Background: an optimization exercise with open tools, aiming at small area and a short achievable clock period. Do not read the settings as production practice. Where RTL was checked, it was by simulation tests only, not by an equivalence proof against the original. The series may have gaps, and a smaller design here may also do less where the tests do not look. For run 5, only the layout was checked, not whether the RTL still works.

run_1/final_congestion.png
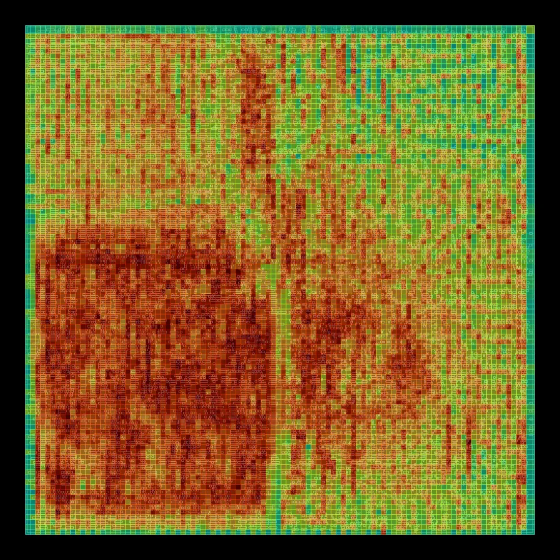
run_1/met2.png
(1 px per µm) Cells faint in the background.
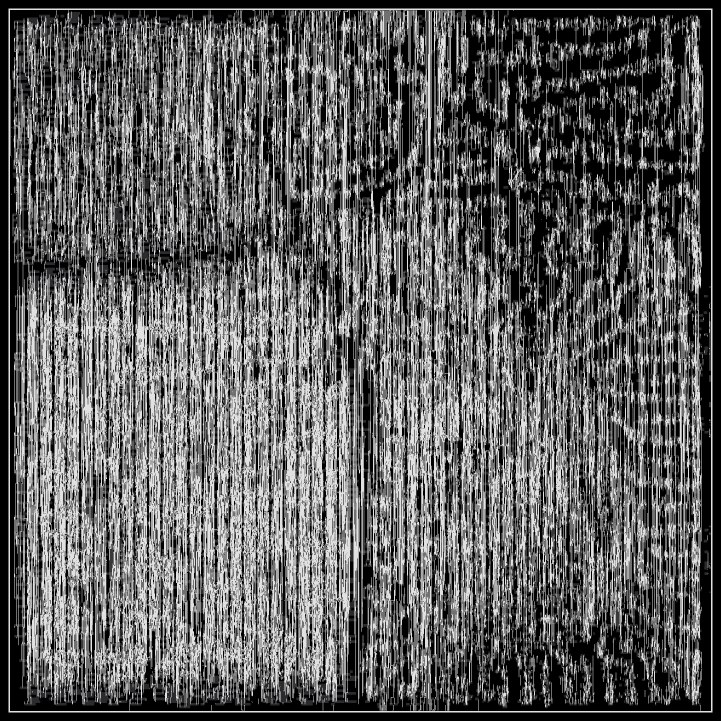
run_1/density.png
(0.5 px per µm) 35 x 35 tiles, from dark blue (low) to red (high), 0 to 100% covered.
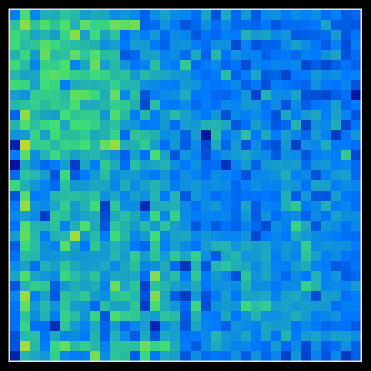
==> design.v <==
module DivisorRestaurador (a, d, q, r);
	input [31:0] a, d;
	output [31:0] q, r;
	wire [32:0] hz;
	assign hz[32] = 1'b1;
	genvar k, i;
	generate
		for (k = 31; k >= 0; k = k - 1) begin : HZ
			assign hz[k] = hz[k+1] & ~d[k];
		end
	endgenerate
	wire [31:0] rs [0:32];
	assign rs[0] = 32'd0;
	generate
		for (i = 0; i < 32; i = i + 1) begin : ROW
			localparam W = i + 1;
			wire [W-1:0] t;
			if (i == 0) begin : T0
				assign t = a[31];
			end else begin : TN
				assign t = {rs[i][W-2:0], a[31-i]};
			end
			wire [W:0] df = {1'b0, t} - {1'b0, d[W-1:0]};
			wire qb = hz[W] & ~df[W];
			assign q[31-i] = qb;
			wire [W-1:0] rn = qb ? df[W-1:0] : t;
			if (W < 32) begin : PAD
				assign rs[i+1] = {{(32-W){1'b0}}, rn};
			end else begin : NOPAD
				assign rs[i+1] = rn;
			end
		end
	endgenerate
	assign r = rs[32];
endmodule
module BinBCD4 (bin, bcd);
	input [31:0] bin;
	output reg [15:0] bcd;
	integer n;
	always @(*) begin
		bcd = 16'd0;
		for (n = 31; n >= 0; n = n - 1) begin
			if (bcd[3:0]   >= 5) bcd[3:0]   = bcd[3:0]   + 4'd3;
			if (bcd[7:4]   >= 5) bcd[7:4]   = bcd[7:4]   + 4'd3;
			if (bcd[11:8]  >= 5) bcd[11:8]  = bcd[11:8]  + 4'd3;
			if (bcd[15:12] >= 5) bcd[15:12] = bcd[15:12] + 4'd3;
			bcd = {bcd[14:0], bin[n]};
		end
	end
endmodule
module BinBCD2 (bin, bcd);
	input [31:0] bin;
	output reg [7:0] bcd;
	integer n;
	always @(*) begin
		bcd = 8'd0;
		for (n = 31; n >= 0; n = n - 1) begin
			if (bcd[3:0] >= 5) bcd[3:0] = bcd[3:0] + 4'd3;
			if (bcd[7:4] >= 5) bcd[7:4] = bcd[7:4] + 4'd3;
			bcd = {bcd[6:0], bin[n]};
		end
	end
endmodule
module Seg7 (d, s);
	input [3:0] d;
	output reg [6:0] s;
	always @(*) begin
		case (d)
			4'd0: s = 7'b1000000;
			4'd1: s = 7'b1111001;
			4'd2: s = 7'b0100100;
			4'd3: s = 7'b0110000;
			4'd4: s = 7'b0011001;
			4'd5: s = 7'b0010010;
			4'd6: s = 7'b0000011;
			4'd7: s = 7'b1111000;
			4'd8: s = 7'b0000000;
			4'd9: s = 7'b0011000;
			default: s = 7'b1111111;
		endcase
	end
endmodule
module Processador (Reset, unidade, dezena, centena, milhar, uniPC, dezPC,
entradaFPGA, clkFPGA, Instrucao, SaidaPC, saidaULA, uniFPGA, dezFPGA, checkBanco,
DadoLidoMemoria, zeroflag, DadoLeitura1, DadoLeitura2);
	input clkFPGA;
	input Reset;
	input [4:0] entradaFPGA;
	input [31:0] Instrucao;
	output [6:0] unidade, dezena, centena, milhar, uniPC, dezPC, uniFPGA, dezFPGA;
	output [31:0] SaidaPC, saidaULA, checkBanco, DadoLidoMemoria, DadoLeitura1, DadoLeitura2;
	output zeroflag;
	genvar g;
	integer k;
	wire [4:0] op = Instrucao[31:27];
	wire [8:0] F1 = Instrucao[26:18];
	wire [8:0] F2 = Instrucao[17:9];
	wire [8:0] F3 = Instrucao[8:0];
	wire [31:0] dop = 32'd1 << op;
	wire oADD = dop[0],  oSUB = dop[1],  oMUL = dop[2],  oDIV = dop[3];
	wire oREM = dop[4],  oLI  = dop[5],  oSTR = dop[6],  oAND = dop[7];
	wire oOR  = dop[8],  oXOR = dop[9],  oNOT = dop[10], oSHR = dop[11];
	wire oSHL = dop[12], oEQ  = dop[13], oGT  = dop[14], oLT  = dop[15];
	wire oLD  = dop[17], oJMP = dop[18], oJAL = dop[19], oBRK = dop[20];
	wire oBEQ = dop[21], oIN  = dop[22], oOUT = dop[23];
	wire oNOP = dop[16] | (op[4] & op[3]);
	wire oALU = ~op[4] & ~oLI & ~oSTR;
	wire m01 = oJMP | oBRK | oOUT;
	wire m11 = oLI | oSTR | oLD | oJAL | oIN;
	wire m10 = ~m01 & ~m11;
	wire [4:0] ra = m10 ? F2[4:0] : 5'd0;
	wire [4:0] rb = m10 ? F3[4:0] : (m11 ? F2[4:0] : F1[4:0]);
	wire [4:0] rc = m01 ? 5'd0 : F1[4:0];
	wire [1023:0] bank;
	wire [31:0] rvalid;
	wire        we;
	wire [31:0] wdata;
	generate
		for (g = 0; g < 32; g = g + 1) begin : RF
			reg [31:0] d;
			reg v;
			wire wr = we & (F1[4:0] == g);
			always @(posedge clkFPGA) begin
				if (wr) d <= wdata;
				if (Reset) v <= 1'b0;
				else if (wr) v <= 1'b1;
			end
			assign bank[g*32 +: 32] = d;
			assign rvalid[g] = v;
		end
	endgenerate
	wire [31:0] selA = rvalid & (32'd1 << ra);
	wire [31:0] selB = rvalid & (32'd1 << rb);
	wire [31:0] selC = rvalid & (32'd1 << rc);
	reg [31:0] rdA, rdB, rdC;
	always @(*) begin
		rdA = 32'd0; rdB = 32'd0; rdC = 32'd0;
		for (k = 0; k < 32; k = k + 1) begin
			rdA = rdA | (bank[k*32 +: 32] & {32{selA[k]}});
			rdB = rdB | (bank[k*32 +: 32] & {32{selB[k]}});
			rdC = rdC | (bank[k*32 +: 32] & {32{selC[k]}});
		end
	end
	assign DadoLeitura1 = rdA;
	assign DadoLeitura2 = rdB;
	assign checkBanco = rdC;
	wire [31:0] A = rdA;
	wire [31:0] B = rdB;
	wire subm = oSUB | oLT | oGT;
	wire [31:0] Bimm = oNOP ? {23'd0, F3} : (oIN ? {23'd0, F2} : B);
	wire [32:0] sum = {1'b0, A} + {1'b0, subm ? ~Bimm : Bimm} + {32'd0, subm};
	wire eq = (A == B);
	wire lt = ~sum[32];
	wire gt = ~lt & ~eq;
	wire [31:0] prod = A * B;
	wire [31:0] quo, resto;
	DivisorRestaurador DIV (.a(A), .d(B), .q(quo), .r(resto));
	reg [31:0] shin, shl_out;
	always @(*) begin
		for (k = 0; k < 32; k = k + 1) shin[k] = oSHL ? A[31-k] : A[k];
	end
	wire [31:0] shr_out = (|B[31:5]) ? 32'd0 : (shin >> B[4:0]);
	always @(*) begin
		for (k = 0; k < 32; k = k + 1) shl_out[k] = shr_out[31-k];
	end
	wire selImm2 = oLI | oSTR | oLD | oJAL;
	wire selImm1 = oJMP | oBRK;
	wire selEq = oEQ | oBEQ;
	wire selSum = oADD | oSUB | oNOP | oIN;
	assign saidaULA =
		({32{selSum}} & sum[31:0]) |
		({32{oMUL}}   & prod) |
		({32{oDIV}}   & quo) |
		({32{oREM}}   & resto) |
		({32{oAND}}   & (A & B)) |
		({32{oOR}}    & (A | B)) |
		({32{oXOR}}   & (A ^ B)) |
		({32{oNOT}}   & ~A) |
		({32{oSHR}}   & shr_out) |
		({32{oSHL}}   & shl_out) |
		({32{selEq}}  & (eq ? 32'd1 : B)) |
		({32{oGT}}    & {31'd0, gt}) |
		({32{oLT}}    & {31'd0, lt}) |
		({32{selImm2}} & {23'd0, F2}) |
		({32{selImm1}} & {23'd0, F1}) |
		({32{oOUT}}   & B);
	assign zeroflag = selEq & eq;
	wire [31:0] mem [0:19];
	wire [19:0] mvalid;
	wire mwe = oSTR & (F2[8:5] == 4'd0) & ~(F2[4] & (F2[3] | F2[2]));
	generate
		for (g = 0; g < 20; g = g + 1) begin : MD
			reg [31:0] d;
			reg v;
			wire wr = mwe & (F2[4:0] == g);
			always @(posedge clkFPGA) begin
				if (wr) d <= rdC;
				if (Reset) v <= 1'b0;
				else if (wr) v <= 1'b1;
			end
			assign mem[g] = d;
			assign mvalid[g] = v;
		end
	endgenerate
	wire addrOk = (saidaULA[31:5] == 27'd0) & ~(saidaULA[4] & (saidaULA[3] | saidaULA[2]));
	wire [31:0] msel = {12'd0, mvalid} & (32'd1 << saidaULA[4:0]);
	reg [31:0] mrd;
	always @(*) begin
		mrd = 32'd0;
		for (k = 0; k < 20; k = k + 1) mrd = mrd | (mem[k] & {32{msel[k]}});
	end
	assign DadoLidoMemoria = addrOk ? (oSTR ? rdC : mrd) : 32'd0;
	assign we = oALU | oIN | oLI | oJAL | oLD;
	assign wdata = oALU ? saidaULA :
	               oIN  ? {27'd0, entradaFPGA} :
	               oLI  ? {23'd0, F2} :
	               oJAL ? SaidaPC : DadoLidoMemoria;
	reg [31:0] PC, NPC;
	wire [31:0] pc1 = PC + 32'd1;
	wire taken = eq | (B == 32'd1);
	always @(posedge clkFPGA) begin
		if (Reset) NPC <= 32'd0;
		else if (oJMP | oBRK) NPC <= {23'd0, F1};
		else if (oJAL) NPC <= {23'd0, F2};
		else if (oBEQ & taken) NPC <= {23'd0, F1};
		else NPC <= pc1;
		if (oNOP) PC <= NPC;
		else if (oBRK | Reset) PC <= 32'd0;
		else PC <= NPC;
	end
	assign SaidaPC = PC;
	wire [15:0] bU;
	BinBCD4 CU (.bin(B), .bcd(bU));
	wire [6:0] sU0, sU1, sU2, sU3;
	Seg7 S0 (.d(bU[3:0]),   .s(sU0));
	Seg7 S1 (.d(bU[7:4]),   .s(sU1));
	Seg7 S2 (.d(bU[11:8]),  .s(sU2));
	Seg7 S3 (.d(bU[15:12]), .s(sU3));
	assign unidade = oOUT ? sU0 : 7'b1111111;
	assign dezena  = oOUT ? sU1 : 7'b1111111;
	assign centena = oOUT ? sU2 : 7'b1111111;
	assign milhar  = oOUT ? sU3 : 7'b1111111;
	wire [7:0] bP;
	BinBCD2 CP (.bin(PC), .bcd(bP));
	Seg7 S4 (.d(bP[3:0]), .s(uniPC));
	Seg7 S5 (.d(bP[7:4]), .s(dezPC));
	wire [3:0] fU = (entradaFPGA >= 5'd30) ? entradaFPGA - 5'd30 :
	                (entradaFPGA >= 5'd20) ? entradaFPGA - 5'd20 :
	                (entradaFPGA >= 5'd10) ? entradaFPGA - 5'd10 : entradaFPGA[3:0];
	wire [3:0] fD = (entradaFPGA >= 5'd30) ? 4'd3 :
	                (entradaFPGA >= 5'd20) ? 4'd2 :
	                (entradaFPGA >= 5'd10) ? 4'd1 : 4'd0;
	Seg7 S6 (.d(fU), .s(uniFPGA));
	Seg7 S7 (.d(fD), .s(dezFPGA));
endmodule
==> run.sh <==
#!/bin/bash
# synth_recipe.tcl (not shown) runs the flow's synth.tcl, then flattens the netlist and writes it again
# the make line also repeats each setting of config.mk as NAME=value (left out here)
make -C /OpenROAD-flow-scripts/flow DESIGN_CONFIG=/design/flow/config.mk WORK_HOME=/design/flow/orfs CLKGATE_MAP_FILE= SYNTH_SCRIPT=/design/flow/synth_recipe.tcl finish
==> config.mk <==
export PLATFORM = sky130hd
export DESIGN_NAME = Processador
export DESIGN_NICKNAME = Processador
export VERILOG_FILES = /design/flow/design.v
export SDC_FILE = /design/flow/constraint.sdc
export NUM_CORES = 4
export LEC_CHECK = 0
export CAP_MARGIN = 20
export CELL_PAD_IN_SITES_DETAIL_PLACEMENT = 1
export CELL_PAD_IN_SITES_GLOBAL_PLACEMENT = 2
export CORE_MARGIN = 2
export CORE_UTILIZATION = 30
export PLACE_DENSITY = 0.45
export SLEW_MARGIN = 20
==> constraint.sdc <==
create_clock -name core_clock -period 250.0 [get_ports {clkFPGA}]
set_input_delay 50.0000 -clock core_clock [delete_from_list [all_inputs] [get_ports {clkFPGA}]]
set_output_delay 50.0000 -clock core_clock [all_outputs]
set_load 0.01 [all_outputs]
==> flow_summary.toml, run 1 <==
[worst_setup_path]
cp-endpoint = "DadoLidoMemoria[3]"
r2r_cells = 675
max_stage_delay_ps = 960
cp.required_ps = 200000
r2r-end = "RF[17].d[18]"
critPathTopFamily = "compound AO/OA/AOI/OAI gates"
crit_top_cell = "o21ai_0"
cp-end-kind = "output pin"
critPathKind = "input pin to output pin"
worstSetupStartpoint = "Instrucao[31]"
regToRegSetupSlack_ps = 115150
slowest_stage = "clkdlybuf4s50_1"
crit_path_max_fanout = 46
path_depth = 678
start_kind = "input pin"
r2r_start = "RF[9].v"
worstPathArrival_ps = 186730
path_buf_inv = 26

[cells_and_area]
mostFrequentLayoutCell = "edfxtp_1"
syn2layout_area_growth_pct = 14.3
register_area_um2 = 52300
multi_input_area_um2 = 87500
final-instance-count-excl-fill = 21700
drive_gt1_frac = 0.120
filler_cell_count = 54100
final_nets = 16600
most-common-layout-cells = "edfxtp_1 (1664), inv_1 (1185), ha_1 (1129), a22oi_1 (1023), nand2_1 (923)"

[hold_path]
hp-class = "flip-flop to flip-flop"
holdPathEnd = "PC[14]"
worstHoldStart = "NPC[14]"
min_delay_path_depth = 1

[place]
gp_congestion = 0.983
dp.cells = 21300
dpl.hpwl_um = 647000
port_buffers = 286

[cts]
postCtsHoldBufs = 0
ctsRootBufferMaster = "clkbuf_16"
cts_buffers = 179
clk_path_buf_depth = 4
clkSinkCount = 1780
worst_skew_pair.late_latency_ps = 890
htreeDepth = 4
tritoncts = "done"
clk_pin_slew_ps = 60

[status]
outcome = "complete, no violations"

[logic_synthesis]
synth_flop_cell = "edfxtp_1"
ys_warn_count = 5
synth-seq-cells = 1780
ys_async_sr_fraction = 0
yosysSeqAreaShare = 0.359
ys_types = 131
netlist_area_um2 = 146000
syn_inst = 14700
synth_edf_count = 1664
avgSynthCellArea_um2 = 9.94

[timing]
hold_viol = 0
final-setup-viol-count = 0
period_minus_slack_ps = 236730
final_max_slew_viol_count = 0
worst_slew_pin_slew_ps = 1260
post-route-period-util = 0.947
slew_headroom = 0.154
setup_tns_ps = 0
finClkSkew_ps = 77.0
rsz0062_at_grt = "no"
max_freq_ghz = 0.00422

[floorplanning]
die_w_um = 701
dieArea_um2 = 491000
io_pins = 288
die_h_um = 701
fp-row-count = 256

[routing]
viasPerCell = 6.44
wl_per_cell_um = 43.1
dr.pass1.iters = 10
drc = 0
drt_iter0_drc = 18100
ant_nets = 0

[global_route]
grt_max_degree = 65
antenna_found_initial = 90
grt_first_pass_wirelength_um = 1250000
grt-ovfl-total = 0
grt_pass1_vias = 139000

[run]
cap_violations = 0
## Picture notes: final_congestion.png
met3 usage: 0.0989
met2 usage: 0.579
GRT busiest layer: met2
Total GRT Usage: 0.368

## Picture notes: met2.png
nets with wire on the layer: 14697
wire length on this layer: 413 mm
longest straight run: 275 µm
Routed WL: 935000 µm
DR vias: 140000

## Picture notes: density.png
mean over tiles: 32%
densest ninth of the die: north-west
fullest tile: 66%
final core occ: 0.344
core area: 485000 µm²
Starting Density: 0.301

## run 1: layout make-up
type                       count  share of cell area
clock inverter               104             0.00629
timing repair buffer         956              0.0499
tap                         6450              0.0484
inverter                    1216              0.0274
sequential                  1780               0.314
multi-input combinational  10900               0.525
antenna                       66            0.000991
clock buffer                 212              0.0281
## run 1: sequential cells by signal (all words and copies together), names as in the netlist
signal,cells
MD.v,20
NPC,32
RF.v,32
PC,32
RF.d,1024
MD.d,640
## run 1: synth_stat cells, types with 251 or more instances
| master | n | area (µm²) |
|---|---|---|
| a21o_1 | 321 | 2410 |
| mux2_2 | 412 | 4640 |
| ha_1 | 1129 | 14100 |
| edfxtp_1 | 1664 | 50000 |
| a22oi_1 | 1023 | 7680 |
| nand2_1 | 931 | 3490 |
| a22o_1 | 345 | 3020 |
| nand4_1 | 251 | 1570 |
| inv_1 | 1195 | 4490 |
| nand3_1 | 283 | 1420 |
| o21ai_0 | 503 | 2520 |
| xnor2_1 | 409 | 3580 |
| nor2_1 | 981 | 3680 |
| a21oi_1 | 581 | 2910 |
| mux2i_1 | 328 | 3280 |
| clkbuf_1 | 595 | 2230 |
| fa_1 | 440 | 8810 |
| a221oi_1 | 399 | 3490 |
## run 1: logic make-up (layout without fill, tap and decap cells)
kind of cell	Yosys count	in the layout	share of synthesized area
xor gates and xnor gates	608	608	0.0367
DFF	1780	1780	0.359
AOI/OAI and AO/OA	4288	4288	0.216
adders and majority gates	1569	1569	0.157
buffers and inverters	1986	2488	0.0518
muxes	748	748	0.0552
and+or+nand+nor	3686	3686	0.125
other	1	67	0.0000257
## run 1: metrics by stage
| stage | setup slack, ps | hold slack, ps | util | instance area (µm²) |
|---|---|---|---|---|
| final | 13270 | 425 | 0.344 | 167000 |
| after global routing | 11.8 | 435 | 0.343 | 166000 |
| after CTS | 14050 | 430 | 0.343 | 166000 |
| after detailed placement | 14890 | 416 | 0.331 | 161000 |
| after global placement | 15220 | 408 | 0.331 | 160000 |
| after floorplan | 35020 | 406 | - | 146000 |
## run 1: routing by layer
layer  track usage  vias to the layer above  wire [µm]
met3        0.0989                     2924      87400
met4         0.226                       42      70900
met2         0.579                     8673     413000
met1         0.449                    72000     364000
met5      0.000784                        -        320
li1              -                    56000          -
## run 1: what timing repair did
action                                  CTS  global route
endpoints found under the hold margin     0             0
endpoints found under the setup margin    0            16
setup buffers                             0             0
gates resized for setup                   0             2
==> inputs of run 2 (changes only) <==
--- a/design.v
+++ b/design.v
@@ -1,4 +1,5 @@
-module DivisorRestaurador (a, d, q, r);
+module DivMul (mul, a, d, q, r);
+	input mul;
 	input [31:0] a, d;
 	output [31:0] q, r;
 	wire [32:0] hz;
@@ -9,21 +10,25 @@
 			assign hz[k] = hz[k+1] & ~d[k];
 		end
 	endgenerate
+	wire [31:0] dx = mul ? d : ~d;
+	wire cin = ~mul;
 	wire [31:0] rs [0:32];
 	assign rs[0] = 32'd0;
 	generate
 		for (i = 0; i < 32; i = i + 1) begin : ROW
 			localparam W = i + 1;
+			wire bin = ~mul & a[31-i];
 			wire [W-1:0] t;
 			if (i == 0) begin : T0
-				assign t = a[31];
+				assign t = bin;
 			end else begin : TN
-				assign t = {rs[i][W-2:0], a[31-i]};
-			end
-			wire [W:0] df = {1'b0, t} - {1'b0, d[W-1:0]};
-			wire qb = hz[W] & ~df[W];
+				assign t = {rs[i][W-2:0], bin};
+			end
+			wire [W:0] sm = {1'b0, t} + {1'b0, dx[W-1:0]} + {{W{1'b0}}, cin};
+			wire qb = hz[W] & sm[W];
 			assign q[31-i] = qb;
-			wire [W-1:0] rn = qb ? df[W-1:0] : t;
+			wire sel = (sm[W] & hz[W] & ~mul) | (mul & a[31-i]);
+			wire [W-1:0] rn = sel ? sm[W-1:0] : t;
 			if (W < 32) begin : PAD
 				assign rs[i+1] = {{(32-W){1'b0}}, rn};
 			end else begin : NOPAD
@@ -33,33 +38,47 @@
 	endgenerate
 	assign r = rs[32];
 endmodule
+module Soma3 (d, y);
+	input [3:0] d;
+	output [3:0] y;
+	assign y[3] = d[3] | (d[2] & d[0]) | (d[2] & d[1]);
+	assign y[2] = (d[3] & d[0]) | (d[2] & ~d[1] & ~d[0]);
+	assign y[1] = (d[3] & ~d[0]) | (~d[2] & d[1]) | (d[1] & d[0]);
+	assign y[0] = (d[3] & ~d[0]) | (~d[3] & ~d[2] & d[0]) | (d[2] & d[1] & ~d[0]);
+endmodule
 module BinBCD4 (bin, bcd);
 	input [31:0] bin;
-	output reg [15:0] bcd;
-	integer n;
-	always @(*) begin
-		bcd = 16'd0;
-		for (n = 31; n >= 0; n = n - 1) begin
-			if (bcd[3:0]   >= 5) bcd[3:0]   = bcd[3:0]   + 4'd3;
-			if (bcd[7:4]   >= 5) bcd[7:4]   = bcd[7:4]   + 4'd3;
-			if (bcd[11:8]  >= 5) bcd[11:8]  = bcd[11:8]  + 4'd3;
-			if (bcd[15:12] >= 5) bcd[15:12] = bcd[15:12] + 4'd3;
-			bcd = {bcd[14:0], bin[n]};
-		end
-	end
-endmodule
-module BinBCD2 (bin, bcd);
-	input [31:0] bin;
-	output reg [7:0] bcd;
-	integer n;
-	always @(*) begin
-		bcd = 8'd0;
-		for (n = 31; n >= 0; n = n - 1) begin
-			if (bcd[3:0] >= 5) bcd[3:0] = bcd[3:0] + 4'd3;
-			if (bcd[7:4] >= 5) bcd[7:4] = bcd[7:4] + 4'd3;
-			bcd = {bcd[6:0], bin[n]};
-		end
-	end
+	output [15:0] bcd;
+	wire [15:0] st [0:32];
+	assign st[0] = 16'd0;
+	genvar n;
+	generate
+		for (n = 0; n < 32; n = n + 1) begin : ST
+			wire [15:0] adj;
+			Soma3 D0 (.d(st[n][3:0]),   .y(adj[3:0]));
+			Soma3 D1 (.d(st[n][7:4]),   .y(adj[7:4]));
+			Soma3 D2 (.d(st[n][11:8]),  .y(adj[11:8]));
+			Soma3 D3 (.d(st[n][15:12]), .y(adj[15:12]));
+			assign st[n+1] = {adj[14:0], bin[31-n]};
+		end
+	endgenerate
+	assign bcd = st[32];
+endmodule
+module BinBCD2x9 (bin, bcd);
+	input [8:0] bin;
+	output [7:0] bcd;
+	wire [7:0] st [0:9];
+	assign st[0] = 8'd0;
+	genvar n;
+	generate
+		for (n = 0; n < 9; n = n + 1) begin : ST
+			wire [7:0] adj;
+			Soma3 D0 (.d(st[n][3:0]), .y(adj[3:0]));
+			Soma3 D1 (.d(st[n][7:4]), .y(adj[7:4]));
+			assign st[n+1] = {adj[6:0], bin[8-n]};
+		end
+	endgenerate
+	assign bcd = st[9];
 endmodule
 module Seg7 (d, s);
 	input [3:0] d;
@@ -152,9 +171,8 @@
 	wire eq = (A == B);
 	wire lt = ~sum[32];
 	wire gt = ~lt & ~eq;
-	wire [31:0] prod = A * B;
 	wire [31:0] quo, resto;
-	DivisorRestaurador DIV (.a(A), .d(B), .q(quo), .r(resto));
+	DivMul DIV (.mul(oMUL), .a(A), .d(B), .q(quo), .r(resto));
 	reg [31:0] shin, shl_out;
 	always @(*) begin
 		for (k = 0; k < 32; k = k + 1) shin[k] = oSHL ? A[31-k] : A[k];
@@ -169,9 +187,8 @@
 	wire selSum = oADD | oSUB | oNOP | oIN;
 	assign saidaULA =
 		({32{selSum}} & sum[31:0]) |
-		({32{oMUL}}   & prod) |
 		({32{oDIV}}   & quo) |
-		({32{oREM}}   & resto) |
+		({32{oREM | oMUL}} & resto) |
 		({32{oAND}}   & (A & B)) |
 		({32{oOR}}    & (A | B)) |
 		({32{oXOR}}   & (A ^ B)) |
@@ -216,17 +233,32 @@
 	               oLI  ? {23'd0, F2} :
 	               oJAL ? SaidaPC : DadoLidoMemoria;
 	reg [31:0] PC, NPC;
+	reg [7:0] PCd, NPCd;
 	wire [31:0] pc1 = PC + 32'd1;
 	wire taken = eq | (B == 32'd1);
+	wire jF1 = oJMP | oBRK | (oBEQ & taken);
+	wire [8:0] jimm = oJAL ? F2 : F1;
+	wire [7:0] jimmd;
+	BinBCD2x9 CJ (.bin(jimm), .bcd(jimmd));
+	wire pcmax = &PC;
+	wire [7:0] pc1d = pcmax ? 8'h00 :
+	                  (PCd[3:0] != 4'd9) ? {PCd[7:4], PCd[3:0] + 4'd1} :
+	                  (PCd[7:4] != 4'd9) ? {PCd[7:4] + 4'd1, 4'd0} : 8'h00;
 	always @(posedge clkFPGA) begin
-		if (Reset) NPC <= 32'd0;
-		else if (oJMP | oBRK) NPC <= {23'd0, F1};
-		else if (oJAL) NPC <= {23'd0, F2};
-		else if (oBEQ & taken) NPC <= {23'd0, F1};
-		else NPC <= pc1;
-		if (oNOP) PC <= NPC;
-		else if (oBRK | Reset) PC <= 32'd0;
-		else PC <= NPC;
+		if (Reset) begin
+			NPC <= 32'd0; NPCd <= 8'h00;
+		end else if (jF1 | oJAL) begin
+			NPC <= {23'd0, jimm}; NPCd <= jimmd;
+		end else begin
+			NPC <= pc1; NPCd <= pc1d;
+		end
+		if (oNOP) begin
+			PC <= NPC; PCd <= NPCd;
+		end else if (oBRK | Reset) begin
+			PC <= 32'd0; PCd <= 8'h00;
+		end else begin
+			PC <= NPC; PCd <= NPCd;
+		end
 	end
 	assign SaidaPC = PC;
 	wire [15:0] bU;
@@ -241,7 +273,7 @@
 	assign centena = oOUT ? sU2 : 7'b1111111;
 	assign milhar  = oOUT ? sU3 : 7'b1111111;
 	wire [7:0] bP;
-	BinBCD2 CP (.bin(PC), .bcd(bP));
+	assign bP = PCd;
 	Seg7 S4 (.d(bP[3:0]), .s(uniPC));
 	Seg7 S5 (.d(bP[7:4]), .s(dezPC));
 	wire [3:0] fU = (entradaFPGA >= 5'd30) ? entradaFPGA - 5'd30 :
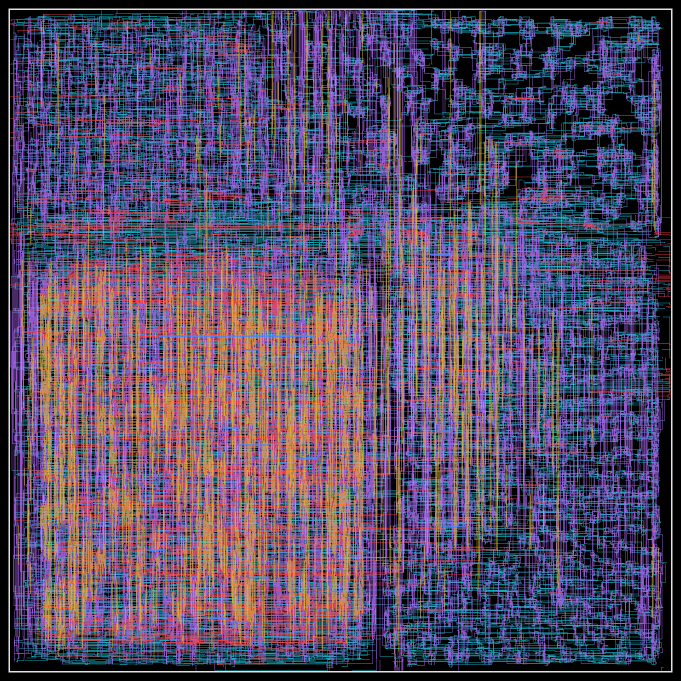
run_2/metal_stack.png
(1 px per µm)
| layer | colour | wire length |
|---|---|---|
| met1 | cyan | 342 mm |
| met5 | blue | 372 µm |
| met3 | red | 96.6 mm |
| met2 | purple | 396 mm |
| met4 | yellow | 75.7 mm |
Total GRT Usage: 0.402
drt wl/cell: 46.6 µm
Routed WL: 911000 µm
DR vias: 136000

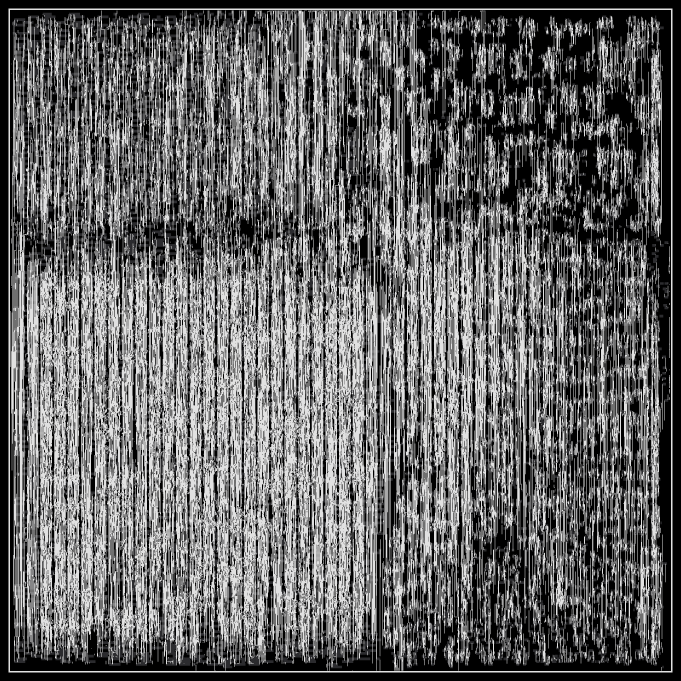
run_2/met2.png
(1 px per µm) Cells faint in the background.
main direction: vertical
longest straight run: 398 µm
share of all routed wire: 44%
wire length on this layer: 396 mm
met2 usage: 0.617

==> flow_summary.toml, run 2 <==
[place]
port_buffers = 286
dpl.hpwl_um = 613000
dp_slack_ps = 14750
dp.cells = 19000
post_dp_cell_area_um2 = 142000
gp_congestion = 1.02

[routing]
ant_nets = 1
dr.pass1.iters = 13
viasPerCell = 6.97
drt_iter0_drc = 20100
drc = 0

[worst_setup_path]
r2r_cells = 649
crit_top_cell = "a21oi_1"
max_stage_delay_ps = 1030
path_depth = 651
r2r-end = "RF[14].d[12]"
worstPathArrival_ps = 187490
r2r_start = "RF[9].v"
path_buf_inv = 38
critPathKind = "input pin to output pin"
worstSetupStartpoint = "Instrucao[29]"
cp-endpoint = "DadoLidoMemoria[11]"
cp-end-kind = "output pin"
crit_path_max_fanout = 57
slowest_stage = "clkdlybuf4s50_1"
start_kind = "input pin"
regToRegSetupSlack_ps = 113930
cp.required_ps = 200000
critPathTopFamily = "compound AO/OA/AOI/OAI gates"

[timing]
period_minus_slack_ps = 237490
post-route-period-util = 0.950
slew_headroom = 0.0934
worst_slew_pin_slew_ps = 1350
max_freq_ghz = 0.00421
fin_ws_ps = 12510
hold_viol = 0
finClkSkew_ps = 89.7
final_max_slew_viol_count = 0
rsz0062_at_grt = "no"
final-setup-viol-count = 0
setup_tns_ps = 0

[cells_and_area]
filler_cell_count = 47800
final-instance-count-excl-fill = 19500
most-common-layout-cells = "edfxtp_1 (1664), nor2_1 (866), a22oi_1 (857), nand2_1 (807), a21oi_1 (739)"
final_nets = 14200
syn2layout_area_growth_pct = 14.7
top_regs = "RF.d (1024), MD.d (640)"
multi_input_area_um2 = 71700
largest_reg_flops = 1024
mostFrequentLayoutCell = "edfxtp_1"
drive_gt1_frac = 0.122
regMostFlops = "RF.d"
design_area_um2 = 149000
register_area_um2 = 52900

[cts]
ctsRootBufferMaster = "clkbuf_16"
cts_setup_buffers = 0
cts_buffers = 191
postCtsHoldBufs = 0
clkSinkCount = 1810
clk_path_buf_depth = 4
clk_pin_slew_ps = 60
worst_skew_pair.late_latency_ps = 950
htreeDepth = 4
cts-resized-gates = 0
tritoncts = "done"

[hold_path]
hp-class = "flip-flop to flip-flop"
holdPathEnd = "PC[28]"
min_delay_path_depth = 1
worstHoldStart = "NPC[28]"

[logic_synthesis]
synth_top_cell_by_area = "edfxtp_1"
synth_flop_cell = "edfxtp_1"
synth_edf_count = 1664
netlist_area_um2 = 130000
avgSynthCellArea_um2 = 9.71
syn_inst = 13300
ys_top_cells_by_area = "edfxtp_1 (39%), ha_1 (6.0%), a22oi_1 (5.0%)"
yosys-top-cells-count = "edfxtp_1 (1664), nor2_1 (928), a22oi_1 (859), nand2_1 (810), a21oi_1 (749)"
yosysTopAreaCellShare = 0.386
ys_warn_count = 5
ys_async_sr_fraction = 0
synth-seq-cells = 1810
post-synth-top-count-cell = "edfxtp_1"
ys_types = 154
yosysSeqAreaShare = 0.408

[run]
cap_violations = 0

[floorplanning]
die_w_um = 661
die_h_um = 661
fp-row-count = 241
dieArea_um2 = 437000
start_util = 0.301
core_um2 = 430000
io_pins = 288

[global_route]
grt_first_pass_wirelength_um = 1200000
grt-ovfl-total = 0
grt_pass1_vias = 130000
antenna_found_initial = 122
grt_max_degree = 63

[status]
outcome = "complete, but fails checks"
failed_checks = "antenna rules"
==> run 2: logic make-up after synthesis <==
| group | count (synthesis) | share of synthesized area |
|---|---|---|
| XOR/XNOR | 582 | 0.0395 |
| AO/OA/AOI/OAI | 4419 | 0.250 |
| flip-flops | 1810 | 0.408 |
| buffers and inverters | 1546 | 0.0495 |
| adder cells (fa/ha/maj) | 671 | 0.0664 |
| multiplexers | 400 | 0.0330 |
| AND/OR/NAND/NOR | 3907 | 0.153 |
| other | 1 | 0.0000290 |
==> run 2: stage by stage <==
step / hold slack (ps) / utilization
final: 427 / 0.345
after global routing: 438 / 0.345
after CTS: 429 / 0.344
after detailed placement: 415 / 0.330
after global placement: 408 / 0.330
after floorplan: 406 / -
==> run 2: layer usage <==
| metal | routed length [µm] | share of wire | up-vias | GRT usage |
|---|---|---|---|---|
| met5 | 372 | 0.00041 | - | 0 |
| met4 | 75700 | 0.083 | 28 | 0.282 |
| met3 | 96600 | 0.11 | 3480 | 0.123 |
| met2 | 396000 | 0.44 | 10500 | 0.617 |
| met1 | 342000 | 0.38 | 69200 | 0.479 |
| li1 | - | - | 52900 | - |
==> run 2: final cells by class <==
class | instances | share of cell area
tap | 5710 | 0.0481
antenna | 130 | 0.00219
sequential | 1810 | 0.356
multi-input combinational | 9980 | 0.483
clock buffer | 234 | 0.0344
clock inverter | 107 | 0.00684
timing repair buffer | 953 | 0.0543
inverter | 598 | 0.0151
==> inputs of run 3 (changes only) <==
--- a/config.mk
+++ b/config.mk
@@ -5,6 +5,7 @@
 export SDC_FILE = /design/flow/constraint.sdc
 export NUM_CORES = 4
 export LEC_CHECK = 0
+export ABC_AREA = 1
 export CAP_MARGIN = 20
 export CELL_PAD_IN_SITES_DETAIL_PLACEMENT = 1
 export CELL_PAD_IN_SITES_GLOBAL_PLACEMENT = 2
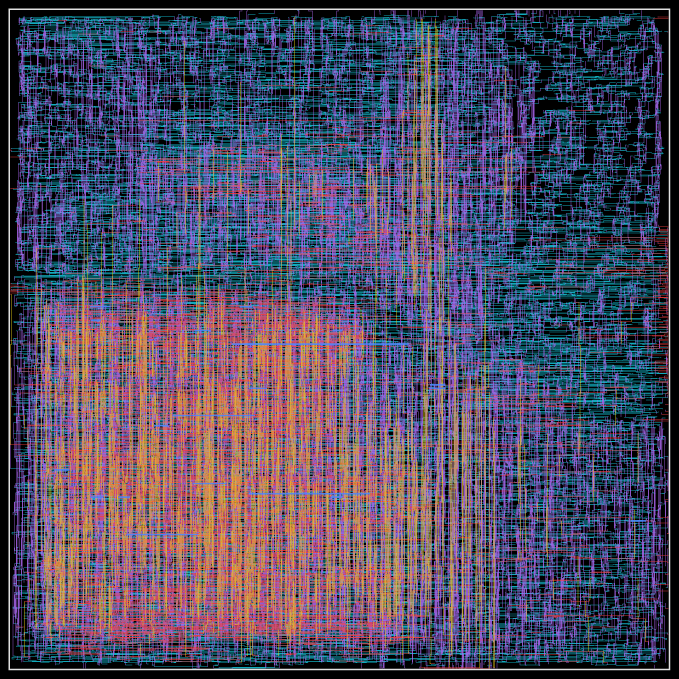
run_3/metal_stack.png
(1 px per µm)
drt wl/cell: 39.1 µm
Routed WL: 893000 µm
Total GRT Usage: 0.396

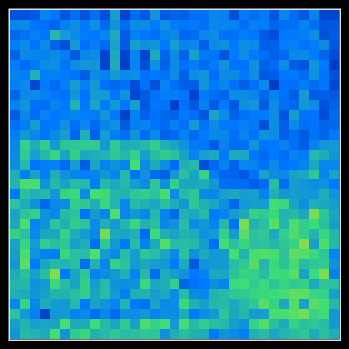
run_3/density.png
(0.5 px per µm) 33 x 33 tiles, from dark blue (low) to red (high), 0 to 100% covered.
mean over tiles: 33%
fullest tile: 59%
densest ninth of the die: south-east
final core occ: 0.349
core area: 427000 µm²
Starting Density: 0.301

==> flow_summary.toml, run 3 <==
[cells_and_area]
final_nets = 17500
syn2layout_area_growth_pct = 16.0
filler_cell_count = 50900
multi_input_area_um2 = 66900
largest_reg_flops = 1024
top_regs = "RF.d (1024), MD.d (640)"
drive_gt1_frac = 0.108
register_area_um2 = 52900
most-common-layout-cells = "nand2_1 (4107), inv_1 (1943), edfxtp_1 (1664), nor2_1 (1172), o21ai_0 (863)"
regMostFlops = "RF.d"
mostFrequentLayoutCell = "nand2_1"

[timing]
period_minus_slack_ps = 214310
final_max_slew_viol_count = 0
hold_viol = 0
rsz0062_at_grt = "no"
finClkSkew_ps = 70.7
setup_tns_ps = 0
max_freq_ghz = 0.00467
post-route-period-util = 0.857
worst_slew_pin_slew_ps = 1320
slew_headroom = 0.116
final-setup-viol-count = 0

[cts]
cts_buffers = 195
ctsRootBufferMaster = "clkbuf_16"
cts_setup_buffers = 0
clk_path_buf_depth = 4
clk_pin_slew_ps = 60
cts-resized-gates = 0
htreeDepth = 4
clkSinkCount = 1810
worst_skew_pair.late_latency_ps = 930
tritoncts = "done"
postCtsHoldBufs = 0

[floorplanning]
dieArea_um2 = 434000
io_pins = 288
die_w_um = 659
die_h_um = 659
fp-row-count = 240

[routing]
drt_iter0_drc = 21500
dr.pass1.iters = 7
viasPerCell = 6.15
vias = 141000
ant_nets = 0
drc = 0

[worst_setup_path]
path_depth = 655
cp.required_ps = 200000
worstSetupStartpoint = "Instrucao[30]"
worstPathArrival_ps = 164310
r2r_cells = 643
r2r-end = "RF[1].d[14]"
critPathTopFamily = "compound AO/OA/AOI/OAI gates"
r2r_start = "RF[6].v"
slowest_stage = "nor2_4"
regToRegSetupSlack_ps = 137400
crit_path_max_fanout = 44
critPathKind = "input pin to output pin"
max_stage_delay_ps = 800
cp-end-kind = "output pin"
cp-endpoint = "DadoLidoMemoria[29]"
crit_top_cell = "nand2_1"
path_buf_inv = 83
start_kind = "input pin"

[hold_path]
hp-class = "flip-flop to flip-flop"
worstHoldStart = "NPC[28]"
holdPathEnd = "PC[28]"
min_delay_path_depth = 2

[global_route]
grt_max_degree = 56
grt-ovfl-total = 0
grt_first_pass_wirelength_um = 1170000
grt_pass1_vias = 131000
antenna_found_initial = 173

[logic_synthesis]
syn_inst = 16200
synth_top_cell_by_area = "edfxtp_1"
synth_flop_cell = "edfxtp_1"
ys_async_sr_fraction = 0
post-synth-top-count-cell = "nand2_1"
ys_warn_count = 5
yosys-top-cells-count = "nand2_1 (4125), inv_1 (1954), edfxtp_1 (1664), nor2_1 (1217), o21ai_0 (880)"
yosysSeqAreaShare = 0.411
netlist_area_um2 = 129000
synth_edf_count = 1664
avgSynthCellArea_um2 = 7.92
ys_top_cells_by_area = "edfxtp_1 (39%), nand2_1 (12%), ha_1 (6.1%)"
synth-seq-cells = 1810
ys_types = 83
yosysTopAreaCellShare = 0.388

[status]
outcome = "complete, no violations"

[place]
dpl.hpwl_um = 633000
gp_congestion = 1.05
port_buffers = 286

[run]
cap_violations = 0
==> run 3: changes by cell type in the layout (fill, tap and decap cells not counted), moves of 285 or more <==
cell     change
a22oi_1    -838
inv_1     +1366
nand2_1   +3300
nand3_1    +290
nor2_1     +306
o21ai_0    +435
o22ai_1    +569
xnor2_1    -285
==> run 3: cells by family after synthesis <==
kind of cell,Yosys count,share of synthesized area
other,1,0.0000292
multiplexers,5,0.000389
adder cells (fa/ha/maj),658,0.0659
AND/OR/NAND/NOR,7327,0.250
AO/OA/AOI/OAI,3330,0.160
buffers and inverters,2637,0.0803
flip-flops,1810,0.411
XOR/XNOR,477,0.0325
==> run 3: per-layer routing <==
| layer | vias to the layer above | GRT usage | part of all wire |
|---|---|---|---|
| met5 | - | 0.00532 | 0.00075 |
| met4 | 40 | 0.246 | 0.076 |
| met3 | 3142 | 0.141 | 0.12 |
| met2 | 10700 | 0.544 | 0.39 |
| met1 | 69300 | 0.525 | 0.42 |
| li1 | 57400 | - | - |
==> run 3: cell type report <==
cell class,instances,share of cell area
Antenna cell,197,0.00330
Multi-Input combinational cell,11800,0.448
Clock inverter,103,0.00756
Timing Repair Buffer,915,0.0512
Tap cell,5687,0.0477
Sequential cell,1810,0.354
Clock buffer,236,0.0345
Inverter,2095,0.0530
==> run 3: metrics by stage <==
stage / instances / hold slack [ps] / worst slack (ps) / cell area [µm²]
2_1_floorplan: 16200 / 394 / 66250 / 129000
3_3_place_gp: 22300 / 395 / 38190 / 142000
3_5_place_dp: 22300 / 400 / 36030 / 142000
4_1_cts: 22600 / 409 / 35620 / 149000
5_1_grt: 22700 / 419 / 21690 / 149000
6_report: 22800 / 408 / 35690 / 149000
==> inputs of run 4 (changes only) <==
--- a/config.mk
+++ b/config.mk
@@ -11,5 +11,7 @@
 export CELL_PAD_IN_SITES_GLOBAL_PLACEMENT = 2
 export CORE_MARGIN = 2
 export CORE_UTILIZATION = 30
+export CTS_CLUSTER_DIAMETER = 60
+export CTS_CLUSTER_SIZE = 25
 export PLACE_DENSITY = 0.45
 export SLEW_MARGIN = 20
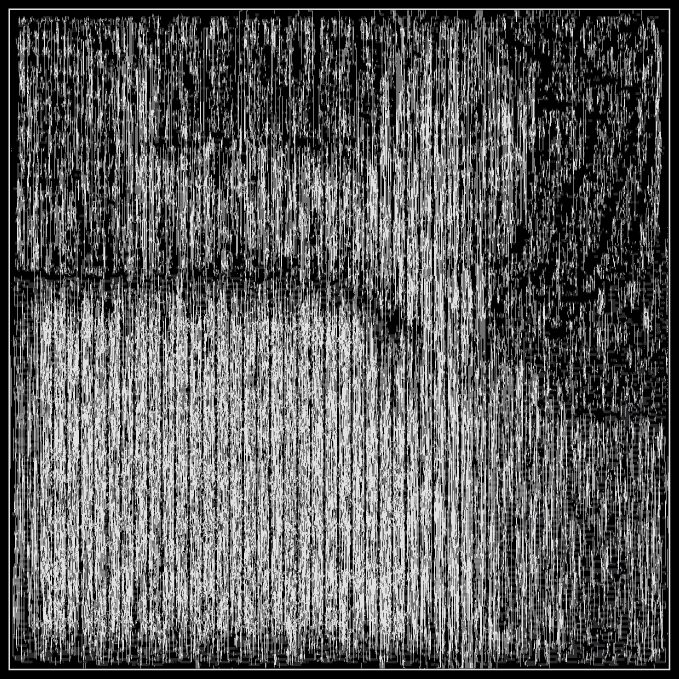
run_4/met2.png
(1 px per µm) Cells faint in the background.
wire length on this layer: 347 mm
share of all routed wire: 39%
nets with wire on the layer: 14300
met2 usage: 0.545
DR vias: 139000
Routed WL: 891000 µm

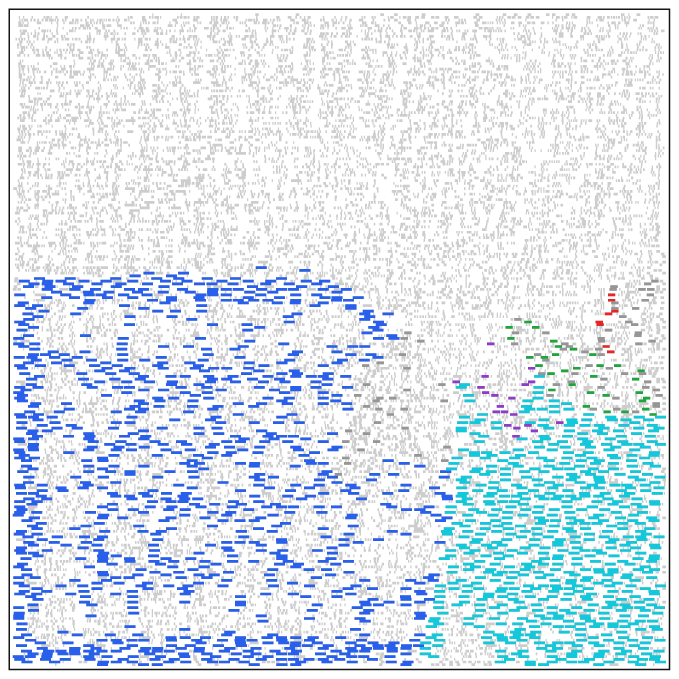
run_4/registers.png
(1 px per µm)
| name in the netlist | colour | flops |
|---|---|---|
| `MD.d` | cyan | 640 |
| `MD.v` | purple | 20 |
| `NPC` | green | 32 |
| `NPCd` | red | 8 |
| `RF.d` | blue | 1024 |
not coloured: 86
FF/Latch Area: 52900 µm²
fraction of area in registers: 0.357
final core occ: 0.347

==> flow_summary.toml, run 4 <==
[floorplanning]
die_h_um = 659
die_w_um = 659
io_pins = 288
start_util = 0.301
dieArea_um2 = 434000

[hold_path]
hp-class = "flip-flop to flip-flop"
holdPathEnd = "PC[12]"
min_delay_path_depth = 2
worstHoldStart = "NPC[12]"

[place]
gp_congestion = 1.05
port_buffers = 286

[timing]
finClkSkew_ps = 90.1
final-setup-viol-count = 0
setup_tns_ps = 0
max_freq_ghz = 0.00467
fin_ws_ps = 35780
slew_headroom = 0.136

[logic_synthesis]
synth_adder_area_share = 0.0659
synth_xor_area_frac = 0.0325
ys_warn_count = 5
synth_top_family_by_area = "simple AND/OR/NAND/NOR gates"
yosys.area_share.simple = 0.250
ys_types = 83
yosysTopAreaCellShare = 0.388
synth-compound-area-share = 0.160
avgSynthCellArea_um2 = 7.92
synth_top_cell_by_area = "edfxtp_1"
ys_top_cells_by_area = "edfxtp_1 (39%), nand2_1 (12%), ha_1 (6.1%)"
yosysSeqAreaShare = 0.411
yosys-top-cells-count = "nand2_1 (4125), inv_1 (1954), edfxtp_1 (1664), nor2_1 (1217), o21ai_0 (880)"
netlist_area_um2 = 129000
syn_inst = 16200
synth_flop_cell = "edfxtp_1"

[worst_setup_path]
cp-endpoint = "DadoLidoMemoria[29]"
r2r-end = "RF[0].d[14]"
r2r_cells = 643
max_stage_delay_ps = 750
critPathTopFamily = "compound AO/OA/AOI/OAI gates"
crit_path_max_fanout = 44
critPathKind = "input pin to output pin"
cp.required_ps = 200000
path_depth = 652
cp-end-kind = "output pin"
path_buf_inv = 83
slowest_stage = "nand3_1"
crit_top_cell = "nand2_1"

[status]
outcome = "complete, no violations"

[cts]
cts_setup_buffers = 0
clk_path_buf_depth = 4
cts-resized-gates = 0
worst_skew_pair.late_latency_ps = 920
postCtsHoldBufs = 0
clkSinkCount = 1810

[routing]
wl_per_cell_um = 39.2
ant_nets = 0
drt_iter0_drc = 21300
viasPerCell = 6.12
dr.pass1.iters = 9

[global_route]
grt_pass1_vias = 130000
grt-ovfl-total = 0
antenna_found_initial = 162
grt_first_pass_wirelength_um = 1170000
grt_max_degree = 56
grt_usage = 0.396

[cells_and_area]
largest_reg_flops = 1024
syn2layout_area_growth_pct = 15.0
most-common-layout-cells = "nand2_1 (4107), inv_1 (1943), edfxtp_1 (1664), nor2_1 (1172), o21ai_0 (862)"
regMostFlops = "RF.d"
drive_gt1_frac = 0.106
top_regs = "RF.d (1024), MD.d (640)"
==> run 4: cell types whose count changed in the layout (fill, tap and decap cells not counted), moves of 15 or more <==
cell and change:
clkinv_2 -19, inv_12 +15, clkinv_1 -21, clkbuf_16 -47, bufinv_16 -16, clkbuf_1 -26
==> run 4: per-stage QoR <==
stage | instance area [µm²] | std cells | utilization
finish | 148000 | 22800 | 0.347
global route | 148000 | 22600 | 0.345
CTS | 147000 | 22600 | 0.345
detailed placement | 142000 | 22300 | 0.333
global placement | 142000 | 22300 | 0.333
floorplan | 129000 | 16200 | -
==> run 4: logic make-up (layout without fill, tap and decap cells) <==
logic type | count (synthesis) | in the layout
flops | 1810 | 1810
compound gates | 3330 | 3330
simple gates | 7327 | 7327
other cells | 1 | 191
fa+ha+maj | 658 | 658
mux | 5 | 5
xor+xnor | 477 | 477
buf+inv | 2637 | 3266
==> run 4: final cells by class <==
cell class                 instances  area [µm²]
antenna                          190         475
clock inverter                    97        1200
inverter                        2095        7910
tap                             5687        7120
fill                           50900      279000
timing repair buffer             914        7640
clock buffer                     160        3840
multi-input combinational      11800       66900
sequential                      1810       52900
==> run 4: routing by layer <==
| metal | global-route usage | routed length [µm] |
|---|---|---|
| met5 | 0.00820 | 1500 |
| met4 | 0.241 | 66700 |
| met3 | 0.141 | 106000 |
| met2 | 0.545 | 347000 |
| met1 | 0.524 | 370000 |
--- run 5 (changed files replaced; the others as in run 4) ---
==> design.v <==
module ProgramCounter (clock, BreakFlag, NopFlag, Reset, EntradaPC, SaidaPC);
	input NopFlag, BreakFlag;
	input Reset, clock;
	input [31:0] EntradaPC;
	output reg [31:0] SaidaPC;
	always @ (posedge clock) 
	begin
		SaidaPC <= EntradaPC;
		if (Reset == 1) SaidaPC <= 0;
		if (NopFlag==1) SaidaPC <= EntradaPC;
		else if (BreakFlag == 1) SaidaPC <= 0;
	end
endmodule
module UnidadeDeControle (opcode, controleULA, FlagMuxULA, FlagEscritaMemoria,
								  controleMuxMD, controleMuxBR, FlagEscritaReg, 
								  controleEnderecamento, controleSinal, controleDesvios,
								  BreakFlag, FlagJumpReg, NopFlag, PrintFlag, FlagLoad,
								  FlagULA, flagsaida);
	input [4:0] opcode;
	output reg [3:0] controleULA;
	output reg [1:0] controleDesvios, controleEnderecamento, FlagMuxULA;
	output reg BreakFlag, FlagEscritaMemoria, controleMuxMD,
				  controleMuxBR, NopFlag, FlagEscritaReg, FlagJumpReg, controleSinal,
				  PrintFlag, FlagLoad, FlagULA, flagsaida;
	always @ (opcode) 
	begin
		BreakFlag = 0;
		NopFlag = 0;
		controleEnderecamento = 0;
		FlagEscritaReg = 0;
		FlagJumpReg = 0;
		controleSinal = 0;
		FlagMuxULA = 0;
		controleULA = 0;
		controleDesvios = 0;
		FlagEscritaMemoria = 0;
		controleMuxMD = 0;
		controleMuxBR = 0;	
		PrintFlag = 0;
		FlagLoad = 0;
		FlagULA = 0;
		flagsaida = 0;
		case (opcode)
			5'b00000:
				begin
					BreakFlag = 0;
					NopFlag = 0;
					controleEnderecamento = 2'b10;
					FlagEscritaReg = 0;
					FlagJumpReg = 0;
					controleSinal = 1'b0;
					FlagMuxULA = 2'b10;
					controleULA = 4'b0000;
					FlagULA = 1;
					controleDesvios = 2'b00;
					FlagEscritaMemoria = 1'b0;
					controleMuxMD = 1;
					controleMuxBR = 0;
				end
			5'b00001:
				begin
					BreakFlag = 0;
					NopFlag = 0;
					controleEnderecamento = 2'b10;
					FlagEscritaReg = 0;
					FlagJumpReg = 0;
					controleSinal = 1'b0;
					FlagMuxULA = 2'b10;
					controleULA = 4'b0001;
					FlagULA = 1;
					controleDesvios = 2'b00;
					FlagEscritaMemoria = 1'b0;
					controleMuxMD = 1;
					controleMuxBR = 0;
				end
			5'b00010:
				begin
					BreakFlag = 0;
					NopFlag = 0;
					controleEnderecamento = 2'b10;
					FlagEscritaReg = 0;
					FlagJumpReg = 0;
					controleSinal = 1'b0;
					FlagMuxULA = 2'b10;
					controleULA = 4'b0010;
					FlagULA = 1;
					controleDesvios = 2'b00;
					FlagEscritaMemoria = 1'b0;
					controleMuxMD = 1;
					controleMuxBR = 0;	
				end
			5'b00011:
				begin
					BreakFlag = 0;
					NopFlag = 0;
					controleEnderecamento = 2'b10;
					FlagEscritaReg = 0;
					FlagJumpReg = 0;
					controleSinal = 1'b0;
					FlagMuxULA = 2'b10;
					controleULA = 4'b0011;
					FlagULA = 1;
					controleDesvios = 2'b00;
					FlagEscritaMemoria = 1'b0;
					controleMuxMD = 1;
					controleMuxBR = 0;	
				end
			5'b00100:
				begin
					BreakFlag = 0;
					NopFlag = 0;
					controleEnderecamento = 2'b10;
					FlagEscritaReg = 0;
					FlagJumpReg = 0;
					controleSinal = 1'b0;
					FlagMuxULA = 2'b10;
					controleULA = 4'b0100;
					FlagULA = 1;
					controleDesvios = 2'b00;
					FlagEscritaMemoria = 1'b0;
					controleMuxMD = 1;
					controleMuxBR = 0;	
				end
			5'b00101:
				begin
					BreakFlag = 0;
					NopFlag = 0;
					controleEnderecamento = 2'b11;
					FlagEscritaReg = 1;
					FlagJumpReg = 0;
					controleSinal = 1;
					FlagMuxULA = 2'b00;
					controleULA = 4'b1110;
					controleDesvios = 2'b00;
					FlagEscritaMemoria = 1'b0;
					controleMuxMD = 1'b0;
					controleMuxBR = 1'b0;
				end
			5'b00110:
				begin
					BreakFlag = 0;
					NopFlag = 0;
					controleEnderecamento = 2'b11;
					FlagEscritaReg = 0;
					FlagJumpReg = 0;
					controleSinal = 1;
					FlagMuxULA = 2'b00;
					controleULA = 4'b1110;
					controleDesvios = 2'b00;
					FlagEscritaMemoria = 1;
					controleMuxMD = 1'b0;
					controleMuxBR = 1'b0;
				end
			5'b00111:
				begin
					BreakFlag = 0;
					NopFlag = 0;
					controleEnderecamento = 2'b10;
					FlagEscritaReg = 0;
					FlagJumpReg = 0;
					controleSinal = 1'b0;
					FlagMuxULA = 2'b10;
					controleULA = 4'b0101;
					FlagULA = 1;
					controleDesvios = 2'b00;
					FlagEscritaMemoria = 1'b0;
					controleMuxMD = 1;
					controleMuxBR = 0;
				end
			5'b01000:
				begin
					BreakFlag = 0;
					NopFlag = 0;
					controleEnderecamento = 2'b10;
					FlagEscritaReg = 0;
					FlagJumpReg = 0;
					controleSinal = 1'b0;
					FlagMuxULA = 2'b10;
					controleULA = 4'b0110;
					FlagULA = 1;
					controleDesvios = 2'b00;
					FlagEscritaMemoria = 1'b0;
					controleMuxMD = 1;
					controleMuxBR = 0;
				end
			5'b01001:
				begin
					BreakFlag = 0;
					NopFlag = 0;
					controleEnderecamento = 2'b10;
					FlagEscritaReg = 0;
					FlagJumpReg = 0;
					controleSinal = 1'b0;
					FlagMuxULA = 2'b10;
					controleULA = 4'b1000;
					FlagULA = 1;
					controleDesvios = 2'b00;
					FlagEscritaMemoria = 1'b0;
					controleMuxMD = 1;
					controleMuxBR = 0;
				end
			5'b01010:
				begin
					BreakFlag = 0;
					NopFlag = 0;
					controleEnderecamento = 2'b10;
					FlagEscritaReg = 0;
					FlagJumpReg = 0;
					controleSinal = 1'b0;
					FlagMuxULA = 2'b10;
					controleULA = 4'b0111;
					FlagULA = 1;
					controleDesvios = 2'b00;
					FlagEscritaMemoria = 1'b0;
					controleMuxMD = 1;
					controleMuxBR = 0;
				end
			5'b01011:
				begin
					BreakFlag = 0;
					NopFlag = 0;
					controleEnderecamento = 2'b10;
					FlagEscritaReg = 0;
					FlagJumpReg = 0;
					controleSinal = 1'b0;
					FlagMuxULA = 2'b10;
					controleULA = 4'b1001;
					FlagULA = 1;
					controleDesvios = 2'b00;
					FlagEscritaMemoria = 1'b0;
					controleMuxMD = 1;
					controleMuxBR = 0;
				end
			5'b01100:
				begin
					BreakFlag = 0;
					NopFlag = 0;
					controleEnderecamento = 2'b10;
					FlagEscritaReg = 0;
					FlagJumpReg = 0;
					controleSinal = 1'b0;
					FlagMuxULA = 2'b10;
					controleULA = 4'b1010;
					FlagULA = 1;
					controleDesvios = 2'b00;
					FlagEscritaMemoria = 1'b0;
					controleMuxMD = 1;
					controleMuxBR = 0;
				end	
			5'b01101:
				begin
					BreakFlag = 0;
					NopFlag = 0;
					controleEnderecamento = 2'b10;
					FlagEscritaReg = 0;
					FlagJumpReg = 0;
					controleSinal = 1'b0;
					FlagMuxULA = 2'b10;
					controleULA = 4'b1011;
					FlagULA = 1;
					controleDesvios = 2'b00;
					FlagEscritaMemoria = 1'b0;
					controleMuxMD = 1;
					controleMuxBR = 0;
				end
			5'b01110:
				begin
					BreakFlag = 0;
					NopFlag = 0;
					controleEnderecamento = 2'b10;
					FlagEscritaReg = 0;
					FlagJumpReg = 0;
					controleSinal = 1'b0;
					FlagMuxULA = 2'b10;
					controleULA = 4'b1100;
					FlagULA = 1;
					controleDesvios = 2'b00;
					FlagEscritaMemoria = 1'b0;
					controleMuxMD = 1;
					controleMuxBR = 0;
				end
			5'b01111:
				begin
					BreakFlag = 0;
					NopFlag = 0;
					controleEnderecamento = 2'b10;
					FlagEscritaReg = 0;
					FlagJumpReg = 0;
					controleSinal = 1'b0;
					FlagMuxULA = 2'b10;
					controleULA = 4'b1101;
					FlagULA = 1;
					controleDesvios = 2'b00;
					FlagEscritaMemoria = 1'b0;
					controleMuxMD = 1;
					controleMuxBR = 0;
				end
			5'b10000:
				begin
					BreakFlag = 0;
					NopFlag = 1;
					controleEnderecamento = 2'b10;
					FlagEscritaReg = 0;
					FlagJumpReg = 0;
					controleSinal = 1'b0;
					FlagMuxULA = 2'b00;
					controleULA = 4'b0000;
					controleDesvios = 2'b00;
					FlagEscritaMemoria = 1'b0;
					controleMuxMD = 1'b0;
					controleMuxBR = 1'b0;
				end
			5'b10001:
				begin
					BreakFlag = 1'b0;
					NopFlag = 1'b0;
					controleEnderecamento = 2'b11;   
					FlagEscritaReg = 1'b0;      
		         FlagLoad = 1'b1;            
					FlagJumpReg = 1'b0;         
					controleSinal = 1'b1;       
					FlagMuxULA = 2'b00;         
					controleULA = 4'b1110;      
					FlagULA = 1'b0;             
					controleDesvios = 2'b00;    
					FlagEscritaMemoria = 1'b0;  
					controleMuxMD = 1'b0;   
					controleMuxBR = 1'b0;   
				end
			5'b10010:
				begin
					BreakFlag = 0;
					NopFlag = 0;
					controleEnderecamento = 2'b01;
					FlagEscritaReg = 0;
					FlagJumpReg = 0;
					controleSinal = 0;
					FlagMuxULA = 2'b00;
					controleULA = 4'b1110;
					controleDesvios = 2'b10;
					FlagEscritaMemoria = 0;
					controleMuxMD = 1'b0;
					controleMuxBR = 1'b0;
				end
			5'b10011:
				begin
					BreakFlag = 0;
					NopFlag = 0;
					controleEnderecamento = 2'b11;
					FlagEscritaReg = 0;
					FlagJumpReg = 1;
					controleSinal = 0;
					FlagMuxULA = 2'b00;
					controleULA = 4'b1110;
					controleDesvios = 2'b10;
					FlagEscritaMemoria = 0;
					controleMuxMD = 1'b0;
					controleMuxBR = 1'b0;
				end	
			5'b10100:
				begin
					BreakFlag = 1;
					NopFlag = 0;
					controleEnderecamento = 2'b01;
					FlagEscritaReg = 0;
					FlagJumpReg = 0;
					controleSinal = 0;
					FlagMuxULA = 2'b00;
					controleULA = 4'b1110;
					controleDesvios = 2'b10;
					FlagEscritaMemoria = 0;
					controleMuxMD = 1'b0;
					controleMuxBR = 1'b0;
				end	
			5'b10101:
				begin
					BreakFlag = 0;
					NopFlag = 0;
					controleEnderecamento = 2'b10;
					FlagEscritaReg = 0;
					FlagJumpReg = 0;
					controleSinal = 1'b0;
					FlagMuxULA = 2'b10;
					controleULA = 4'b1011;
					controleDesvios = 2'b01;
					FlagEscritaMemoria = 1'b0;
					controleMuxMD = 1'b0;
					controleMuxBR = 1'b0;
				end
			5'b10110:
				begin
					BreakFlag = 0;
					NopFlag = 0;
					controleEnderecamento = 2'b11;
					FlagEscritaReg = 0;
					FlagJumpReg = 0;
					controleSinal = 0;
					FlagMuxULA = 2'b00;
					controleULA = 4'b0000;
					FlagULA = 1;
					controleDesvios = 2'b00;
					FlagEscritaMemoria = 1'b0;
					controleMuxMD = 1'b0;
					controleMuxBR = 1;
					PrintFlag = 1;
				end 
			5'b10111: 
				begin
					BreakFlag = 0;
					NopFlag = 0;
					controleEnderecamento = 2'b01;
					FlagEscritaReg = 0;
					FlagJumpReg = 0;
					controleSinal = 1'b0;
					FlagMuxULA = 2'b10;
					controleULA = 4'b1110;
					controleDesvios = 2'b00;
					FlagEscritaMemoria = 0;
					controleMuxMD = 1'b0;
					controleMuxBR = 1'b0;
					flagsaida = 1;
				end
			default:	
				begin
					BreakFlag = 0;
					NopFlag = 1;
					controleEnderecamento = 2'b10;
					FlagEscritaReg = 0;
					FlagJumpReg = 0;
					controleSinal = 1'b0;
					FlagMuxULA = 2'b00;
					controleULA = 4'b0000;
					controleDesvios = 2'b00;
					FlagEscritaMemoria = 1'b0;
					controleMuxMD = 1'b0;
					controleMuxBR = 1'b0;
				end
		endcase
	end
endmodule
module ModosDeEnderecamento (controle, instrucao, RA, RB, RC);
	input [26:0] instrucao;
	input [1:0] controle;
	output reg [8:0] RA, RB, RC;
	always @ (controle or instrucao) 
	begin
		RC = 0;
		RA = 0;
		RB = 0;
		case(controle)
			2'b00:
				begin
					RA = instrucao[26:18];
					RB = instrucao[17:9];					
				end
			2'b01:
				begin
					RB = instrucao[26:18];
				end
			2'b10: 
				begin
					RC = instrucao[26:18];
					RA = instrucao[17:9];
					RB = instrucao[8:0];
				end
			2'b11:
				begin
					RC = instrucao[26:18];
					RB = instrucao[17:9];
				end	
			default: 
				begin
					RC = 0;
					RA = 0;
					RB = 0;
				end
		endcase
	end
endmodule
module BancoDeRegistradores (Dado, RegLeitura1, RegLeitura2, RegEscrita,
	FlagEscrita, EnderecoPC, clock, Reset, FlagJump, DadoLeitura1, DadoLeitura2, Saida,
	FlagLoad, EscritaULA, FlagULA, Memoria);
	input [31:0] Dado, EscritaULA, Memoria;
	input [8:0] RegLeitura1, RegLeitura2;
	input [8:0] RegEscrita;
	input [31:0] EnderecoPC;
	input FlagEscrita, FlagLoad, FlagULA;
	input clock, Reset;
	input FlagJump;
	output [31:0] DadoLeitura1, DadoLeitura2;
	output [31:0] Saida;
	reg [31:0] Banco [31:0];
	integer k;
	always @ (posedge clock)
	begin
		if (Reset == 1)
		begin
			for (k = 0; k < 32; k = k + 1) Banco[k] <= 32'd0;
		end
		else
		begin
			if(FlagULA == 1) Banco[RegEscrita[4:0]] <= EscritaULA;
			else if(FlagEscrita == 1) Banco[RegEscrita[4:0]] <= Dado;
			else if(FlagJump == 1) Banco[RegEscrita[4:0]] <= EnderecoPC;
			else if(FlagLoad == 1) Banco[RegEscrita[4:0]] <= Memoria;
		end
	end
	assign Saida = Banco[RegEscrita[4:0]];
	assign DadoLeitura1 = Banco[RegLeitura1[4:0]];
	assign DadoLeitura2 = Banco[RegLeitura2[4:0]];
endmodule
module ExtensorDeBits (controle, tamanho14, tamanho23, saida);
	input [13:0] tamanho14;
	input [22:0] tamanho23;
	input controle;
	output reg [31:0] saida;
	always @(*) begin
		case(controle)
			1'b0: 
			begin
				saida = tamanho14;
				saida = {18'h0000, tamanho14};
			end
			1'b1:
			begin
				saida = tamanho23;
				saida = {9'h0000, tamanho23};
			end
		endcase
	end
endmodule
module MultiplexadorULA (flag, entrada1, entrada2, entrada3, entrada4, saida);
	input [31:0] entrada1, entrada2, entrada3, entrada4;
	input [1:0] flag;
	output reg [31:0] saida;
	always @ (*) begin
		saida = 0;
		case (flag)
			2'b00: saida = entrada1;
			2'b01: saida = entrada2;
			2'b10: saida = entrada3;
			2'b11: saida = entrada4;
			default: saida = entrada1;
		endcase
	end
endmodule
module UnidadeLogicaAritmetica (comando, entrada1, entrada2, saida, zeroflag);
	input [31:0] entrada1, entrada2;
	input [3:0] comando;
	output reg [31:0] saida;
	output reg zeroflag;
	always @ (comando or entrada1 or entrada2) 
	begin
		saida = 0;
		zeroflag = 0;
		case(comando[3:0])
			4'b0000: saida = entrada1 + entrada2;
			4'b0001: saida = entrada1 - entrada2;
			4'b0010: saida = entrada1 * entrada2;
			4'b0011: saida = (entrada2 == 0) ? 32'hFFFFFFFF : entrada1 / entrada2;
			4'b0100: saida = (entrada2 == 0) ? entrada1 : entrada1 % entrada2;
			4'b0101: saida = entrada1 & entrada2;
			4'b0110: saida = entrada1 | entrada2;
			4'b0111: saida = ~entrada1;
			4'b1000: saida = entrada1 ^ entrada2;
			4'b1001: saida = entrada1 >> entrada2;
			4'b1010: saida = entrada1 << entrada2;
			4'b1011:
				begin
					if (entrada1 == entrada2) 
					begin
						zeroflag = 1;
						saida = 1;
					end
					else 
					begin
						zeroflag = 0;
						saida = entrada2;
					end
				end
			4'b1100:
				if (entrada1 > entrada2) saida = 1;
				else saida = 0;
			4'b1101:
				if (entrada1 < entrada2) saida = 1;
				else saida = 0;
			4'b1110: saida = entrada2;
			default: saida = entrada1;
		endcase
	end
endmodule
module ControleDeDesvios (comando, clock, ZeroFlag, imediato,
								  ProgramCounter, saida, saidaULA, Reset);
	input [31:0] ProgramCounter;
	input wire [31:0] saidaULA, imediato;
	input [1:0] comando;
	input ZeroFlag, Reset;
	input clock;
	output reg [31:0] saida;
	always @ (posedge clock) 
	begin
		case(comando)
			2'b00: saida <= ProgramCounter + 1;
			2'b01: 
				begin
					if(ZeroFlag == 1 || saidaULA == 1) saida <= imediato;
					else saida <= ProgramCounter + 1;
				end
			2'b10: saida <= saidaULA;
			2'b11: saida <= ProgramCounter;
		endcase
		if (Reset == 1) saida <= 0;
	end
endmodule
module MemoriaDeDados (Endereco, DadoEscrita, clock, Reset, FlagEscrita, DadoLeitura);
	input [31:0] DadoEscrita;
	input [31:0] Endereco;
	input clock, Reset;
	input FlagEscrita;
	output [31:0] DadoLeitura;
	reg [31:0] Memoria [19:0];
	integer k;
	wire valido = (Endereco < 32'd20);
	always @ (posedge clock)
	begin
		if (Reset == 1)
		begin
			for (k = 0; k < 20; k = k + 1) Memoria[k] <= 32'd0;
		end
		else if (FlagEscrita == 1 && valido) Memoria[Endereco[4:0]] <= DadoEscrita;
	end
	assign DadoLeitura = !valido ? 32'd0 :
	                     (FlagEscrita == 1) ? DadoEscrita : Memoria[Endereco[4:0]];
endmodule
module MultiplexadorMD (flag, entrada1, entrada2, saida);
	input [31:0] entrada1, entrada2;
	input flag;
	output reg [31:0] saida;
	always @ (*) begin
		case (flag)
			1'b0: saida = entrada1;
			1'b1: saida = entrada2;
		endcase
	end
endmodule
module MultiplexadorBR (flag, entrada1, entrada2, saida);
	input [31:0] entrada1, entrada2;
	input flag;
	output reg [31:0] saida;
	always @ (*) begin
		case (flag)
			1'b0: saida = entrada1;
			1'b1: saida = entrada2;
		endcase
	end
endmodule
module Conversor (binario, ones, tens, hundreds, thousands, millions, flag);
	input flag;
	input [31:0] binario;
	output reg [3:0] ones, tens, hundreds, thousands, millions;
	integer i;
	always @ (binario or flag) 
	begin
		i = 0;
		if(flag)
			begin  
				millions = 4'b0;
				thousands = 4'b0;
				hundreds = 4'b0;
				tens = 4'b0;
				ones = 4'b0;
				for(i=31; i>=0; i=i-1)
				begin
					if(millions >= 5) millions = millions + 3;
					if(thousands >= 5) thousands = thousands + 3;
					if(hundreds >= 5) hundreds = hundreds + 3;
					if (tens >= 5) tens = tens + 3;
					if(ones >=5) ones = ones + 3;
					millions = millions << 1;
					millions[0] = thousands[3];
					thousands = thousands << 1;
					thousands[0] = hundreds[3];
					hundreds = hundreds << 1;
					hundreds[0] = tens[3];
					tens = tens << 1;
					tens[0] = ones[3];
					ones = ones << 1;
					ones[0] = binario[i];
				end 
			end
			else begin
				millions = 4'b1010;
				thousands = 4'b1010;
				hundreds = 4'b1010;
				tens = 4'b1010;
				ones = 4'b1010;
			end	
	end
endmodule 
module Display7Segmentos (entrada, display);
	input [3:0] entrada;
	output reg [6:0] display;
	always @ (*) 
	begin
	display = 7'b1111111;
		case (entrada)
			4'b0000: display = 7'b1000000;
			4'b0001: display = 7'b1111001;
			4'b0010: display = 7'b0100100;
			4'b0011: display = 7'b0110000;
			4'b0100: display = 7'b0011001;
			4'b0101: display = 7'b0010010;
			4'b0110: display = 7'b0000011;
			4'b0111: display = 7'b1111000;
			4'b1000: display = 7'b0000000;
			4'b1001: display = 7'b0011000;
			default: display = 7'b1111111;
		endcase
	end
endmodule
module EntradaSaida (entrada, saida, unidade, dezena, centena, milhar, 
uniPC, dezPC, uniFPGA, dezFPGA, saidaPC, flag, entradaFPGA, flagsaida);
	input [31:0] entrada, saidaPC, entradaFPGA;
	input flag, flagsaida;
	wire [3:0] bcdUnidade, bcdDezena, bcdCentena, bcdUnidadeMilhar, bcdDezenaMilhar, 
	bcdPCUnidade, bcdPCDezena, bcdPCcent, bcdPCmil, bcdPCmilhao, bcdUniFPGA, bcdDezFPGA,
	bcdCentFPGA, bcdMilFPGA, bcdMilhaoFPGA;
	output [6:0] unidade, dezena, centena, milhar, uniPC, dezPC, uniFPGA, dezFPGA;
	output reg [31:0] saida;
	Conversor Binary2BCD1 (.binario(entrada), .ones(bcdUnidade), .tens(bcdDezena), .hundreds(bcdCentena),
	.thousands(bcdUnidadeMilhar), .millions(bcdDezenaMilhar), .flag(flagsaida));
	Conversor Binary2BCD2 (.binario(saidaPC), .ones(bcdPCUnidade), .tens(bcdPCDezena), .hundreds(bcdPCcent),
	.thousands(bcdPCmil), .millions(bcdPCmilhao), .flag(1));
	Conversor Binary2BCD3 (.binario(entradaFPGA), .ones(bcdUniFPGA), .tens(bcdDezFPGA), .hundreds(bcdCentFPGA),
	.thousands(bcdMilFPGA), .millions(bcdMilhaoFPGA), .flag(1));
	Display7Segmentos A (.entrada(bcdUnidade), .display(unidade));
	Display7Segmentos B (.entrada(bcdDezena), .display(dezena));
	Display7Segmentos C (.entrada(bcdCentena), .display(centena));
	Display7Segmentos D (.entrada(bcdUnidadeMilhar), .display(milhar));
	Display7Segmentos F (.entrada(bcdPCUnidade), .display(uniPC));
	Display7Segmentos G (.entrada(bcdPCDezena), .display(dezPC));
	Display7Segmentos H (.entrada(bcdUniFPGA), .display(uniFPGA));
	Display7Segmentos I (.entrada(bcdDezFPGA), .display(dezFPGA));
	always @ (*) 
	begin
		saida = 0;
		if(flag == 1) saida <= entradaFPGA;
	end
endmodule
module Processador (Reset, unidade, dezena, centena, milhar, uniPC, dezPC,
entradaFPGA, clkFPGA, Instrucao, SaidaPC, saidaULA, uniFPGA, dezFPGA, checkBanco,
DadoLidoMemoria, zeroflag, DadoLeitura1, DadoLeitura2);
	input clkFPGA;
	input Reset;
	input [4:0] entradaFPGA;
	input [31:0] Instrucao;
	wire [31:0] Dado, EntradaPC, SaidaExtendida,
	saidaMUX1, saidaMUX2, entrada;
	wire [8:0] RegLeitura1, RegLeitura2, RegEscrita;
	wire [3:0] controleULA;
	wire [1:0] controleDesvios, controleEnderecamento, FlagMuxULA;
	wire BreakFlag, NopFlag, FlagEscritaReg, FlagJumpReg, controleSinal,
	FlagEscritaMemoria, controleMuxMD, controleMuxBR, printFlag, FlagLoad,
	FlagULA, flagsaida;
	wire clock = clkFPGA;
	output [6:0] unidade, dezena, centena, milhar, uniPC, dezPC, uniFPGA, dezFPGA;
	output [31:0] SaidaPC, saidaULA, checkBanco, DadoLidoMemoria, DadoLeitura1, DadoLeitura2;
	output zeroflag;
	ProgramCounter PC (
		.clock(clock),
		.BreakFlag(BreakFlag),
		.NopFlag(NopFlag),
		.Reset(Reset),
		.EntradaPC(EntradaPC),
		.SaidaPC(SaidaPC)
	);
	UnidadeDeControle UC (
		.opcode(Instrucao[31:27]),
		.controleULA(controleULA),
		.FlagMuxULA(FlagMuxULA),
		.FlagEscritaMemoria(FlagEscritaMemoria),
		.controleMuxMD(controleMuxMD),
		.controleMuxBR(controleMuxBR),
		.FlagEscritaReg(FlagEscritaReg),
		.controleEnderecamento(controleEnderecamento),
		.controleSinal(controleSinal),
		.controleDesvios(controleDesvios),
		.BreakFlag(BreakFlag),
		.FlagJumpReg(FlagJumpReg),
		.NopFlag(NopFlag),
		.PrintFlag(printFlag),
		.FlagLoad(FlagLoad),
		.FlagULA(FlagULA),
		.flagsaida(flagsaida)
	);
	ModosDeEnderecamento ME (
		.controle(controleEnderecamento),
		.instrucao(Instrucao[26:0]),
		.RA(RegLeitura1),
		.RB(RegLeitura2),
		.RC(RegEscrita)
	);
	BancoDeRegistradores BR (
		.Dado({23'd0, RegLeitura2}),
		.RegLeitura1(RegLeitura1),
		.RegLeitura2(RegLeitura2),
		.RegEscrita(RegEscrita),
		.FlagEscrita(FlagEscritaReg),
		.EnderecoPC(SaidaPC),
		.clock(clock),
		.Reset(Reset),
		.FlagJump(FlagJumpReg),
		.DadoLeitura1(DadoLeitura1),
		.DadoLeitura2(DadoLeitura2),
		.Saida(checkBanco),
		.FlagLoad(FlagLoad),
		.EscritaULA(Dado),
		.FlagULA(FlagULA),
		.Memoria(DadoLidoMemoria)
	);
	ExtensorDeBits EB (
		.controle(controleSinal),
		.tamanho14(Instrucao[31:18]),
		.tamanho23(Instrucao[31:9]),
		.saida(SaidaExtendida)
	);
	MultiplexadorULA muxULA (
		.flag(FlagMuxULA),
		.entrada1({23'd0, RegLeitura2}),
		.entrada2(SaidaExtendida),
		.entrada3(DadoLeitura2),
		.entrada4(checkBanco),
		.saida(saidaMUX1)
	);
	UnidadeLogicaAritmetica ULA (
		.comando(controleULA),
		.entrada1(DadoLeitura1),
		.entrada2(saidaMUX1),
		.saida(saidaULA),
		.zeroflag(zeroflag)
	);
	ControleDeDesvios CD (
		.comando(controleDesvios),
		.clock(clock),
		.ZeroFlag(zeroflag),
		.imediato({23'd0, RegEscrita}),
		.ProgramCounter(SaidaPC),
		.saida(EntradaPC),
		.saidaULA(saidaULA),
		.Reset(Reset)
	);
	MemoriaDeDados MD (
		.Endereco(saidaULA),
		.DadoEscrita(checkBanco),
		.clock(clock),
		.Reset(Reset),
		.FlagEscrita(FlagEscritaMemoria),
		.DadoLeitura(DadoLidoMemoria)
	);
	MultiplexadorMD muxMD (
		.flag(controleMuxMD),
		.entrada1(DadoLidoMemoria),
		.entrada2(saidaULA),
		.saida(saidaMUX2)
	);
	MultiplexadorBR muxBR (
		.flag(controleMuxBR),
		.entrada1(saidaMUX2),
		.entrada2(entrada),
		.saida(Dado)
	);
	EntradaSaida ES (
		.entrada(saidaULA),
		.saida(entrada),
		.unidade(unidade),
		.dezena(dezena),
		.centena(centena),
		.milhar(milhar),
		.uniPC(uniPC),
		.dezPC(dezPC),
		.uniFPGA(uniFPGA),
		.dezFPGA(dezFPGA),
		.saidaPC(SaidaPC),
		.flag(printFlag),
		.entradaFPGA({27'h0000, entradaFPGA}),
		.flagsaida(flagsaida)
	);
endmodule
==> config.mk <==
export PLATFORM = sky130hd
export DESIGN_NAME = Processador
export DESIGN_NICKNAME = Processador
export VERILOG_FILES = /design/flow/design.v
export SDC_FILE = /design/flow/constraint.sdc
export NUM_CORES = 4
export LEC_CHECK = 0
export CAP_MARGIN = 20
export CELL_PAD_IN_SITES_DETAIL_PLACEMENT = 1
export CELL_PAD_IN_SITES_GLOBAL_PLACEMENT = 2
export CORE_MARGIN = 2
export CORE_UTILIZATION = 30
export PLACE_DENSITY = 0.45
export SLEW_MARGIN = 20
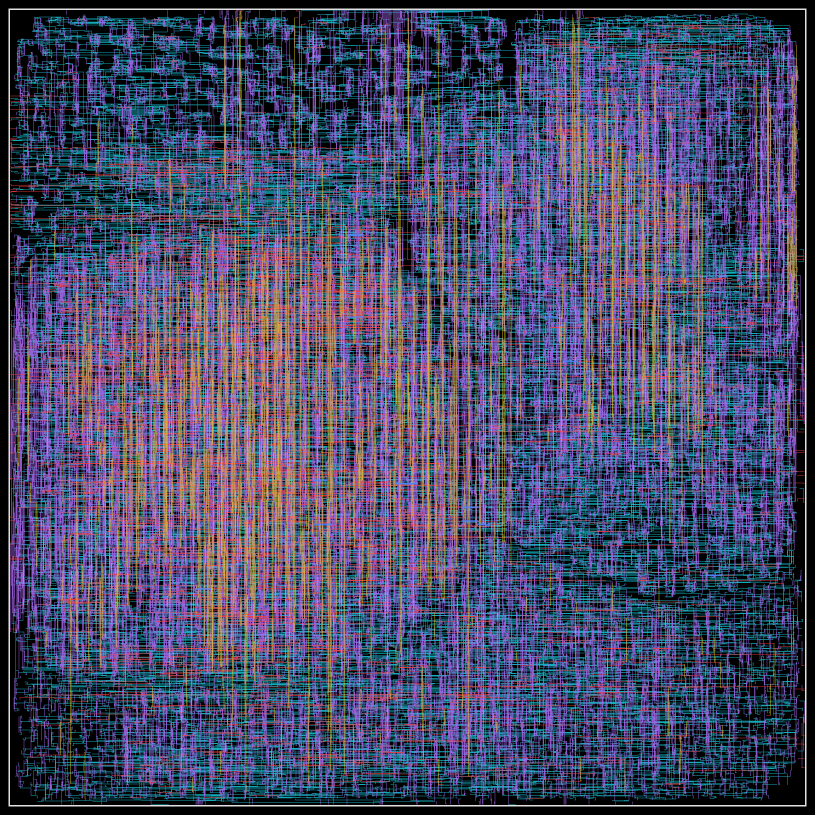
run_5/metal_stack.png
(1 px per µm)
DR vias: 185000
Total GRT Usage: 0.353
drt wl/cell: 38.5 µm
Routed WL: 1160000 µm

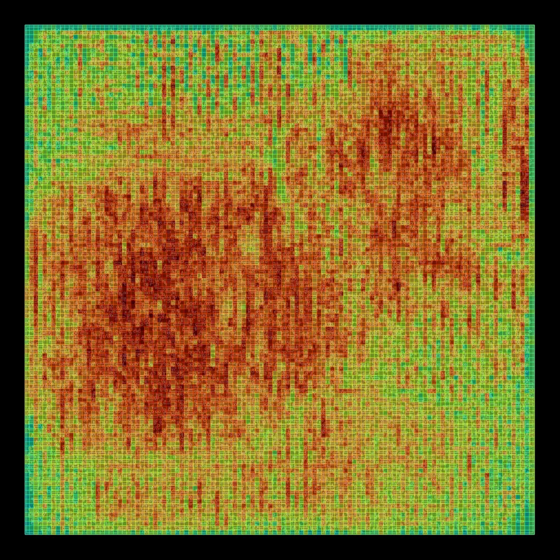
run_5/final_congestion.png
met2 usage: 0.534
met3 usage: 0.0553
met1 GRT Util: 0.482
final core occ: 0.342

==> flow_summary.toml, run 5 <==
[cells_and_area]
mostFrequentLayoutCell = "nand2_1"
most-common-layout-cells = "nand2_1 (2835), nor2_1 (2122), edfxtp_1 (2048), ha_1 (994), a21oi_1 (947)"
filler_cell_count = 72100
top_regs = "BR.Banco (1024), MD.Memoria (1024)"
syn2layout_area_growth_pct = 13.6
drive_gt1_frac = 0.107
final_nets = 23000

[worst_setup_path]
crit_top_cell = "ha_1"
regToRegSetupSlack_ps = 146870
start_kind = "input pin"
r2r-end = "BR.Banco[9][7]"
r2r_start = "BR.Banco[31][17]"
r2r_cells = 382
cp.required_ps = 200000
worstPathArrival_ps = 178500
critPathKind = "input pin to output pin"
slowest_stage = "buf_4"
cp-end-kind = "output pin"
crit_path_max_fanout = 63
max_stage_delay_ps = 980

[cts]
clk_path_buf_depth = 4
tritoncts = "done"
worst_skew_pair.late_latency_ps = 1050
cts_setup_buffers = 0
ctsRootBufferMaster = "clkbuf_16"
htreeDepth = 5
clkSinkCount = 2112
clk_pin_slew_ps = 60
cts_buffers = 275
postCtsHoldBufs = 0
cts-resized-gates = 0

[timing]
slew_headroom = 0.126
worst_slew_pin_slew_ps = 1310
post-route-period-util = 0.914
rsz0062_at_grt = "no"
max_freq_ghz = 0.00438
setup_tns_ps = 0
final_max_slew_viol_count = 0
hold_viol = 0
final-setup-viol-count = 0
finClkSkew_ps = 163
period_minus_slack_ps = 228500

[hold_path]
hp-class = "flip-flop to flip-flop"
worstHoldStart = "CD.saida[2]"
holdPathEnd = "PC.SaidaPC[2]"
min_delay_path_depth = 1

[floorplanning]
dieArea_um2 = 632000
core_um2 = 623000
die_w_um = 795
die_h_um = 795
fp-row-count = 290
start_util = 0.301
io_pins = 288

[logic_synthesis]
post-synth-top-count-cell = "nand2_1"
synth_flop_cell = "edfxtp_1"
synth_edf_count = 2048
syn_inst = 21300
ys_async_sr_fraction = 0
yosysSeqAreaShare = 0.335
yosysTopAreaCellShare = 0.328
ys_top_cells_by_area = "edfxtp_1 (33%), ha_1 (6.6%), nand2_1 (5.8%)"
ys_warn_count = 16
synth-seq-cells = 2112
ys_types = 180
avgSynthCellArea_um2 = 8.80
yosys-top-cells-count = "nand2_1 (2882), nor2_1 (2171), edfxtp_1 (2048), clkbuf_1 (1109), ha_1 (997)"
netlist_area_um2 = 188000
synth_top_cell_by_area = "edfxtp_1"

[routing]
viasPerCell = 6.14
dr.pass1.iters = 8
drc = 0
ant_nets = 0
drt_iter0_drc = 21000

[place]
gp_congestion = 0.930
dpl.hpwl_um = 817000
port_buffers = 286

[run]
cap_violations = 0

[global_route]
grt_first_pass_wirelength_um = 1570000
grt_pass1_vias = 182000
grt_max_degree = 130
grt-ovfl-total = 0
antenna_found_initial = 137

[status]
outcome = "complete, no violations"
[run 5: worst max-delay path: cells and delay by family]
family / cells / cell delay [ps]
AO/OA/AOI/OAI: 242 / 63740
AND/OR/NAND/NOR: 128 / 33750
adder cells (fa/ha/maj): 57 / 16090
buffers and inverters: 47 / 10350
multiplexers: 9 / 2440
XOR/XNOR: 3 / 1280
[run 5: final cells by class]
type                       count  area (µm²)  area share
clock inverter               147        1400     0.00655
antenna                       69         173    0.000810
clock buffer                 342        7280      0.0342
timing repair buffer        1117        9340      0.0438
sequential                  2112       62800       0.295
inverter                    1002        3800      0.0178
tap                         8322       10400      0.0489
multi-input combinational  17000      118000       0.553
[run 5: worst max-delay path by stage]
stage / from / end / slack, ps / cells after the start
3_3_place_gp: Instrucao[27] / dezena[3] / 24360 / 480
3_5_place_dp: Instrucao[27] / dezena[3] / 23490 / 485
2_1_floorplan: Instrucao[28] / milhar[4] / 41740 / 534
6_report: Instrucao[27] / dezena[3] / 21500 / 486
5_1_grt: Instrucao[27] / milhar[4] / 11980 / 483
4_1_cts: Instrucao[27] / dezena[3] / 23050 / 484
[run 5: cell families after synthesis]
kind of cell               Yosys count  share of synthesized area
buffers and inverters             2568                     0.0568
other                                1                  0.0000200
and+or+nand+nor                   8339                      0.207
adders and majority gates         1414                      0.111
muxes                             1109                     0.0687
AOI/OAI and AO/OA                 5208                      0.194
xor gates and xnor gates           576                     0.0279
DFF                               2112                      0.335
[run 5: metal layers]
layer | global-route usage | part of all wire | vias up
li1 | - | - | 78500
met1 | 0.482 | 0.43 | 96100
met2 | 0.534 | 0.43 | 8272
met3 | 0.0553 | 0.073 | 2045
met4 | 0.193 | 0.064 | 40
met5 | 0 | 0.00025 | -
[run 5: per-stage QoR]
stage / cell area [µm²] / hold slack, ps / setup slack [ps] / cells / utilization
6_report: 213000 / 400 / 21500 / 30100 / 0.342
5_1_grt: 213000 / 411 / 11980 / 30100 / 0.342
4_1_cts: 213000 / 403 / 23050 / 30100 / 0.341
3_5_place_dp: 204000 / 414 / 23490 / 29600 / 0.328
3_3_place_gp: 204000 / 406 / 24360 / 29600 / 0.327
2_1_floorplan: 189000 / 406 / 41740 / 21700 / -

[static timing again, ports no longer ideal]
No port has a modelled driver above. Below, the same layouts with a new extraction and two added sets of constraints. Step 1, drivers: a clkbuf_16 drives clkFPGA and a buf_2 each remaining input, both assumed. Step 2 also shifts input and output timing later by t, the mid clock arrival at the registers, as if the neighbouring blocks saw the same clock. Three values: ideal ports, drivers, drivers and shift; two values: the first two.
run	t (ns)	setup slack, ns	worst hold slack (ns)	worst data-port slew with drivers (ns)	cell pins on the clock port's net
run 1	0.972	13.269 / 12.968 / 12.968	0.425 / 0.425 / 0.425	0.31	1
run 2	1.015	12.509 / 12.357 / 12.357	0.427 / 0.427 / 0.427	0.21	1
run 3	1.004	35.694 / 35.649 / 35.649	0.408 / 0.408 / 0.408	0.36	1
run 4	0.995	35.781 / 35.737 / 35.737	0.403 / 0.403 / 0.403	0.41	1
run 5	1.112	21.497 / 21.392 / 21.392	0.400 / 0.400 / 0.400	0.15	1
For run 1, which loses most, drivers alone change the setup slack by -0.301 ns; drivers and shift together by -0.301 ns.
